Source: an optimization exercise on an open RTL-to-GDS flow (aim: small area and a short achievable clock period). Production flows keep margins and buffers that such runs may drop. At most, simulation tests tie the RTL to the original design; equivalence was not proved. The series may have gaps, and a smaller design here may also do less where the tests do not look. For runs 3 to 5, 10 and 11, only the layout was checked, not whether the RTL still works.

**Run 1: wiring by layer**

(1 px per um) Only two layers are drawn.
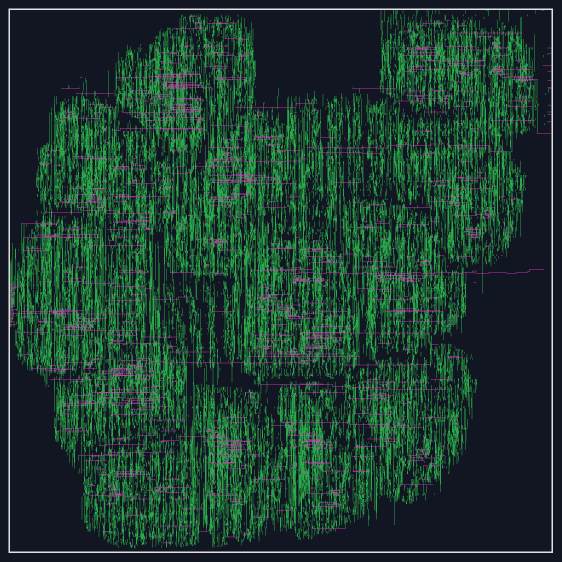
**Run 1: cells coloured by class**

(1 px per um)
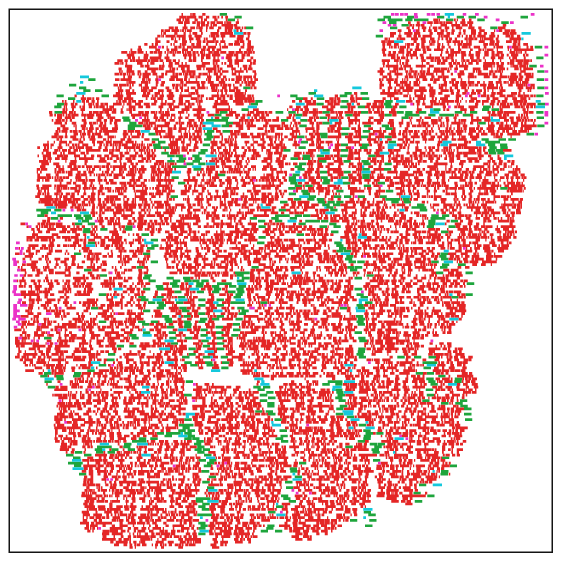
**Run 1: full-chip view from the flow's report step**

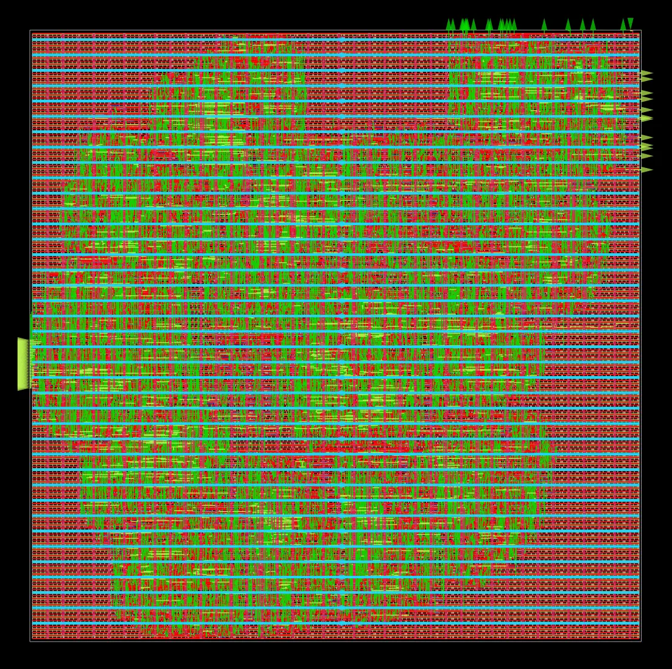
`flow/config.mk`:
```
export PLATFORM = sky130hd
export DESIGN_NAME = ROTATING_VECTORING
export DESIGN_NICKNAME = ROTATING_VECTORING
export VERILOG_FILES = /design/flow/design.v
export SDC_FILE = /design/flow/constraint.sdc
export NUM_CORES = 4
export LEC_CHECK = 0
export CAP_MARGIN = 20
export CORE_MARGIN = 2
export CORE_UTILIZATION = 40
export SLEW_MARGIN = 20
```
`flow/constraint.sdc`:
```
create_clock -name core_clock -period 8.0 [get_ports {clk}]
set_input_delay 1.6000 -clock core_clock [delete_from_list [all_inputs] [get_ports {clk}]]
set_output_delay 1.6000 -clock core_clock [all_outputs]
set_load 0.01 [all_outputs]
```
`flow/design.v`:
```
module ROTATING_VECTORING(clk,xi,yi,xf,yf);
 input clk;
 input [15:0]xi,yi; 
 output [15:0] xf,yf;
 wire [15:0]theta,norm;
 VECTORING first(clk,xi,yi,theta,norm);
 ROTATING second(xi,yi,theta,xf,yf,clk);
endmodule
module ROTATING(x0, y0, theta, xf, yf, clk);
  input clk;
  input [15:0] x0, y0;
  input [15:0] theta;
  output [15:0] xf, yf;
  wire [15:0] xi [0:7]; 
  wire [15:0] yi [0:7];
  reg [2:0] stage;
  wire [15:0] outangle [0:7];
  cordics r0(clk, 3'd0, x0, y0, theta, 16'd45_00, 16'd0, xi[0], yi[0], outangle[0]);
  cordics r1(clk, 3'd1, xi[0], yi[0], theta, 16'd26_57, outangle[0], xi[1], yi[1], outangle[1]);
  cordics r2(clk, 3'd2, xi[1], yi[1], theta, 16'd14_04, outangle[1], xi[2], yi[2], outangle[2]); 
  cordics r3(clk, 3'd3, xi[2], yi[2], theta, 16'd7_13, outangle[2], xi[3], yi[3], outangle[3]);
  cordics r4(clk, 3'd4, xi[3], yi[3], theta, 16'd3_58, outangle[3], xi[4], yi[4], outangle[4]);  
  cordics r5(clk, 3'd5, xi[4], yi[4], theta, 16'd1_79, outangle[4], xi[5], yi[5], outangle[5]);
  cordics r6(clk, 3'd6, xi[5], yi[5], theta, 16'd89, outangle[5], xi[6], yi[6], outangle[6]);
  cordics r7(clk, 3'd7, xi[6], yi[6], theta, 16'd44, outangle[6], xi[7], yi[7], outangle[7]);
  assign xf = xi[7];
  assign yf = yi[7];
endmodule
module cordics(clk,stage,xi,yi,theta,uangle,inangle,xf,yf,outangle);
 input clk;
 input [2:0] stage;
 input [15:0] xi,yi,theta,inangle,uangle;
 output reg [15:0] xf,yf,outangle;
 always @(posedge clk)begin
   if((inangle)>theta)begin                                    
    case({xi[15],yi[15]})
       2'b00 : begin
          xf <= xi+(yi>>stage);
            yf <= yi - (xi>>stage);
       end
       2'b01 : begin
          xf <= xi-((16'hffff-yi+1)>>stage);
          yf <= -(16'hffff-yi+1) - (xi>>stage);
       end 
      2'b10 : begin
          xf <= -(16'hffff-xi+1)+(yi>>stage);
          yf <= yi +((16'hffff-xi+1)>>stage);
       end
      2'b11 : begin 
          xf <= -(16'hffff-xi+1)-((16'hffff-yi+1)>>stage);
          yf <= -(16'hffff-yi+1) + ((16'hffff-xi+1)>>stage);
       end
    endcase
    outangle <= inangle-uangle;
   end
   else begin 
    case({xi[15],yi[15]})
       2'b00 : begin                                         
          xf <= xi-(yi>>stage);
          yf <= yi + (xi>>stage);
        end
       2'b01 : begin
            xf <= xi + ((16'hffff-yi+1)>>stage);
            yf <= -(16'hffff-yi+1) + (xi>>stage);
        end 
       2'b10 : begin
          xf <= -((16'hffff-xi+1))-(yi>>stage);
          yf <= yi - ((16'hffff-xi+1)>>stage);
        end 
       2'b11 : begin
          xf <= -(16'hffff-xi+1)+((16'hffff-yi+1)>>stage);
          yf <= -(16'hffff-yi+1) - ((16'hffff-xi+1)>>stage);
        end
    endcase
         outangle <= inangle+uangle;
   end
  end
endmodule
module VECTORING(clk, xi, yi, theta, norm);
input clk;
input [15:0] xi, yi;
output [15:0] theta, norm;
reg [2:0] stage;
wire [15:0] x [0:7];
wire [15:0] y [0:7];
wire [15:0] outangle [0:7];
   cordicvec v0(clk,3'd0,xi,yi,16'd0,x[0],y[0],outangle[0],16'd45_00);
   cordicvec v1(clk,3'd1,x[0],y[0],outangle[0],x[1],y[1],outangle[1],16'd26_57); 
   cordicvec v2(clk,3'd2,x[1],y[1],outangle[1],x[2],y[2],outangle[2],16'd14_04);
   cordicvec v3(clk,3'd3,x[2],y[2],outangle[2],x[3],y[3],outangle[3],16'd7_13);
   cordicvec v4(clk,3'd4,x[3],y[3],outangle[3],x[4],y[4],outangle[4],16'd3_58); 
   cordicvec v5(clk,3'd5,x[4],y[4],outangle[4],x[5],y[5],outangle[5],16'd1_79); 
   cordicvec v6(clk,3'd6,x[5],y[5],outangle[5],x[6],y[6],outangle[6],16'd89);
   cordicvec v7(clk,3'd7,x[6],y[6],outangle[6],x[7],y[7],outangle[7],16'd44); 
    assign norm = x[7];
    assign theta = outangle[7];
endmodule
module cordicvec (clk, stage, xi, yi, inangle, xf, yf, outangle, uangle);
input clk;
input [2:0] stage;
input [15:0] xi, yi, inangle, uangle;
output reg [15:0] xf, yf, outangle;
 always @(posedge clk)
 begin
  if (yi[15])
   begin
   case({xi[15],yi[15]})
       2'b00 : begin                               
          xf <= xi-(yi>>stage);
          yf <= yi + (xi>>stage);
        end
       2'b01 : begin
            xf <= xi + ((16'hffff-yi+1)>>stage);
            yf <= -(16'hffff-yi+1) + (xi>>stage);
        end 
       2'b10 : begin
          xf <= -((16'hffff-xi+1))-(yi>>stage);
          yf <= yi - ((16'hffff-xi+1)>>stage);
        end 
       2'b11 : begin
          xf <= -(16'hffff-xi+1)+((16'hffff-yi+1)>>stage);
          yf <= -(16'hffff-yi+1) - ((16'hffff-xi+1)>>stage);
        end
    endcase
         outangle <= inangle-uangle;
   end
     else begin                                     
    case({xi[15],yi[15]})
       2'b00 : begin
          xf <= xi+(yi>>stage);
            yf <= yi - (xi>>stage);
       end
       2'b01 : begin
          xf <= xi-((16'hffff-yi+1)>>stage);
          yf <= -(16'hffff-yi+1) - (xi>>stage);
       end 
      2'b10 : begin
          xf <= -(16'hffff-xi+1)+(yi>>stage);
          yf <= yi +((16'hffff-xi+1)>>stage);
       end
      2'b11 : begin 
          xf <= -(16'hffff-xi+1)-((16'hffff-yi+1)>>stage);
          yf <= -(16'hffff-yi+1) + ((16'hffff-xi+1)>>stage);
       end
    endcase
    outangle <= inangle+uangle;
   end
 end
 endmodule
```
`flow/run.sh`:
```
#!/bin/bash
# synth_recipe.tcl (not shown) runs the flow's synth.tcl, then flattens the netlist and writes it again
# the make line also repeats each setting of config.mk as NAME=value (left out here)
make -C /OpenROAD-flow-scripts/flow DESIGN_CONFIG=/design/flow/config.mk WORK_HOME=/design/flow/orfs CLKGATE_MAP_FILE= SYNTH_SCRIPT=/design/flow/synth_recipe.tcl finish
```
==> key figures, run 1 <==
Clock tree
  • Hold-fix buffers at CTS: 0
  • Clock root buffer: clkbuf_16
  • CTS Sinks: 630

Setup path
  • CP max stage delay: 0.71 ns
  • RR Endpoint: second.r2.xf[15]
  • Worst path depth: 16
  • Buf/Inv on CP: 2

Global route
  • Vias in the first global route: 101000
  • Grt met1 use: 29.9%
  • Global-route met2 utilization: 40.1%
  • Pin count of the biggest net entering global routing: 79

Logic synthesis
  • Largest family of logic cells by synthesized area: adder cells
  • Post-synthesis async set-or-reset flop share: 0%
  • Post-Synth Simple-Gate Area: 19.5%
  • Area leader, netlist: ha_1
  • Synth Area in XOR/XNOR: 17.9%

Outcome
  • Status: complete, no violations

Finish
  • Multi-input combinational area share: 78.0%
  • Area of the multi-input gates: 95200 um2
  • Layout cells sized above 1: 3.55%
  • CLK BUF: 114
  • NonClk Buf Share: 1.11%

Timing
  • Rel. slew slack: 27.4%
  • Tcrit/Tclk final: 77.8%
  • Fmax: 0.161 GHz
  • Final worst path period need: 6.22 ns

Job
  • Number of max-cap violations: 0

Die
  • I/O pin cnt: 65
  • Initial Util: 40.2%
Back to the opening pictures, 'wiring by layer':
| layer | colour | wire length |
|---|---|---|
| M2 | green | 164 mm |
| M3 | magenta | 15500 um |

Back to the opening pictures, 'cells coloured by class':
| class | colour | cells |
|---|---|---|
| clock drivers and dummy loads | cyan | 160 |
| remaining buffers and delay cells | magenta | 160 |
| remaining logic cells | red | 14557 |
| registers | green | 630 |
sequential share of cell area: 10.4%
final core utilization: 42.4%
Row Count: 197
Design Area, Final: 122000 um2

Back to the opening pictures, 'full-chip view from the flow's report step':
Die X: 542 um
Post-Route WL: 348 mm

-- run 1: placed cells by master, fill, tap and decap left out, types with 122 or more instances in the layout --
master    Yosys  routed
ha_1       1811    1811
xnor2_1    1566    1566
nor2_1     1456    1456
nand2_1    1432    1430
inv_1      1362    1359
a21oi_1    1271    1271
o21ai_0     797     797
xor2_1      796     796
dfxtp_1     630     615
nor3_1      510     510
o21bai_1    284     283
a21o_1      273     272
nand3_1     223     223
or3_1       210     210
nor2b_1     199     199
nand2b_1    177     177
a211oi_1    142     142
a31oi_1     133     133
mux2i_1     132     132
nor4_1      123     122
-- run 1: metrics by stage --
step	instances
2_1_floorplan	15900
3_5_place_dp	19100
3_3_place_gp	19100
6_report	19300
4_1_cts	19300
5_1_grt	19300
==> inputs of run 2 (changes only) <==
==> flow/design.v (replaced) <==
module ROTATING_VECTORING(clk, xi, yi, xf, yf);
  input clk;
  input [15:0] xi, yi;
  output [15:0] xf, yf;
  wire [15:0] theta;
  VECTORING first(.clk(clk), .x0(xi), .y0(yi), .theta(theta));
  ROTATING second(.clk(clk), .x0(xi), .y0(yi), .theta(theta), .xf(xf), .yf(yf));
endmodule
module tadd #(parameter S = 0) (a, b, plus, r);
  input [15:0] a, b;
  input plus;
  output [15:0] r;
  wire [15:0] sh;
  wire c;
  generate
    if (S == 0) begin : g0
      assign sh = b;
      assign c = 1'b0;
    end else begin : gs
      assign sh = {{S{b[15]}}, b[15:S]};
      assign c = b[15] & (|b[S-1:0]);
    end
  endgenerate
  assign r = a + (sh ^ {16{~plus}}) + {15'd0, c ^ ~plus};
endmodule
module ROTATING(clk, x0, y0, theta, xf, yf);
  input clk;
  input [15:0] x0, y0, theta;
  output [15:0] xf, yf;
  localparam [16*8-1:0] U = {16'd44, 16'd89, 16'd179, 16'd358, 16'd713, 16'd1404, 16'd2657, 16'd4500};
  wire [15:0] xs [0:8];
  wire [15:0] ys [0:8];
  wire [15:0] as [0:8];
  assign xs[0] = x0;
  assign ys[0] = y0;
  assign as[0] = 16'd0;
  genvar k;
  generate
    for (k = 0; k < 8; k = k + 1) begin : st
      wire d = as[k] > theta;
      wire [15:0] nx, ny;
      tadd #(k) ax(.a(xs[k]), .b(ys[k]), .plus(d), .r(nx));
      tadd #(k) ay(.a(ys[k]), .b(xs[k]), .plus(~d), .r(ny));
      reg [15:0] rx, ry, ra;
      always @(posedge clk) begin
        rx <= nx;
        ry <= ny;
        ra <= d ? as[k] - U[16*k +: 16] : as[k] + U[16*k +: 16];
      end
      assign xs[k+1] = rx;
      assign ys[k+1] = ry;
      assign as[k+1] = ra;
    end
  endgenerate
  assign xf = xs[8];
  assign yf = ys[8];
endmodule
module VECTORING(clk, x0, y0, theta);
  input clk;
  input [15:0] x0, y0;
  output [15:0] theta;
  localparam [16*8-1:0] U = {16'd44, 16'd89, 16'd179, 16'd358, 16'd713, 16'd1404, 16'd2657, 16'd4500};
  wire [15:0] xs [0:8];
  wire [15:0] ys [0:8];
  wire [15:0] as [0:8];
  assign xs[0] = x0;
  assign ys[0] = y0;
  assign as[0] = 16'd0;
  genvar k;
  generate
    for (k = 0; k < 8; k = k + 1) begin : st
      wire e = ys[k][15];
      wire [15:0] nx, ny;
      tadd #(k) ax(.a(xs[k]), .b(ys[k]), .plus(~e), .r(nx));
      tadd #(k) ay(.a(ys[k]), .b(xs[k]), .plus(e), .r(ny));
      reg [15:0] rx, ry, ra;
      always @(posedge clk) begin
        rx <= nx;
        ry <= ny;
        ra <= e ? as[k] - U[16*k +: 16] : as[k] + U[16*k +: 16];
      end
      assign xs[k+1] = rx;
      assign ys[k+1] = ry;
      assign as[k+1] = ra;
    end
  endgenerate
  assign theta = as[8];
endmodule
==> key figures, run 2 <==
Placed design
  • Placed cells: 6004 (was 19100)

Logic synthesis
  • Post-Synth Simple-Gate Area: 12.2% (was 19.5%)
  • Synth Area in Compound Gates: 16.1% (was 20.8%)
  • Post-synthesis async set-or-reset flop share: 0% (unchanged)
  • Synth top cells by count: 632 x dfxtp_1, 604 x ha_1, 565 x xnor2_1, 383 x nor2_1, 327 x inv_1 (was 1811 x ha_1, 1566 x xnor2_1, 1456 x nor2_1, 1432 x nand2_1, 1362 x inv_1)
  • Area leader, netlist: dfxtp_1 (was ha_1)
  • Synth Area in XOR/XNOR: 16.8% (was 17.9%)
  • Largest family of logic cells by synthesized area: adder cells (unchanged)

Clock tree
  • Clock root buffer: clkbuf_16 (unchanged)
  • CTS Sinks: 632 (was 630)
  • Hold-fix buffers at CTS: 0 (unchanged)

Timing
  • Final worst path period need: 5.65 ns (was 6.22 ns)
  • Tcrit/Tclk final: 70.6% (was 77.8%)
  • Rel. slew slack: 38.9% (was 27.4%)
  • RSZ-0062 raised after global routing: false (unchanged)
  • Fmax: 0.177 GHz (was 0.161 GHz)

Global route
  • Pin count of the biggest net entering global routing: 42 (was 79)
  • Vias in the first global route: 30000 (was 101000)

Finish
  • Layout cells sized above 1: 4.68% (was 3.55%)
  • Multi-input comb cells: 3581 (was 13200)
  • Commonest non-fill, non-tap cell in the layout: dfxtp_1 (was ha_1)
  • Fin cells: 6141 (was 19300)
  • Commonest non-fill, non-tap cells in the layout: 627 x dfxtp_1, 604 x ha_1, 565 x xnor2_1 (was 1811 x ha_1, 1566 x xnor2_1, 1456 x nor2_1)
  • Multi-input combinational area share: 59.4% (was 78.0%)
  • Area grow syn2layout: 11.5% (was 5.55%)
  • CLK BUF: 90 (was 114)
  • NonClk Buf Share: 1.57% (was 1.11%)

Outcome
  • Status: complete, no violations (unchanged)

Setup path
  • RR Endpoint: second.st[6].rx[14] (was second.r2.xf[15])
  • Buf/Inv on CP: 2 (unchanged)
  • Worst path depth: 22 (was 16)
  • CP max stage delay: 0.79 ns (was 0.71 ns)

Job
  • Number of max-cap violations: 0 (unchanged)

Die
  • I/O pin cnt: 65 (unchanged)
  • Die X: 328 um (was 542 um)

Min path
  • Worst min path class: reg -> reg (unchanged)
run 2: cell count changes after synthesis, sizes merged, moves of 202 or more:
cell	previous run	this run
xnor2	1567	565
a21o	273	71
o21ai	810	261
nand2	1434	198
a21oi	1272	270
o21bai	284	66
nor2	1458	384
xor2	798	238
inv	1369	333
clkbuf	588	31
ha	1811	604
nor3	512	117
run 2: per-layer routing:
metal  vias to the layer above  global-route usage (%)
met4                         2                    4.80
met5                         -                       0
met1                     13900                    21.3
li1                      16300                       -
met2                       373                    27.4
met3                       122                    2.03
run 2: per-stage QoR:
step | area [um2] | setup slack, ns | util, %
after detailed placement | 44200 | 2.37 | 42.6
final | 46800 | 2.35 | 45.1
after floorplan | 42000 | 3.21 | -
after CTS | 46800 | 2.35 | 45.1
after global routing | 46800 | 1.94 | 45.1
after global placement | 44200 | 2.39 | 42.6
run 2: kinds of logic after synthesis:
group,Yosys count
AND/OR/NAND/NOR,1076
AO/OA/AOI/OAI,1029
XOR/XNOR,803
adder cells (fa/ha/maj),664
flip-flops,632
buffers and inverters,399
multiplexers,8
other,1
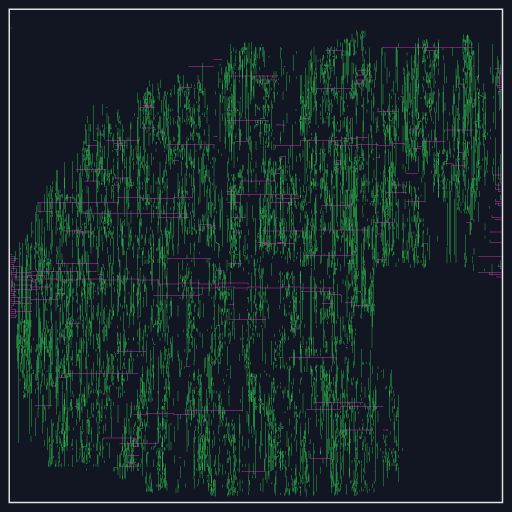
**Above:** run 2 (wiring by layer).
(1.5 px per um) Only two layers are drawn.
via count: 30600
GRT Total Usage: 16.1%
Post-Route WL: 86.5 mm
Wirelength per Cell: 14.1 um

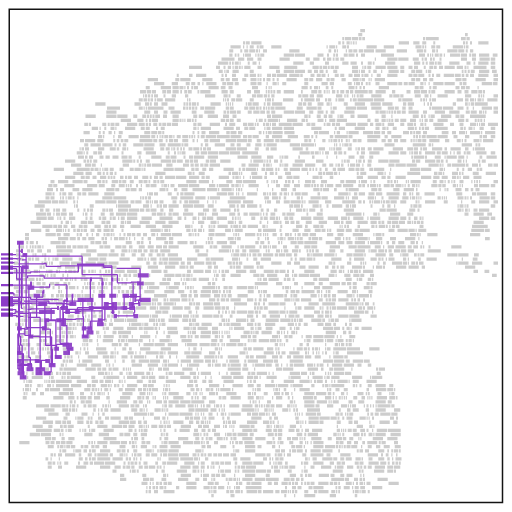
**Above:** run 2 (wires at chosen ports, followed through buffers).
(1.5 px per um)
| port | colour | bits | direction | edge | end cells | buffers | wire |
|---|---|---|---|---|---|---|---|
| `yi` | purple | 16 | input | west | 81 | 17 | 1770 um |

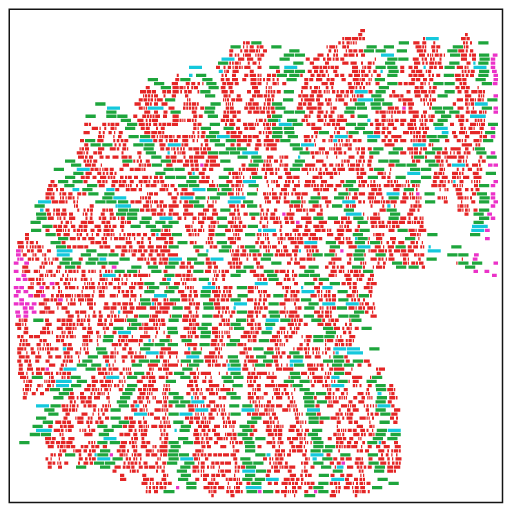
**Above:** run 2 (cells coloured by class).
(1.5 px per um)
| class | colour | cells |
|---|---|---|
| remaining buffers and delay cells | magenta | 77 |
| registers | green | 632 |
| clock drivers and dummy loads | cyan | 137 |
| remaining logic cells | red | 3915 |
final core utilization: 45.1%
Row Count: 118
Design Area, Final: 46800 um2
sequential share of cell area: 27.1%

--- run 3: outline of the changes from run 2 ---
flow/design.v: 88 -> 851 lines; modules unchanged: 0
  ROTATING_VECTORING: edited, 8 -> 851 lines
  removed: tadd, ROTATING, VECTORING
--- a/flow/config.mk
+++ b/flow/config.mk
@@ -9,3 +9,4 @@
 export CORE_MARGIN = 2
 export CORE_UTILIZATION = 40
+export SETUP_SLACK_MARGIN = 5
 export SLEW_MARGIN = 20
==> key figures, run 3 <==
Clock tree
  • CTS Sinks: 481 (was 632)
  • Clock root buffer: clkbuf_16 (unchanged)
  • Hold-fix buffers at CTS: 0 (unchanged)

Setup path
  • Buf/Inv on CP: 0 (was 2)
  • CP max stage delay: 0.53 ns (was 0.79 ns)

Global route
  • Overflow after GRT: 0 (unchanged)
  • Met3 Usage GRT: 1.93% (was 2.03%)
  • Vias in the first global route: 23700 (was 30000)
  • Top Usage Layer GRT: met2 (unchanged)
  • Pin count of the biggest net entering global routing: 36 (was 42)

Placed design
  • Pre-CTS setup slack: 3.54 ns (was 2.37 ns)
  • Placed cells: 4518 (was 6004)

Timing
  • PnR worst setup slack: 4.81 ns (was 2.35 ns)
  • Tcrit/Tclk final: 39.9% (was 70.6%)
  • Rel. slew slack: 48.0% (was 38.9%)
  • Final worst path period need: 3.19 ns (was 5.65 ns)

Die
  • Initial Util: 40.3% (was 40.4%)
  • Die X: 286 um (was 328 um)
  • Row Count: 103 (was 118)

Route
  • DRT iter0 DRCs: 1133 (was 1293)
  • Drt drc: 0 (unchanged)

Min path
  • Worst min path class: reg -> reg (unchanged)

Outcome
  • Status: complete, no violations (unchanged)

Finish
  • Design Area, Final: 39600 um2 (was 46800 um2)
  • Layout cells sized above 1: 18.4% (was 4.68%)
  • Area grow syn2layout: 24.6% (was 11.5%)
  • Final core utilization: 50.2% (was 45.1%)
  • Fin cells: 4842 (was 6141)
  • Commonest non-fill, non-tap cell in the layout: dfxtp_1 (unchanged)
  • Commonest non-fill, non-tap cells in the layout: 450 x dfxtp_1, 403 x xnor2_1, 381 x ha_1 (was 627 x dfxtp_1, 604 x ha_1, 565 x xnor2_1)

Logic synthesis
  • Synth top cells by count: 481 x dfxtp_1, 420 x xnor2_1, 405 x ha_1, 294 x a21oi_1, 272 x xor2_1 (was 632 x dfxtp_1, 604 x ha_1, 565 x xnor2_1, 383 x nor2_1, 327 x inv_1)
  • Largest family of logic cells by synthesized area: XOR/XNOR gates (was adder cells)
  • Post-Synth Simple-Gate Area: 10.8% (was 12.2%)
  • Area leader, netlist: dfxtp_1 (unchanged)
  • Post-synthesis async set-or-reset flop share: 0% (unchanged)

Job
  • Number of max-cap violations: 0 (unchanged)
[run 3: cell count changes after synthesis, moves of 44 or more]
cell / change
a21boi_1: -44
a21o_1: +68
dfxtp_1: -151
ha_1: -199
inv_1: -173
nor2_1: -192
nor2b_1: -44
nor3_1: -58
o21ai_0: -71
xnor2_1: -145
[run 3: path summary, 6_finish.rpt]
check | start | endpoint | slack [ns] | depth (start not counted)
worst max-delay path | rx7[2] | yo[15] | 4.81 | 13
worst min register to register | vE5[3] | vE6[3] | 0.33 | 0
worst max register to register | rx7[2] | yo[15] | 4.81 | 13
worst min-delay path | vE5[3] | vE6[3] | 0.33 | 0
[run 3: layout make-up]
class | instances | area, um2 | area share (%)
timing repair buffer | 300 | 2880 | 7.27
inverter | 157 | 641 | 1.62
sequential | 481 | 9700 | 24.5
multi-input combinational | 2753 | 23100 | 58.3
clock buffer | 75 | 1580 | 4.00
tap | 1050 | 1310 | 3.32
clock inverter | 26 | 390 | 0.985
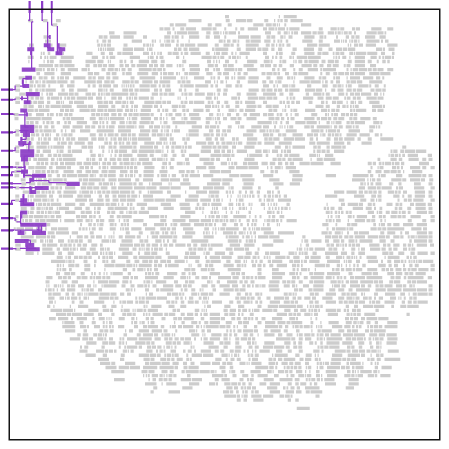
**Above:** run 3 (wires at chosen ports, followed through buffers).
(1.5 px per um)
| port | colour | bits | direction | edge | end cells | buffers | wire |
|---|---|---|---|---|---|---|---|
| `yi` | purple | 16 | input | 13 west, 3 north | 48 | 16 | 400 um |
I/O pin cnt: 65
number of buffers added on ports: 64

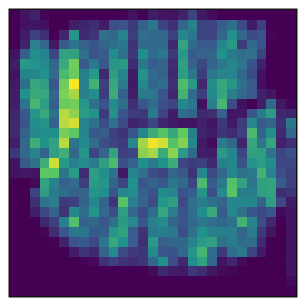
**Above:** run 3 (wiring heat map).
(1 px per um) The die is cut into 29 by 29 equal tiles; dark purple is low, yellow is high, scaled to the fullest tile. Values are wire area over tile area, all layers added.
tiles over half the peak: 16%
fullest tile: 0.53
mean over tiles: 0.15
nearly empty tiles: 20%
emptiest ninth of the die: south-west

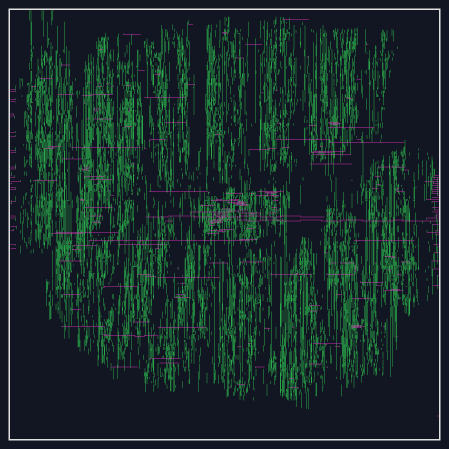
**Above:** run 3 (wiring by layer).
(1.5 px per um) Only two layers are drawn.
| layer | colour | wire length |
|---|---|---|
| M2 | green | 37.0 mm |
| M3 | magenta | 2310 um |
Post-Route WL: 75.1 mm
GRT Total Usage: 17.2%
Wirelength per Cell: 15.5 um
via count: 24700

--- run 4: outline of the changes from run 3 ---
flow/design.v: 851 -> 3613 lines; modules unchanged: 0
  ROTATING_VECTORING: edited, 851 -> 3613 lines
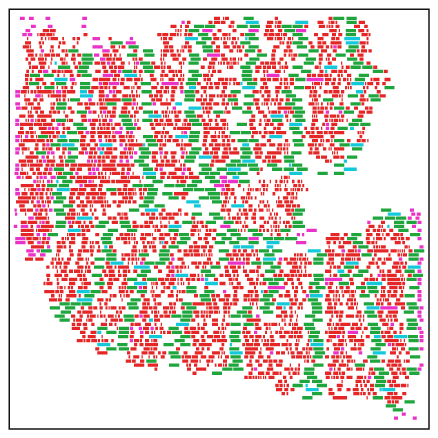
**Above:** run 4 (cells coloured by class).
(1.5 px per um)
sequential share of cell area: 26.3%
final core utilization: 49.3%
Row Count: 100

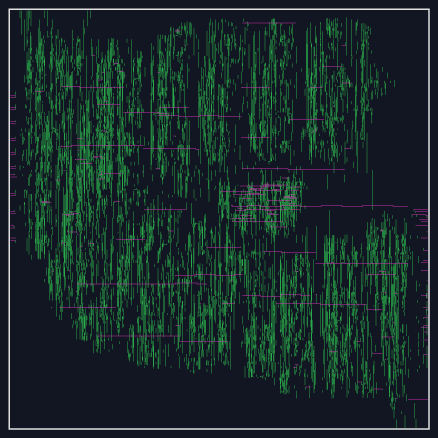
**Above:** run 4 (wiring by layer).
(1.5 px per um) Only two layers are drawn.
| layer | colour | wire length |
|---|---|---|
| M2 | green | 32.2 mm |
| M3 | magenta | 1850 um |
GRT Total Usage: 16.6%
Wirelength per Cell: 15.1 um
via count: 22100
Post-Route WL: 66.4 mm

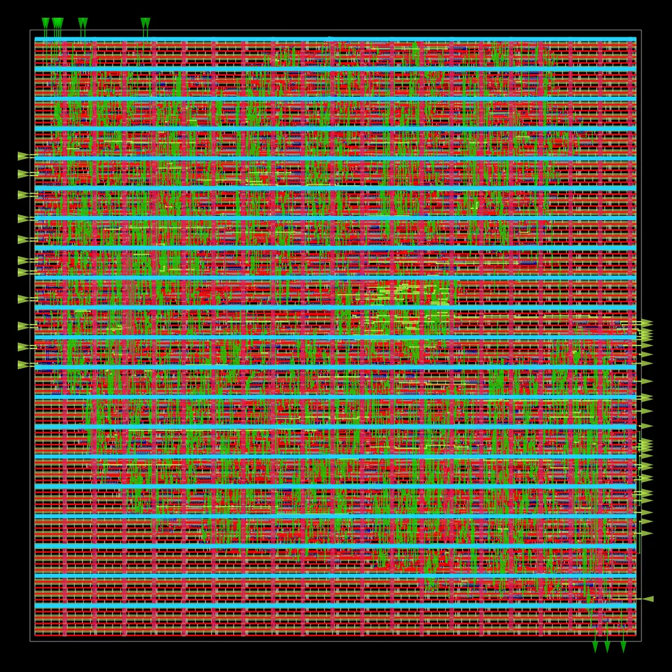
**Above:** run 4 (full-chip view from the flow's report step).
Design Area, Final: 36700 um2
Total Die Area: 77800 um2
fin cells: 4403

==> key figures, run 4 <==
Global route
  • Pin count of the biggest net entering global routing: 38 (was 36)
  • Top Usage Layer GRT: met2 (unchanged)
  • Vias in the first global route: 21700 (was 23700)
  • Overflow after GRT: 0 (unchanged)
  • Grt met1 use: 20.8% (was 20.7%)
  • Met3 Usage GRT: 2.10% (was 1.93%)
  • Global-route met2 utilization: 29.4% (was 30.8%)

Logic synthesis
  • Synth Area in Compound Gates: 13.6% (was 18.2%)
  • Post-Synth Simple-Gate Area: 13.3% (was 10.8%)
  • Area leader, netlist: dfxtp_1 (unchanged)
  • Synth Area in XOR/XNOR: 18.3% (was 19.1%)
  • Post-synthesis async set-or-reset flop share: 0% (unchanged)
  • Synth top cells by count: 481 x dfxtp_1, 406 x ha_1, 382 x xnor2_1, 249 x nor2_1, 249 x xor2_1 (was 481 x dfxtp_1, 420 x xnor2_1, 405 x ha_1, 294 x a21oi_1, 272 x xor2_1)

Die
  • Die X: 279 um (was 286 um)
  • I/O pin cnt: 65 (unchanged)
  • Initial Util: 40.5% (was 40.3%)

Route
  • Drt drc: 0 (unchanged)
  • DRT iter0 DRCs: 851 (was 1133)

Finish
  • Antenna fix cells: 0 (unchanged)
  • Commonest non-fill, non-tap cell in the layout: dfxtp_1 (unchanged)
  • Area grow syn2layout: 21.6% (was 24.6%)

Timing
  • Rel. slew slack: 39.0% (was 48.0%)
  • Fmax: 0.297 GHz (was 0.314 GHz)
  • Tcrit/Tclk final: 42.1% (was 39.9%)
  • PnR worst setup slack: 4.63 ns (was 4.81 ns)
  • Final worst path period need: 3.37 ns (was 3.19 ns)
  • RSZ-0062 raised after global routing: true (unchanged)

Setup path
  • FF-to-FF path depth: 12 (was 13)
  • RR Endpoint: vy2[15] (was yo[15])
  • R2R Path Start: ve0 (was rx7[2])
  • Flop2flop setup slack: 4.63 ns (was 4.81 ns)

Min path
  • Hold Crit Depth: 0 (unchanged)

Clock tree
  • Clk latency of the worst-skew pair: 0.60 ns (was 0.61 ns)
  • CTS Sinks: 481 (unchanged)
  • Hold-fix buffers at CTS: 0 (unchanged)

Job
  • Number of max-cap violations: 0 (unchanged)

Placed design
  • Pre-CTS setup slack: 3.29 ns (was 3.54 ns)
  • Post-DP Area: 32200 um2 (was 33900 um2)
  • Number of buffers added on ports: 64 (unchanged)

Outcome
  • Status: complete, no violations (unchanged)
==> run 4: worst max path at each step <==
| stage | start | endpoint | slack (ns) | cells past startpoint |
|---|---|---|---|---|
| floorplan | xi[2] | ry1[15] | 4.31 | 11 |
| global placement | xi[0] | rx1[14] | 3.31 | 12 |
| detailed placement | xi[0] | rx1[14] | 3.29 | 12 |
| CTS | xi[0] | rx1[14] | 4.62 | 12 |
| global route | ve0 | vy2[15] | 4.55 | 12 |
| finish | ve0 | vy2[15] | 4.63 | 12 |
==> run 4: critical path, cell delays in order, from the launching register on <==
cell      delay, ns
dfxtp_4        0.38
buf_12         0.14
mux2_4         0.34
xnor2_4        0.14
ha_4           0.17
or4_4          0.54
o211ai_1       0.12
a21oi_2        0.08
o311ai_4       0.26
a41oi_2        0.17
o21a_1         0.24
o31a_1         0.34
a311o_1        0.32
==> run 4: final cells by class <==
| type | instances | area, um2 | share of cell area (%) |
|---|---|---|---|
| clock buffer | 74 | 1570 | 4.27 |
| clock inverter | 21 | 256 | 0.698 |
| inverter | 119 | 514 | 1.40 |
| multi-input combinational | 2516 | 21300 | 58.0 |
| sequential | 481 | 9660 | 26.3 |
| tap | 969 | 1210 | 3.30 |
| timing repair buffer | 223 | 2240 | 6.09 |
==> inputs of run 5 (changes only) <==
--- a/flow/config.mk
+++ b/flow/config.mk
@@ -8,5 +8,5 @@
 export CAP_MARGIN = 20
 export CORE_MARGIN = 2
-export CORE_UTILIZATION = 40
+export CORE_UTILIZATION = 60
 export SETUP_SLACK_MARGIN = 5
 export SLEW_MARGIN = 20
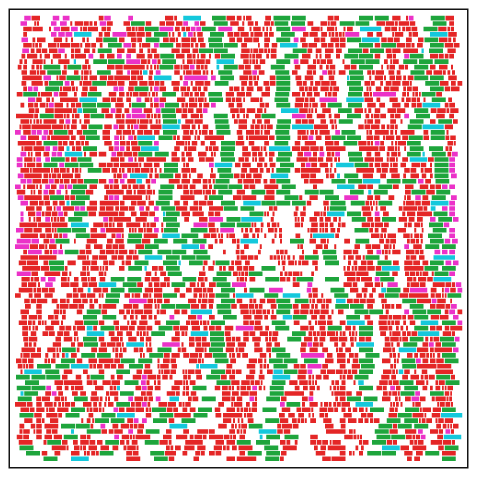
**Above:** run 5 (cells coloured by class).
(2 px per um)
| class | colour | cells |
|---|---|---|
| registers | green | 481 |
| remaining buffers and delay cells | magenta | 239 |
| clock drivers and dummy loads | cyan | 96 |
| remaining logic cells | red | 2635 |

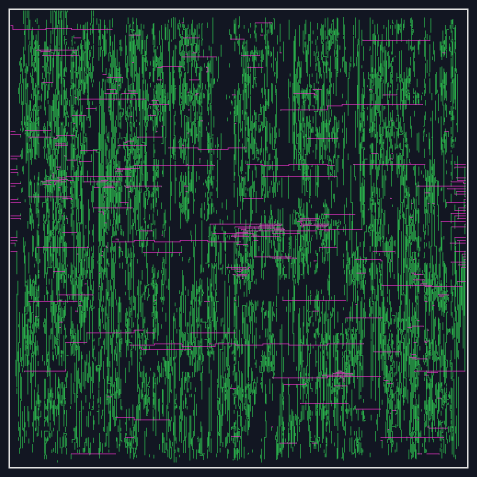
**Above:** run 5 (wiring by layer).
(2 px per um) Only two layers are drawn.
| layer | colour | wire length |
|---|---|---|
| M2 | green | 36.2 mm |
| M3 | magenta | 2500 um |
via count: 23300
Post-Route WL: 72.9 mm
Wirelength per Cell: 17.7 um

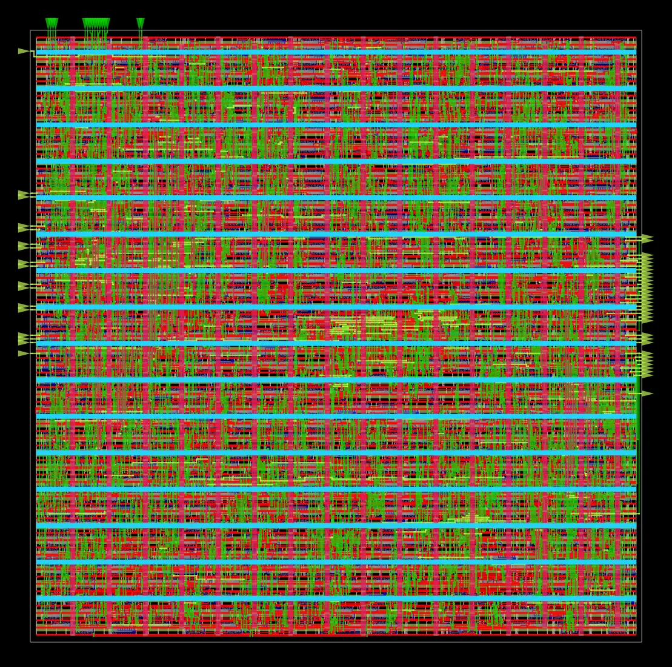
**Above:** run 5 (full-chip view from the flow's report step).
Die X: 228 um
Total Die Area: 52200 um2
fin cells: 4123
Row Count: 82

==> key figures, run 5 <==
Outcome
  • Status: complete, no violations (unchanged)

Setup path
  • Crit-path most repeated cell: a21oi_2
  • R2R Path Start: ve0 (unchanged)
  • Worst path depth: 12 (unchanged)
  • RR Endpoint: vy2[15] (unchanged)
  • Critical path origin: xi[0] (was ve0)
  • Worst setup path end: rx1[14] (was vy2[15])

Global route
  • GRT Total Usage: 26.4% (was 16.6%)
  • Pin count of the biggest net entering global routing: 38 (unchanged)

Placed design
  • Post-DP Area: 31800 um2 (was 32200 um2)
  • Placed cells: 3864 (was 4160)

Die
  • I/O pin cnt: 65 (unchanged)
  • Initial Util: 60.5% (was 40.5%)

Timing
  • PnR worst setup slack: 4.63 ns (about the same)
  • Final worst path period need: 3.37 ns (about the same)
  • RSZ-0062 raised after global routing: true (unchanged)

Clock tree
  • Hold-fix buffers at CTS: 0 (unchanged)
  • Clk latency of the worst-skew pair: 0.60 ns (about the same)

Min path
  • Hold Crit Depth: 0 (unchanged)
  • Hold Path End: vE6[3] (was E[2])
  • Worst min path class: reg -> reg (unchanged)

Finish
  • Design Area, Final: 36400 um2 (was 36700 um2)

Route
  • DRT iter0 DRCs: 1130 (was 851)
## run 5: changes by cell type in the layout (fill, tap and decap cells not counted), sizes merged, moves of 3 or more
cell,delta
clkinv,+5
clkbuf,-8
bufinv,+5
buf,+17
bufbuf,-3
## run 5: layout make-up
type,instances,area (um2)
Fill cell,3696,13500
Timing Repair Buffer,239,2330
Clock buffer,64,1410
Clock inverter,32,434
Multi-Input combinational cell,2516,21200
Tap cell,672,841
Inverter,119,517
Sequential cell,481,9660
## run 5: logic make-up after synthesis
group | Yosys count | share of synthesized area (%)
AO/OA/AOI/OAI | 596 | 13.6
AND/OR/NAND/NOR | 803 | 13.3
flip-flops | 481 | 31.9
XOR/XNOR | 631 | 18.3
multiplexers | 41 | 1.54
buffers and inverters | 190 | 2.41
adder cells (fa/ha/maj) | 445 | 19.0
## run 5: routing by layer
metal / share of wire (%) / track usage [%] / routed length, um / vias up
li1: - / - / - / 11700
met1: 43 / 31.2 / 31100 / 11000
met2: 50 / 47.7 / 36200 / 466
met4: 4.3 / 11.6 / 3110 / 0
met5: 0 / 0 / 0 / -
met3: 3.4 / 3.52 / 2500 / 178
**Run 5: wiring heat map**

(1.5 px per um) The die is cut into 23 by 23 equal tiles; dark purple is low, yellow is high, scaled to the fullest tile. Values are wire area over tile area, all layers added.
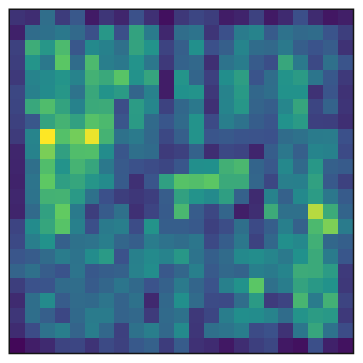

==> inputs of run 6 (changes only) <==
--- a/flow/design.v
+++ b/flow/design.v
@@ -1479,8 +1479,12 @@
   wire ad13_pp15_4 = ad13_pp15_3 & ad13_pp7_3;
   wire [15:0] ad13 = {(ad13_p15 ^ (ad13_g14_4 | (ad13_pp14_4 & ((vx5[15] & (|vx5[4:0])) ^ ad13_m)))), (ad13_p14 ^ (ad13_g13_4 | (ad13_pp13_4 & ((vx5[15] & (|vx5[4:0])) ^ ad13_m)))), (ad13_p13 ^ (ad13_g12_4 | (ad13_pp12_4 & ((vx5[15] & (|vx5[4:0])) ^ ad13_m)))), (ad13_p12 ^ (ad13_g11_4 | (ad13_pp11_4 & ((vx5[15] & (|vx5[4:0])) ^ ad13_m)))), (ad13_p11 ^ (ad13_g10_4 | (ad13_pp10_4 & ((vx5[15] & (|vx5[4:0])) ^ ad13_m)))), (ad13_p10 ^ (ad13_g9_4 | (ad13_pp9_4 & ((vx5[15] & (|vx5[4:0])) ^ ad13_m)))), (ad13_p9 ^ (ad13_g8_4 | (ad13_pp8_4 & ((vx5[15] & (|vx5[4:0])) ^ ad13_m)))), (ad13_p8 ^ (ad13_g7_3 | (ad13_pp7_3 & ((vx5[15] & (|vx5[4:0])) ^ ad13_m)))), (ad13_p7 ^ (ad13_g6_3 | (ad13_pp6_3 & ((vx5[15] & (|vx5[4:0])) ^ ad13_m)))), (ad13_p6 ^ (ad13_g5_3 | (ad13_pp5_3 & ((vx5[15] & (|vx5[4:0])) ^ ad13_m)))), (ad13_p5 ^ (ad13_g4_3 | (ad13_pp4_3 & ((vx5[15] & (|vx5[4:0])) ^ ad13_m)))), (ad13_p4 ^ (ad13_g3_2 | (ad13_pp3_2 & ((vx5[15] & (|vx5[4:0])) ^ ad13_m)))), (ad13_p3 ^ (ad13_g2_2 | (ad13_pp2_2 & ((vx5[15] & (|vx5[4:0])) ^ ad13_m)))), (ad13_p2 ^ (ad13_g1_1 | (ad13_pp1_1 & ((vx5[15] & (|vx5[4:0])) ^ ad13_m)))), (ad13_p1 ^ (ad13_g0_0 | (ad13_p0 & ((vx5[15] & (|vx5[4:0])) ^ ad13_m)))), (ad13_p0 ^ ((vx5[15] & (|vx5[4:0])) ^ ad13_m))};
-  reg [15:0] vx6, vy6;
+  reg [15:6] vx6h;
+  reg vx6z;
+  reg [15:0] vy6;
+  wire [15:0] vx6 = {vx6h, 5'd0, vx6z};
   reg [5:0] vE6;    
   always @(posedge clk) begin
-    vx6 <= ad12;
+    vx6h <= ad12[15:6];
+    vx6z <= |ad12[5:0];
     vy6 <= ad13;
     vE6 <= {ve5, vE5};
--- a/flow/config.mk
+++ b/flow/config.mk
@@ -6,7 +6,8 @@
 export NUM_CORES = 4
 export LEC_CHECK = 0
+export ABC_AREA = 1
 export CAP_MARGIN = 20
 export CORE_MARGIN = 2
-export CORE_UTILIZATION = 60
+export CORE_UTILIZATION = 40
 export SETUP_SLACK_MARGIN = 5
 export SLEW_MARGIN = 20
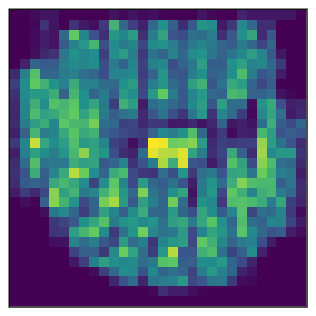
**Above:** run 6 (wiring heat map).
(1 px per um) The die is cut into 30 by 30 equal tiles; dark purple is low, yellow is high, scaled to the fullest tile. Values are wire area over tile area, all layers added.
Post-Route WL: 78.3 mm
via count: 27600

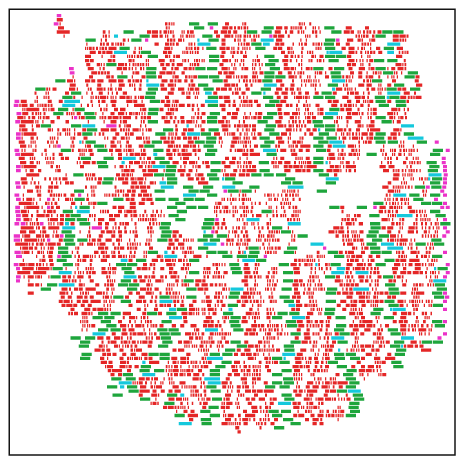
**Above:** run 6 (cells coloured by class).
(1.5 px per um)
| class | colour | cells |
|---|---|---|
| registers | green | 476 |
| remaining buffers and delay cells | magenta | 86 |
| remaining logic cells | red | 3940 |
| clock drivers and dummy loads | cyan | 103 |
final core utilization: 45.1%
Design Area, Final: 38300 um2

==> key figures, run 6 <==
Logic synthesis
  • Synth Area in XOR/XNOR: 15.7% (was 18.3%)
  • Largest family of logic cells by synthesized area: simple AND/OR/NAND/NOR gates (was adder cells)
  • Area leader, netlist: dfxtp_1 (unchanged)
  • Post-synthesis mux area share: 0.0330% (was 1.54%)
  • Post-Synth Simple-Gate Area: 22.1% (was 13.3%)

Min path
  • Worst min path class: reg -> reg (unchanged)
  • Hold path startpoint: vE6[0] (was vE5[3])
  • Hold Crit Depth: 0 (unchanged)
  • Hold Path End: E[0] (was vE6[3])

Die
  • I/O pin cnt: 65 (unchanged)
  • Well tap count: 1144 (was 672)
  • Initial Util: 40.2% (was 60.5%)

Outcome
  • Status: complete, no violations (unchanged)

Finish
  • Final clock-cell share: 5.11% (was 5.06%)
  • Non-CTS buffers: 86 (was 239)
  • CLK BUF: 70 (was 64)
  • Area grow syn2layout: 12.1% (was 20.5%)
  • Signal inverters: 564 (was 119)
  • Multi-input comb cells: 3376 (was 2516)
  • Largest class: multi-input gates (unchanged)
  • Flip-flop and latch area: 9530 um2 (was 9660 um2)
  • FF+latch count: 476 (was 481)

Setup path
  • CP max stage delay: 0.50 ns (was 0.48 ns)
  • Slowest-stage cell, CP: clkdlybuf4s50_1 (was or4b_1)
  • R2R Path Start: rd2[2] (was ve0)
  • Buf/Inv on CP: 3 (was 1)
  • RR Endpoint: ry3[9] (was vy2[15])
  • Critical path origin: xi[9] (was xi[0])
  • FF-to-FF path depth: 11 (was 12)
  • Worst path depth: 10 (was 12)

Clock tree
  • Clock root buffer: clkbuf_16 (unchanged)
  • Clk latency of the worst-skew pair: 0.62 ns (was 0.60 ns)

Global route
  • GRT Total Usage: 17.9% (was 26.4%)
  • Overflow after GRT: 0 (unchanged)
  • Pin count of the biggest net entering global routing: 61 (was 38)

Placed design
  • Number of buffers added on ports: 64 (unchanged)

Timing
  • Final worst path period need: 2.92 ns (was 3.37 ns)
  • RSZ-0062 raised after global routing: true (unchanged)
  • Tcrit/Tclk final: 36.5% (was 42.1%)

Route
  • Drt drc: 0 (unchanged)
  • Wirelength per Cell: 13.6 um (was 17.7 um)

Job
  • Number of max-cap violations: 0 (unchanged)
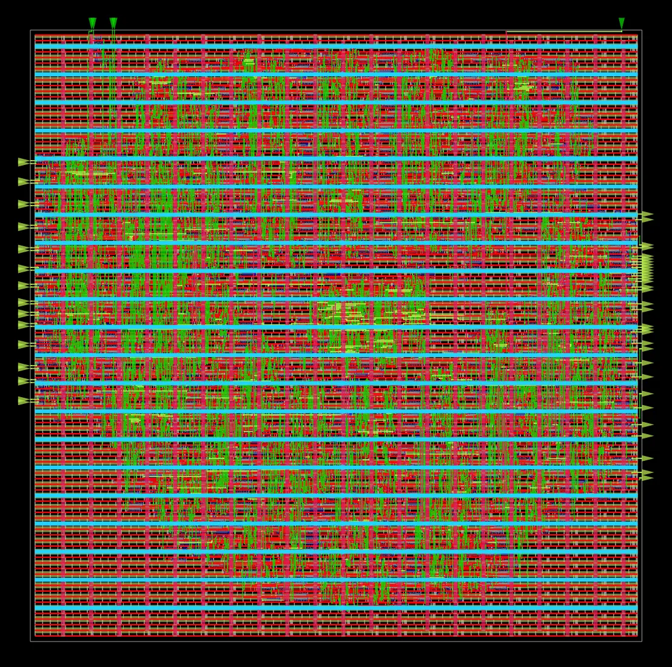
**Above:** run 6 (full-chip view from the flow's report step).
Row Count: 107
fin cells: 5749

## run 6: changes by cell type after synthesis, sizes merged, moves of 43 or more
cell / change
a21oi: +156
and3: -45
inv: +441
nand2: +788
nand3: +266
nand4: +119
nor3: -43
o21a: -60
xnor2: -169
xor2: +145
## run 6: what timing repair did
| item | CTS | global route |
|---|---|---|
| pin swaps | 5 | 14 |
| cloned | 0 | 0 |
| endpoints found under the setup margin | 75 | 42 |
| setup buffers | 3 | 6 |
| gates resized for setup | 66 | 43 |
## run 6: routing by layer
metal / up-vias / share of wire [%] / global-route usage, %
li1: 14900 / - / -
met1: 12100 / 45 / 21.4
met2: 462 / 48 / 32.8
met3: 153 / 2.9 / 1.83
met4: 0 / 3.4 / 6.49
met5: - / 0 / 0
## run 6: stage by stage
| step | utilization (%) | instances | cell area, um2 |
|---|---|---|---|
| 2_1_floorplan | - | 4487 | 34200 |
| 3_5_place_dp | 42.4 | 5637 | 36000 |
| 6_report | 45.1 | 5749 | 38300 |
| 4_1_cts | 44.8 | 5743 | 38100 |
| 5_1_grt | 45.1 | 5749 | 38300 |
| 3_3_place_gp | 42.4 | 5637 | 36000 |
==> run 7: too many edits to list; what changed since run 6 <==
flow/design.v: 3617 -> 3617 lines; modules unchanged: 0
  ROTATING_VECTORING: edited, 3617 -> 3617 lines
--- a/flow/config.mk
+++ b/flow/config.mk
@@ -12,2 +12,3 @@
 export SETUP_SLACK_MARGIN = 5
 export SLEW_MARGIN = 20
+export TNS_END_PERCENT = 0
==> key figures, run 7 <==
Global route
  • Overflow after GRT: 0 (unchanged)
  • Global-route met2 utilization: 26.9% (was 32.8%)
  • Vias in the first global route: 20700 (was 26500)
  • Met3 Usage GRT: 1.83% (about the same)
  • Grt met1 use: 19.0% (was 21.4%)
  • Pin count of the biggest net entering global routing: 36 (was 61)
  • Top Usage Layer GRT: met2 (unchanged)

Finish
  • Commonest non-fill, non-tap cells in the layout: 545 x nand2_1, 470 x dfxtp_1, 379 x inv_1 (was 873 x nand2_1, 543 x inv_1, 473 x dfxtp_1)
  • Final core utilization: 46.0% (was 45.1%)
  • Area grow syn2layout: 13.9% (was 12.1%)
  • Fill cell count: 7341 (was 8590)
  • Commonest non-fill, non-tap cell in the layout: nand2_1 (unchanged)
  • Antenna fix cells: 0 (unchanged)

Setup path
  • CP Cell Sequence: clkdlybuf4s50_1 (was clkdlybuf4s50_1 -> inv_1 -> ha_4 -> nand2_1 -> inv_1 -> a21oi_1 -> or2_2 -> nand3_1 -> a21oi_1 -> xnor2_1)
  • Worst path depth: 1 (was 10)
  • FF-to-FF path depth: 14 (was 11)
  • CP delay by family, top: buffers and inverters (unchanged)
  • CP max stage delay: 0.53 ns (was 0.50 ns)
  • Buf/Inv on CP: 1 (was 3)

Placed design
  • Placed cells: 4534 (was 5637)
  • Number of buffers added on ports: 64 (unchanged)
  • Post-DP Area: 32300 um2 (was 36000 um2)
  • Pre-CTS setup slack: 4.18 ns (was 4.03 ns)

Die
  • Die X: 281 um (was 296 um)
  • Initial Util: 40.4% (was 40.2%)
  • Row Count: 101 (was 107)
  • I/O pin cnt: 65 (unchanged)

Logic synthesis
  • Synth Area in XOR/XNOR: 16.1% (was 15.7%)
  • Largest family of logic cells by synthesized area: adder cells (was simple AND/OR/NAND/NOR gates)
  • Adder-Cell Fraction of Synth Area: 22.6% (was 16.4%)
  • Synth Area in Compound Gates: 9.59% (was 10.6%)
  • Post-synthesis async set-or-reset flop share: 0% (unchanged)

Route
  • Drt drc: 0 (unchanged)
  • Highest Signal Layer: met4 (unchanged)
  • DRT iter0 DRCs: 821 (was 1274)
  • M1 wire length: 27.9 mm (was 35.4 mm)
  • Metal2 WL: 28.7 mm (was 38.0 mm)

Clock tree
  • CTS resizes: 23 (was 66)
  • Clock root buffer: clkbuf_16 (unchanged)
  • CTS Sinks: 476 (unchanged)
  • Number of setup buffers added after CTS: 2 (was 3)
  • Clk latency of the worst-skew pair: 0.61 ns (was 0.62 ns)

Timing
  • Fmax: 0.327 GHz (was 0.342 GHz)
  • Final worst path period need: 3.06 ns (was 2.92 ns)
  • RSZ-0062 raised after global routing: true (unchanged)
  • PnR worst setup slack: 4.94 ns (was 5.08 ns)
  • Rel. slew slack: 55.1% (was 47.8%)

Min path
  • Worst min path class: reg -> reg (unchanged)

Outcome
  • Status: complete, no violations (unchanged)

Job
  • Number of max-cap violations: 0 (unchanged)
## run 7: cell count changes after synthesis, moves of 41 or more
cell     before  now
nand2_1     879  550
ha_1        406  357
inv_1       548  380
nor2_1      251  167
o21ai_0      98   57
xor2_1      389  335
nor3_1       67   22
nand4_1     131    7
fa_1         26  123
nand3_1     331  223
a21oi_1     311  245
## run 7: worst paths after layout
path	startpoint	end	slack (ns)
worst max register to register	ve0	vy2[8]	5.01
worst max-delay path	yo[12]	yf[12]	4.94
worst min-delay path	vE6[0]	E[0]	0.31
worst min register to register	vE6[0]	E[0]	0.31
## run 7: final cells by class
cell class              instances  area [um2]  share of cell area [%]
well taps                    1030        1290                    3.69
flip-flops and latches        476        9540                    27.3
clock inverters                22         298                   0.853
inverters                     392        1480                    4.23
multi-input cells            2558       19600                    56.0
repair buffers                107        1170                    3.36
clock buffers                  77        1590                    4.55
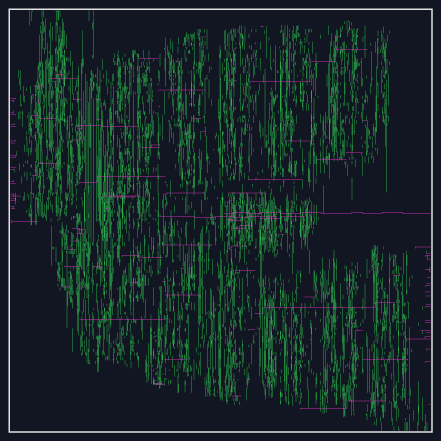
**Above:** run 7 (wiring by layer).
(1.5 px per um) Only two layers are drawn.
| layer | colour | wire length |
|---|---|---|
| M2 | green | 28.7 mm |
| M3 | magenta | 1440 um |
Wirelength per Cell: 12.8 um
via count: 21200
GRT Total Usage: 15.2%
Post-Route WL: 59.7 mm

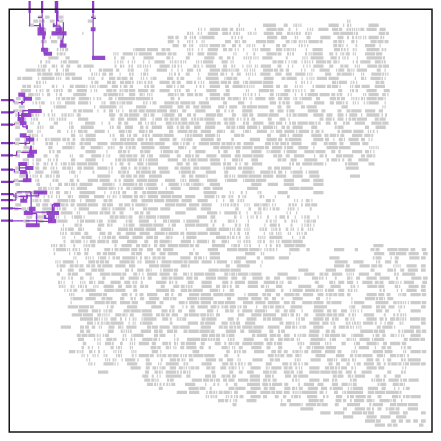
**Above:** run 7 (wires at chosen ports, followed through buffers).
(1.5 px per um)
| port | colour | bits | direction | edge | end cells | buffers | wire |
|---|---|---|---|---|---|---|---|
| `yi` | purple | 16 | input | 11 west, 5 north | 48 | 16 | 415 um |

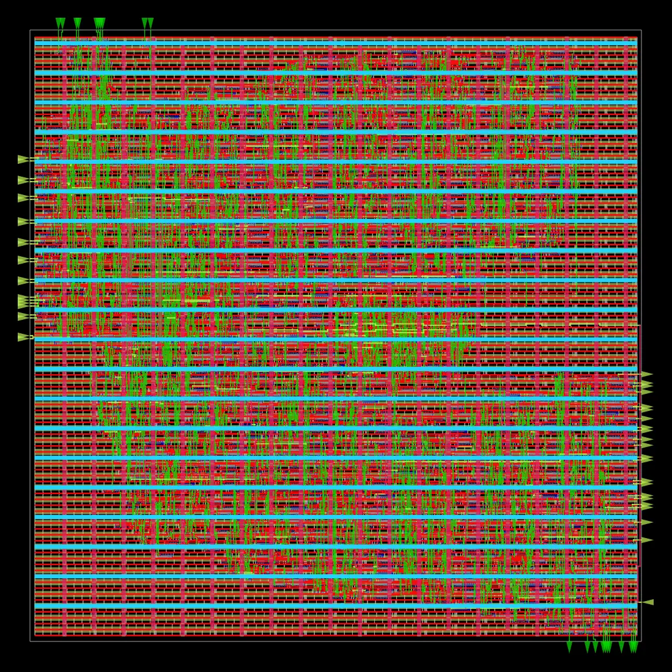
**Above:** run 7 (full-chip view from the flow's report step).
Design Area, Final: 34900 um2
fin cells: 4662

==> inputs of run 8 (changes only) <==
--- a/flow/config.mk
+++ b/flow/config.mk
@@ -12,3 +12,2 @@
 export SETUP_SLACK_MARGIN = 5
 export SLEW_MARGIN = 20
-export TNS_END_PERCENT = 0
==> key figures, run 8 <==
Outcome
  • Status: complete, no violations (unchanged)

Timing
  • Final worst path period need: 2.96 ns (was 3.06 ns)
  • PnR worst setup slack: 5.04 ns (was 4.94 ns)
  • Tcrit/Tclk final: 37.0% (was 38.2%)

Setup path
  • RR Endpoint: ry6[9] (was vy2[8])
  • FF-to-FF path depth: 14 (unchanged)
  • R2R Path Start: rx5[3] (was ve0)

Finish
  • Flip-flop and latch area: 9560 um2 (was 9540 um2)
  • Area grow syn2layout: 15.5% (was 13.9%)
  • Signal inverters: 392 (unchanged)
  • Design Area, Final: 35400 um2 (was 34900 um2)
  • Final clock-cell share: 5.24% (was 5.40%)
  • Fin cells: 4683 (was 4662)
  • Fill cell count: 7257 (was 7341)
  • FF+latch count: 476 (unchanged)
  • Non-CTS buffers: 129 (was 107)
  • Layout cells sized above 1: 10.3% (was 8.15%)
  • Commonest non-fill, non-tap cell in the layout: nand2_1 (unchanged)
  • Sequential share of cell area: 27.0% (was 27.3%)
  • Multi-input comb cells: 2558 (unchanged)

Logic synthesis
  • Largest family of logic cells by synthesized area: adder cells (unchanged)
  • Post-synthesis async set-or-reset flop share: 0% (unchanged)
  • Area leader, netlist: dfxtp_1 (unchanged)
  • Synth Area in Compound Gates: 9.59% (unchanged)

Clock tree
  • CTS resizes: 102 (was 23)
  • Clock root buffer: clkbuf_16 (unchanged)
  • Hold-fix buffers at CTS: 0 (unchanged)

Global route
  • Pin count of the biggest net entering global routing: 36 (unchanged)

Die
  • Die X: 281 um (unchanged)
  • Initial Util: 40.4% (unchanged)
  • Row Count: 101 (unchanged)
  • Total Die Area: 78900 um2 (unchanged)

Min path
  • Hold Path End: E[0] (unchanged)
  • Worst min path class: reg -> reg (unchanged)
  • Hold Crit Depth: 0 (unchanged)
  • Hold path startpoint: vE6[0] (unchanged)

Placed design
  • Pre-CTS setup slack: 4.09 ns (was 4.18 ns)
  • Post-DP Area: 32300 um2 (about the same)

Route
  • Via count: 21500 (was 21200)
==> run 8: cell counts after synthesis <==
No cell type changed its count.
==> run 8: worst max-delay path, cell delays in order (launching register included) <==
cell	delay, ns
dfxtp_2	0.32
or4_4	0.54
o21ai_4	0.18
xor2_2	0.18
fa_2	0.22
inv_2	0.04
fa_2	0.39
nand3_2	0.09
nand2_2	0.06
nand3_2	0.06
nand2_2	0.07
nand3_2	0.08
nand2_4	0.07
fa_2	0.38
xor2_1	0.16
==> run 8: routing by layer <==
layer	wire length, um	global-route usage, %	up-vias
met5	0	0	-
met3	1750	2.05	106
met1	28200	19.1	9591
li1	-	-	11500
met4	1810	5.35	0
met2	29000	27.0	279
==> run 8: worst max-delay path by stage <==
stage                         end  slack (ns)  cells past startpoint
final                      ry6[9]        5.04                     14
after CTS                  vy2[8]        4.92                     13
after global routing       ry6[9]        4.91                     14
after detailed placement   vy2[8]        4.09                     16
after global placement     vy2[8]        4.16                     15
after floorplan           ry1[10]        5.00                     10
==> run 8: stage by stage <==
step,hold WS (ns)
detailed placement,0.312
finish,0.320
CTS,0.324
floorplan,0.310
global route,0.327
global placement,0.310
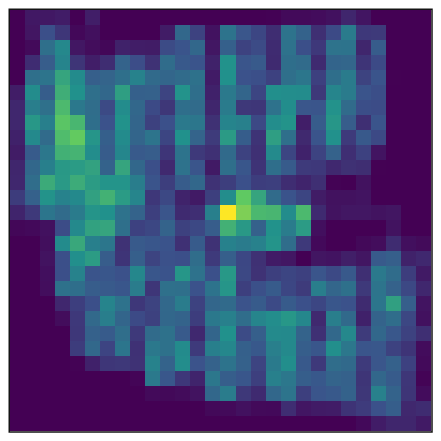
**Above:** run 8 (wiring heat map).
(1.5 px per um) The die is cut into 28 by 28 equal tiles; dark purple is low, yellow is high, scaled to the fullest tile. Values are wire area over tile area, all layers added.
mean over tiles: 0.12
emptiest ninth of the die: south-west
fullest tile: 0.54
tiles over half the peak: 7.5%
nearly empty tiles: 21%
Post-Route WL: 60.7 mm
Wirelength per Cell: 13.0 um
GRT Total Usage: 15.3%

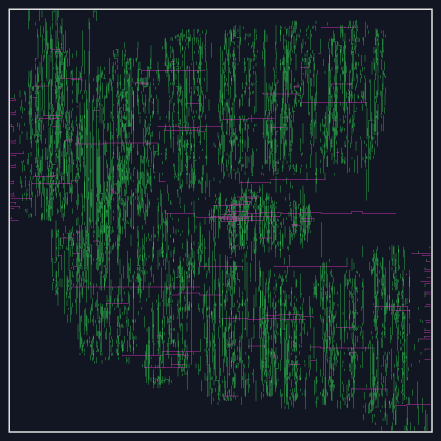
**Above:** run 8 (wiring by layer).
(1.5 px per um) Only two layers are drawn.
| layer | colour | wire length |
|---|---|---|
| M3 | magenta | 1750 um |
| M2 | green | 29.0 mm |

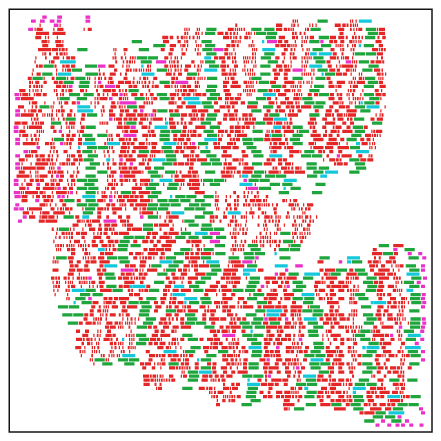
**Above:** run 8 (cells coloured by class).
(1.5 px per um)
Core ar.: 75900 um2
final core utilization: 46.6%

==> inputs of run 9 (changes only) <==
--- a/flow/config.mk
+++ b/flow/config.mk
@@ -9,5 +9,5 @@
 export CAP_MARGIN = 20
 export CORE_MARGIN = 2
-export CORE_UTILIZATION = 40
+export CORE_UTILIZATION = 55
 export SETUP_SLACK_MARGIN = 5
 export SLEW_MARGIN = 20
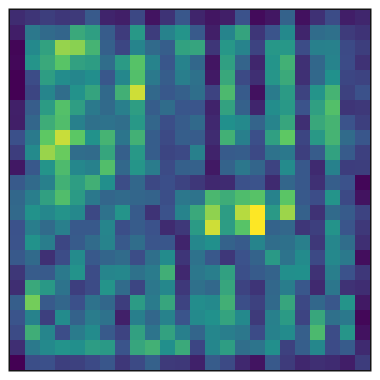
**Above:** run 9 (wiring heat map).
(1.5 px per um) The die is cut into 24 by 24 equal tiles; dark purple is low, yellow is high, scaled to the fullest tile. Values are wire area over tile area, all layers added.
mean over tiles: 0.18
nearly empty tiles: 1.0%
densest ninth of the die: west
tiles over half the peak: 23%
fullest tile: 0.49
GRT Total Usage: 22.8%
Wirelength per Cell: 14.7 um
via count: 22300
Post-Route WL: 64.8 mm

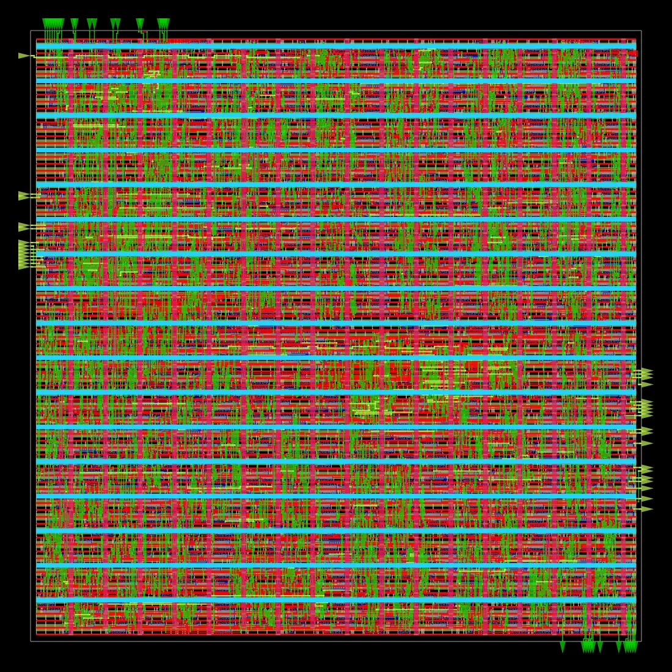
**Above:** run 9 (full-chip view from the flow's report step).
Total Die Area: 57600 um2
die height: 240 um
Row Count: 86
Design Area, Final: 34900 um2

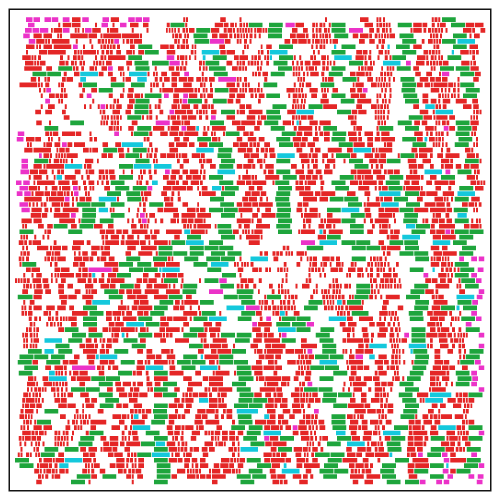
**Above:** run 9 (cells coloured by class).
(2 px per um)
| class | colour | cells |
|---|---|---|
| remaining logic cells | red | 2951 |
| clock drivers and dummy loads | cyan | 98 |
| remaining buffers and delay cells | magenta | 122 |
| registers | green | 476 |
Core ar.: 55100 um2
sequential share of cell area: 27.4%
final core utilization: 63.3%

==> key figures, run 9 <==
Clock tree
  • Clk latency of the worst-skew pair: 0.61 ns (about the same)
  • Clock root buffer: clkbuf_16 (unchanged)

Finish
  • CLK BUF: 74 (was 69)
  • Antenna fix cells: 0 (unchanged)
  • Non-CTS buffers: 122 (was 129)
  • Commonest non-fill, non-tap cells in the layout: 539 x nand2_1, 462 x dfxtp_1, 374 x inv_1 (was 538 x nand2_1, 460 x dfxtp_1, 375 x inv_1)
  • Flip-flop and latch area: 9560 um2 (unchanged)
  • Fin cells: 4395 (was 4683)
  • Layout cells sized above 1: 9.93% (was 10.3%)

Setup path
  • RR Endpoint: rx6[9] (was ry6[9])
  • CP max stage delay: 0.54 ns (about the same)
  • Flop2flop setup slack: 5.02 ns (was 5.04 ns)
  • Critical path origin: ry5[0] (was rx5[3])
  • FF-to-FF path depth: 14 (unchanged)

Global route
  • Vias in the first global route: 22200 (was 21100)
  • Pin count of the biggest net entering global routing: 32 (was 36)
  • Overflow after GRT: 0 (unchanged)

Die
  • Well tap count: 748 (was 1030)
  • Die X: 240 um (was 281 um)

Timing
  • Fmax: 0.336 GHz (was 0.337 GHz)
  • PnR worst setup slack: 5.02 ns (was 5.04 ns)
  • RSZ-0062 raised after global routing: true (unchanged)
  • Tcrit/Tclk final: 37.2% (was 37.0%)

Min path
  • Worst min path class: reg -> reg (unchanged)
  • Hold Crit Depth: 0 (unchanged)

Job
  • Number of max-cap violations: 0 (unchanged)

Logic synthesis
  • Synth top cells by count: 550 x nand2_1, 476 x dfxtp_1, 380 x inv_1, 357 x ha_1, 335 x xor2_1 (unchanged)
  • Post-synthesis async set-or-reset flop share: 0% (unchanged)

Route
  • DRT iter0 DRCs: 963 (was 838)

Outcome
  • Status: complete, no violations (unchanged)

Placed design
  • Placed cells: 4249 (was 4533)
-- run 9: worst max-delay path by stage --
stage / cells past startpoint / end
4_1_cts: 11 / ry1[10]
5_1_grt: 12 / vx4[9]
6_report: 14 / rx6[9]
2_1_floorplan: 10 / ry1[10]
3_5_place_dp: 15 / vy2[9]
3_3_place_gp: 15 / vy2[9]
-- run 9: per-layer routing --
metal	share of wire (%)	up-vias	global-route usage, %
met5	0	-	0
met4	2.9	0	7.85
met3	3.1	119	2.95
met2	49	353	40.5
met1	45	10300	28.3
li1	-	11500	-
-- run 9: what timing repair did --
action,4_1_cts,5_1_grt
pin swaps,16,39
setup buffers,15,29
gates resized for setup,106,115
setup endpoints to repair,115,84
cloned,3,1
-- run 9: logic make-up (layout without fill, tap and decap cells) --
family / Yosys count / after routing / synth area share, %
AOI/OAI and AO/OA: 477 / 478 / 9.59
DFF: 476 / 476 / 31.1
xor gates and xnor gates: 562 / 562 / 16.1
buffers and inverters: 453 / 612 / 6.02
adders and majority gates: 480 / 480 / 22.6
muxes: 1 / 1 / 0.0367
and+or+nand+nor: 1038 / 1038 / 14.6
--- run 10: outline of the changes from run 9 ---
flow/design.v: 3617 -> 2555 lines; modules unchanged: 0
  ROTATING_VECTORING: edited, 3617 -> 2555 lines
--- a/flow/config.mk
+++ b/flow/config.mk
@@ -6,8 +6,7 @@
 export NUM_CORES = 4
 export LEC_CHECK = 0
-export ABC_AREA = 1
 export CAP_MARGIN = 20
 export CORE_MARGIN = 2
-export CORE_UTILIZATION = 55
+export CORE_UTILIZATION = 40
 export SETUP_SLACK_MARGIN = 5
 export SLEW_MARGIN = 20
==> key figures, run 10 <==
Logic synthesis
  • Largest family of logic cells by synthesized area: adder cells (unchanged)
  • Post-synthesis async set-or-reset flop share: 0% (unchanged)
  • Synth Area in XOR/XNOR: 13.5% (was 16.1%)
  • Adder-Cell Fraction of Synth Area: 30.9% (was 22.6%)
  • Area leader, netlist: dfxtp_1 (unchanged)

Global route
  • Vias in the first global route: 25100 (was 22200)

Die
  • I/O pin cnt: 65 (unchanged)
  • Initial Util: 40.5% (was 55.6%)

Route
  • DRT iter0 DRCs: 1045 (was 963)
  • Drt drc: 0 (unchanged)

Placed design
  • Pre-CTS setup slack: 2.91 ns (was 4.00 ns)

Clock tree
  • Clock root buffer: clkbuf_16 (unchanged)
  • CTS Sinks: 488 (was 476)

Outcome
  • Status: complete, no violations (unchanged)

Setup path
  • CP Cell Sequence: or4_4 -> o31ai_4 -> xnor2_2 -> fa_2 -> inv_2 -> fa_2 -> a21o_1 -> a21o_1 -> a21o_1 -> o311a_1 -> a311o_2 -> o31ai_4 -> o21a_1 -> fa_1 -> inv_1 (was or4_4 -> o21ai_4 -> xor2_2 -> fa_2 -> inv_2 -> fa_2 -> nand3_2 -> nand2_2 -> nand3_2 -> nand2_2 -> nand3_2 -> nand2_4 -> fa_2 -> xor2_1)
  • Buf/Inv on CP: 2 (was 1)
  • Crit-path most repeated cell: a21o_1

Finish
  • Area of the multi-input gates: 26000 um2 (was 19900 um2)
  • Final core utilization: 50.9% (was 63.3%)

Timing
  • Hold WS: 0.321 ns (was 0.320 ns)
  • Final worst path period need: 3.95 ns (was 2.98 ns)
  • RSZ-0062 raised after global routing: true (unchanged)
  • PnR worst setup slack: 4.05 ns (was 5.02 ns)

Min path
  • Worst min path class: reg -> reg (unchanged)
==> run 10: cell count changes in the layout (fill, tap and decap cells not counted), sizes merged, moves of 97 or more <==
cell / before / now
fa: 123 / 232
a21oi: 268 / 162
a21o: 47 / 144
ha: 357 / 496
buf: 54 / 280
nand2: 589 / 139
nand3: 225 / 32
==> run 10: routing by layer <==
metal | vias up | GRT usage (%) | wire (um)
met5 | - | 0 | 0
met4 | 0 | 4.74 | 2030
met3 | 111 | 2.01 | 2430
met2 | 367 | 30.2 | 38000
met1 | 11700 | 22.0 | 35100
li1 | 12600 | - | -
==> run 10: area by class of cell <==
class	instances	area share (%)
well taps	1155	3.27
inverters	438	3.83
clock buffers	78	3.65
repair buffers	345	7.54
clock inverters	25	0.619
flip-flops and latches	488	22.4
multi-input cells	2530	58.7
==> run 10: what timing repair did <==
item                       in CTS  in global routing
buffers inserted              177                 75
setup endpoints to repair     309                252
cloned                          6                  0
pin swaps                     216                191
resized for setup             435                211
==> run 10: final timing paths <==
check / start / cells after the start / end
min reg2reg: vE5[3] / 0 / vE6[3]
max: ry6[0] / 15 / rx7[14]
max reg2reg: ry6[0] / 15 / rx7[14]
min: vE5[3] / 0 / vE6[3]
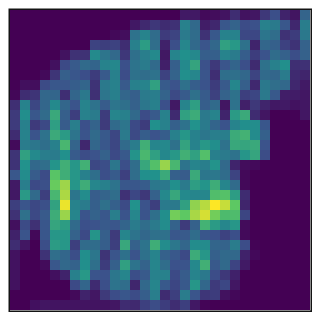
**Above:** run 10 (wiring heat map).
(1 px per um) The die is cut into 30 by 30 equal tiles; dark purple is low, yellow is high, scaled to the fullest tile. Values are wire area over tile area, all layers added.
via count: 24800
Wirelength per Cell: 15.3 um
GRT Total Usage: 17.1%
Post-Route WL: 77.5 mm

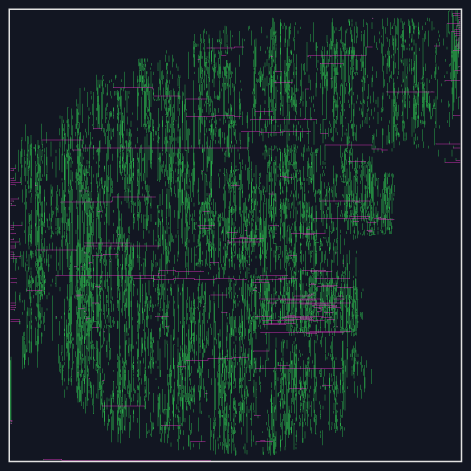
**Above:** run 10 (wiring by layer).
(1.5 px per um) Only two layers are drawn.
| layer | colour | wire length |
|---|---|---|
| M3 | magenta | 2430 um |
| M2 | green | 38.0 mm |

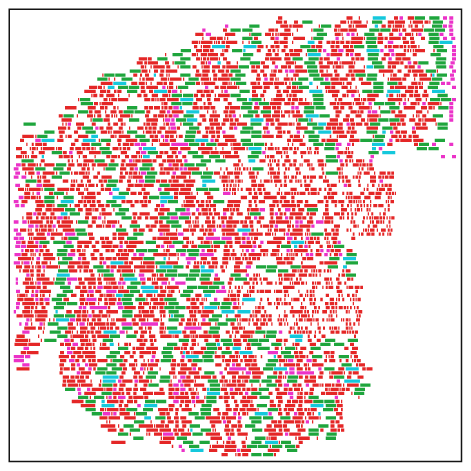
**Above:** run 10 (cells coloured by class).
(1.5 px per um)
| class | colour | cells |
|---|---|---|
| remaining buffers and delay cells | magenta | 345 |
| clock drivers and dummy loads | cyan | 103 |
| remaining logic cells | red | 2968 |
| registers | green | 488 |
Core ar.: 86900 um2
Design Area, Final: 44200 um2
Row Count: 108

**Run 10: full-chip view from the flow's report step**

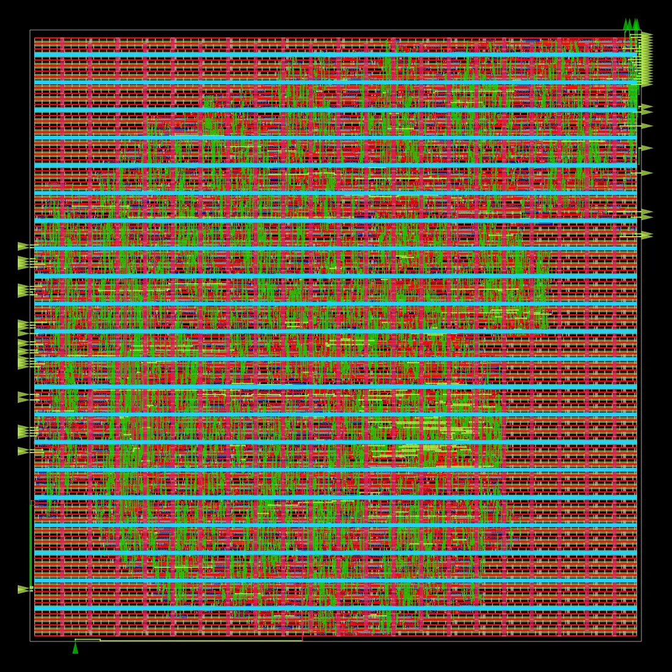

==> inputs of run 11 (changes only) <==
--- a/flow/config.mk
+++ b/flow/config.mk
@@ -9,4 +9,3 @@
 export CORE_MARGIN = 2
 export CORE_UTILIZATION = 40
-export SETUP_SLACK_MARGIN = 5
 export SLEW_MARGIN = 20
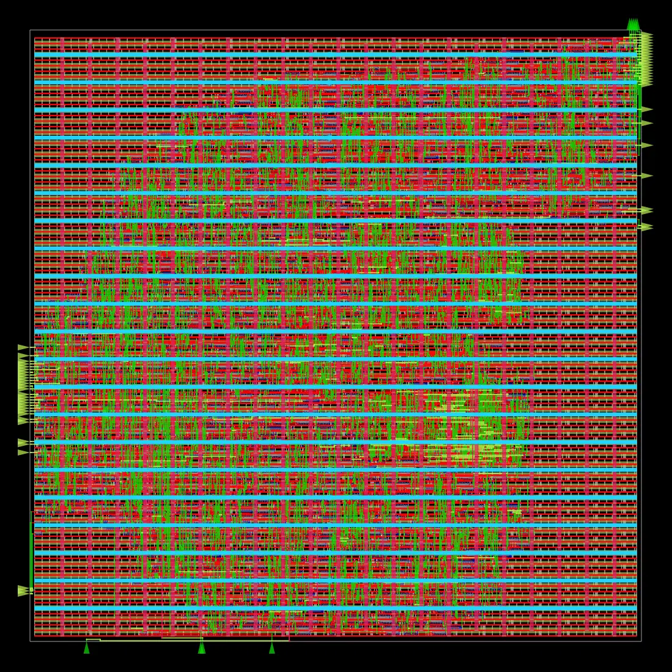
**Above:** run 11 (full-chip view from the flow's report step).
Total Die Area: 90300 um2
fin cells: 4799
final core utilization: 44.8%
Design Area, Final: 38900 um2

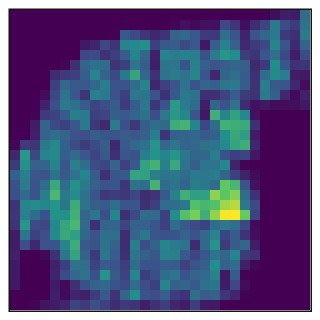
**Above:** run 11 (wiring heat map).
(1 px per um) The die is cut into 30 by 30 equal tiles; dark purple is low, yellow is high, scaled to the fullest tile. Values are wire area over tile area, all layers added.
nearly empty tiles: 25%
fullest tile: 0.54
densest ninth of the die: centre
emptiest ninth of the die: north-west
tiles over half the peak: 7.0%

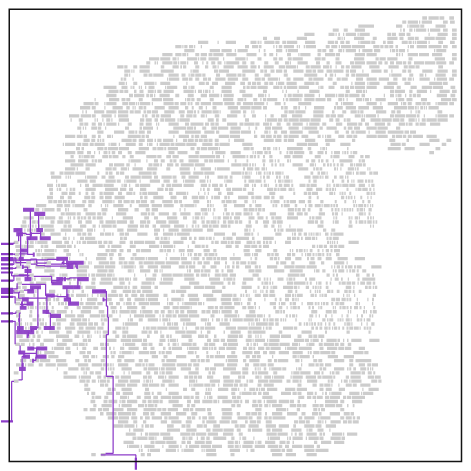
**Above:** run 11 (wires at chosen ports, followed through buffers).
(1.5 px per um)
| port | colour | bits | direction | edge | end cells | buffers | wire |
|---|---|---|---|---|---|---|---|
| `yi` | purple | 16 | input | 15 west, 1 south | 58 | 16 | 785 um |

==> key figures, run 11 <==
Finish
  • Fill cell count: 8251 (was 7686)
  • Area grow syn2layout: 10.6% (was 25.9%)
  • Layout cells sized above 1: 4.34% (was 25.1%)

Logic synthesis
  • Post-synthesis mux area share: 1.65% (unchanged)
  • Adder-Cell Fraction of Synth Area: 30.9% (unchanged)
  • Largest family of logic cells by synthesized area: adder cells (unchanged)
  • Synth top cells by count: 496 x ha_1, 488 x dfxtp_1, 435 x inv_1, 287 x xnor2_1, 255 x xor2_1 (unchanged)
  • Synth Area in Compound Gates: 13.7% (unchanged)

Global route
  • Met3 Usage GRT: 1.99% (was 2.01%)
  • Grt met1 use: 21.7% (was 22.0%)

Route
  • M1 wire length: 34.0 mm (was 35.1 mm)
  • Wirelength per Cell: 14.9 um (was 15.3 um)
  • Highest Signal Layer: met4 (unchanged)
  • DRT iter0 DRCs: 1130 (was 1045)
  • Met3 wire length: 2.32 mm (was 2.43 mm)
  • Drt drc: 0 (unchanged)

Die
  • Die height: 300 um (unchanged)
  • Initial Util: 40.5% (unchanged)
  • Core ar.: 86900 um2 (unchanged)
  • Die X: 300 um (unchanged)
  • I/O pin cnt: 65 (unchanged)

Setup path
  • Crit-path most repeated cell: fa_1 (was a21o_1)
  • Worst setup path end: vy2[14] (was rx7[14])
  • Critical path origin: ve0 (was ry6[0])
  • R2R Path Start: ve0 (was ry6[0])
  • CP delay by family, top: compound AO/OA/AOI/OAI gates (unchanged)
  • RR Endpoint: vy2[14] (was rx7[14])
  • Slowest-stage cell, CP: dfxtp_2 (was or4_4)

Clock tree
  • Clk latency of the worst-skew pair: 0.62 ns (was 0.63 ns)
  • Hold-fix buffers at CTS: 0 (unchanged)
  • Number of setup buffers added after CTS: 0 (was 177)

Timing
  • Rel. slew slack: 32.8% (was 35.1%)
  • RSZ-0062 raised after global routing: false (was true)
  • Tcrit/Tclk final: 57.6% (was 49.3%)
  • Fmax: 0.217 GHz (was 0.253 GHz)

Outcome
  • Status: complete, no violations (unchanged)

Min path
  • Worst min path class: reg -> reg (unchanged)
  • Hold Path End: vE6[0] (was vE6[3])
## run 11: cell counts after synthesis
No cell type changed its count.
## run 11: final cells by class
| type | instances | share of cell area (%) |
|---|---|---|
| antenna | 1 | 0.00643 |
| timing repair buffer | 85 | 2.05 |
| tap | 1155 | 3.72 |
| inverter | 438 | 4.23 |
| clock buffer | 74 | 4.03 |
| sequential | 488 | 25.1 |
| multi-input combinational | 2530 | 59.9 |
| clock inverter | 28 | 0.888 |
## run 11: through the flow
step                hold WS [ns]  worst slack (ns)  area [um2]  util (%)
floorplan                  0.310              3.81       35200         -
global placement           0.310              2.82       37000      42.6
detailed placement         0.312              2.75       37000      42.6
CTS                        0.326              3.38       38900      44.8
global route               0.328              3.09       38900      44.8
finish                     0.326              3.39       38900      44.8

==> layout pictures side by side <==
Wiring heat map.
picture 1
(1.5 px per um) The die is cut into 28 by 28 equal tiles; dark purple is low, yellow is high, scaled to the fullest tile. Values are wire area over tile area, all layers added.
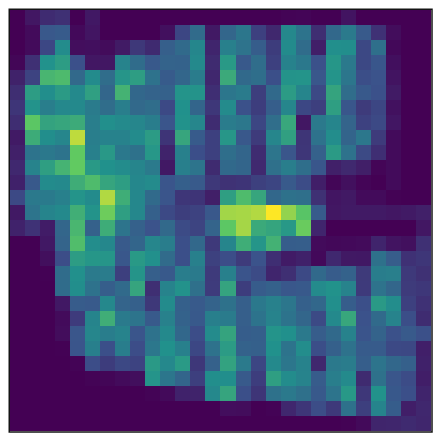
picture 2
The die is cut into 27 by 27 equal tiles; dark purple is low, yellow is high, scaled to the fullest tile. Values are wire area over tile area, all layers added.
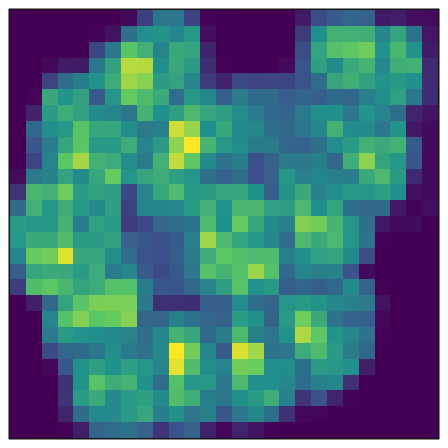
picture 3
(1 px per um) The die is cut into 33 by 33 equal tiles; dark purple is low, yellow is high, scaled to the fullest tile. Values are wire area over tile area, all layers added.
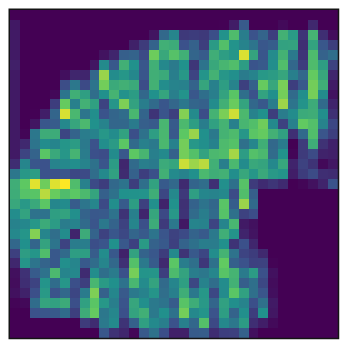
- smallest die: picture 1
- largest die: picture 2
Run 2 is picture 3.
Run 7 is picture 1.
Run 1 is picture 2.

Key to picture 2:
nearly empty tiles: 19%
tiles over half the peak: 35%
mean over tiles: 0.19
emptiest ninth of the die: south-east
fullest tile: 0.50


## Gallery

Full-chip view from the flow's report step.
shot_01.png
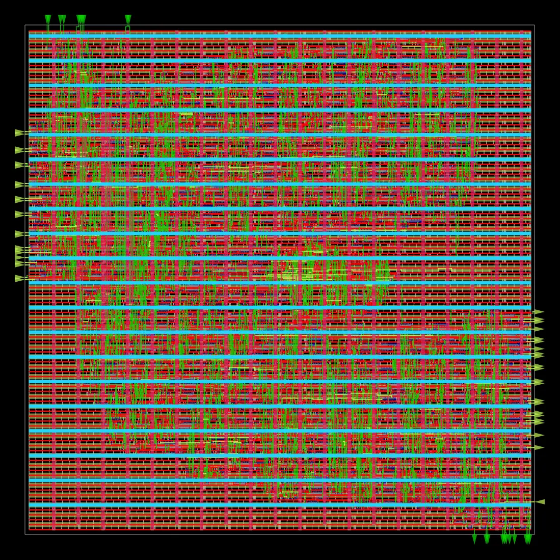
shot_02.png
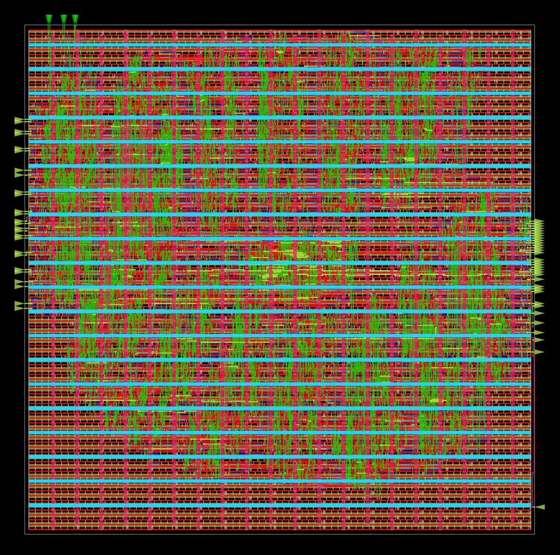
shot_03.png
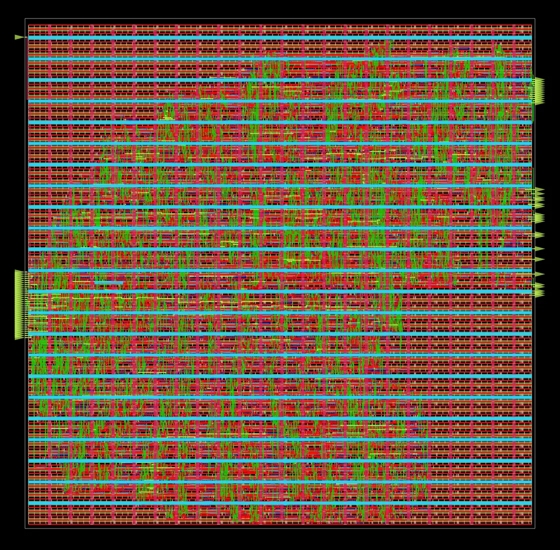
- most cells: shot_03.png
- largest die: shot_03.png
shot_03.png -> run 2
shot_02.png -> run 3
shot_01.png -> run 8

port drivers added, routing unchanged:
How much do the figures lean on ideal ports? The routed layouts below were timed once more, with nothing changed but the port constraints. Step 1 (the two cells are an assumption about what drives the block):
set clk [get_ports {clk}]
set_driving_cell -lib_cell sky130_fd_sc_hd__clkbuf_16 $clk
set_driving_cell -lib_cell sky130_fd_sc_hd__buf_2 [delete_from_list [all_inputs] $clk]
Step 2, shift: input delay + t, output delay - t, t = (earliest + latest rising clock arrival at the registers) / 2. This alone moves slack from input paths to output paths. Slacks: ideal / step 1 / step 2; pairs: ideal / step 1.
run	t (ns)	setup WS [ns]	latest minus earliest clock arrival (ns)	slew at the worst register clock pin (ns)	worst data-port slew with drivers (ns)
run 1	0.827	1.779 / 1.849 / 1.022	0.054 / 0.054	0.07 / 0.07	0.06
run 2	0.696	2.355 / 2.355 / 2.355	0.038 / 0.039	0.06 / 0.06	0.08
run 3	0.662	4.811 / 4.811 / 4.245	0.023 / 0.024	0.06 / 0.06	0.05
run 4	0.652	4.633 / 4.633 / 4.024	0.020 / 0.020	0.07 / 0.07	0.06
run 5	0.655	4.635 / 4.637 / 3.983	0.019 / 0.018	0.06 / 0.06	0.06
run 6	0.665	5.080 / 5.121 / 4.455	0.031 / 0.031	0.06 / 0.06	0.04
run 7	0.663	4.943 / 4.881 / 4.348	0.029 / 0.028	0.06 / 0.06	0.03
run 8	0.661	5.036 / 5.036 / 4.448	0.035 / 0.035	0.07 / 0.07	0.03
run 9	0.655	5.024 / 5.024 / 4.463	0.024 / 0.024	0.07 / 0.07	0.04
run 10	0.674	4.053 / 4.053 / 3.731	0.024 / 0.024	0.06 / 0.06	0.08
run 11	0.672	3.390 / 3.389 / 2.717	0.028 / 0.028	0.07 / 0.07	0.12
After both steps setup and hold are still met in every run listed. For run 1, which loses most, drivers alone change the setup slack by +0.070 ns; drivers and shift together by -0.757 ns.
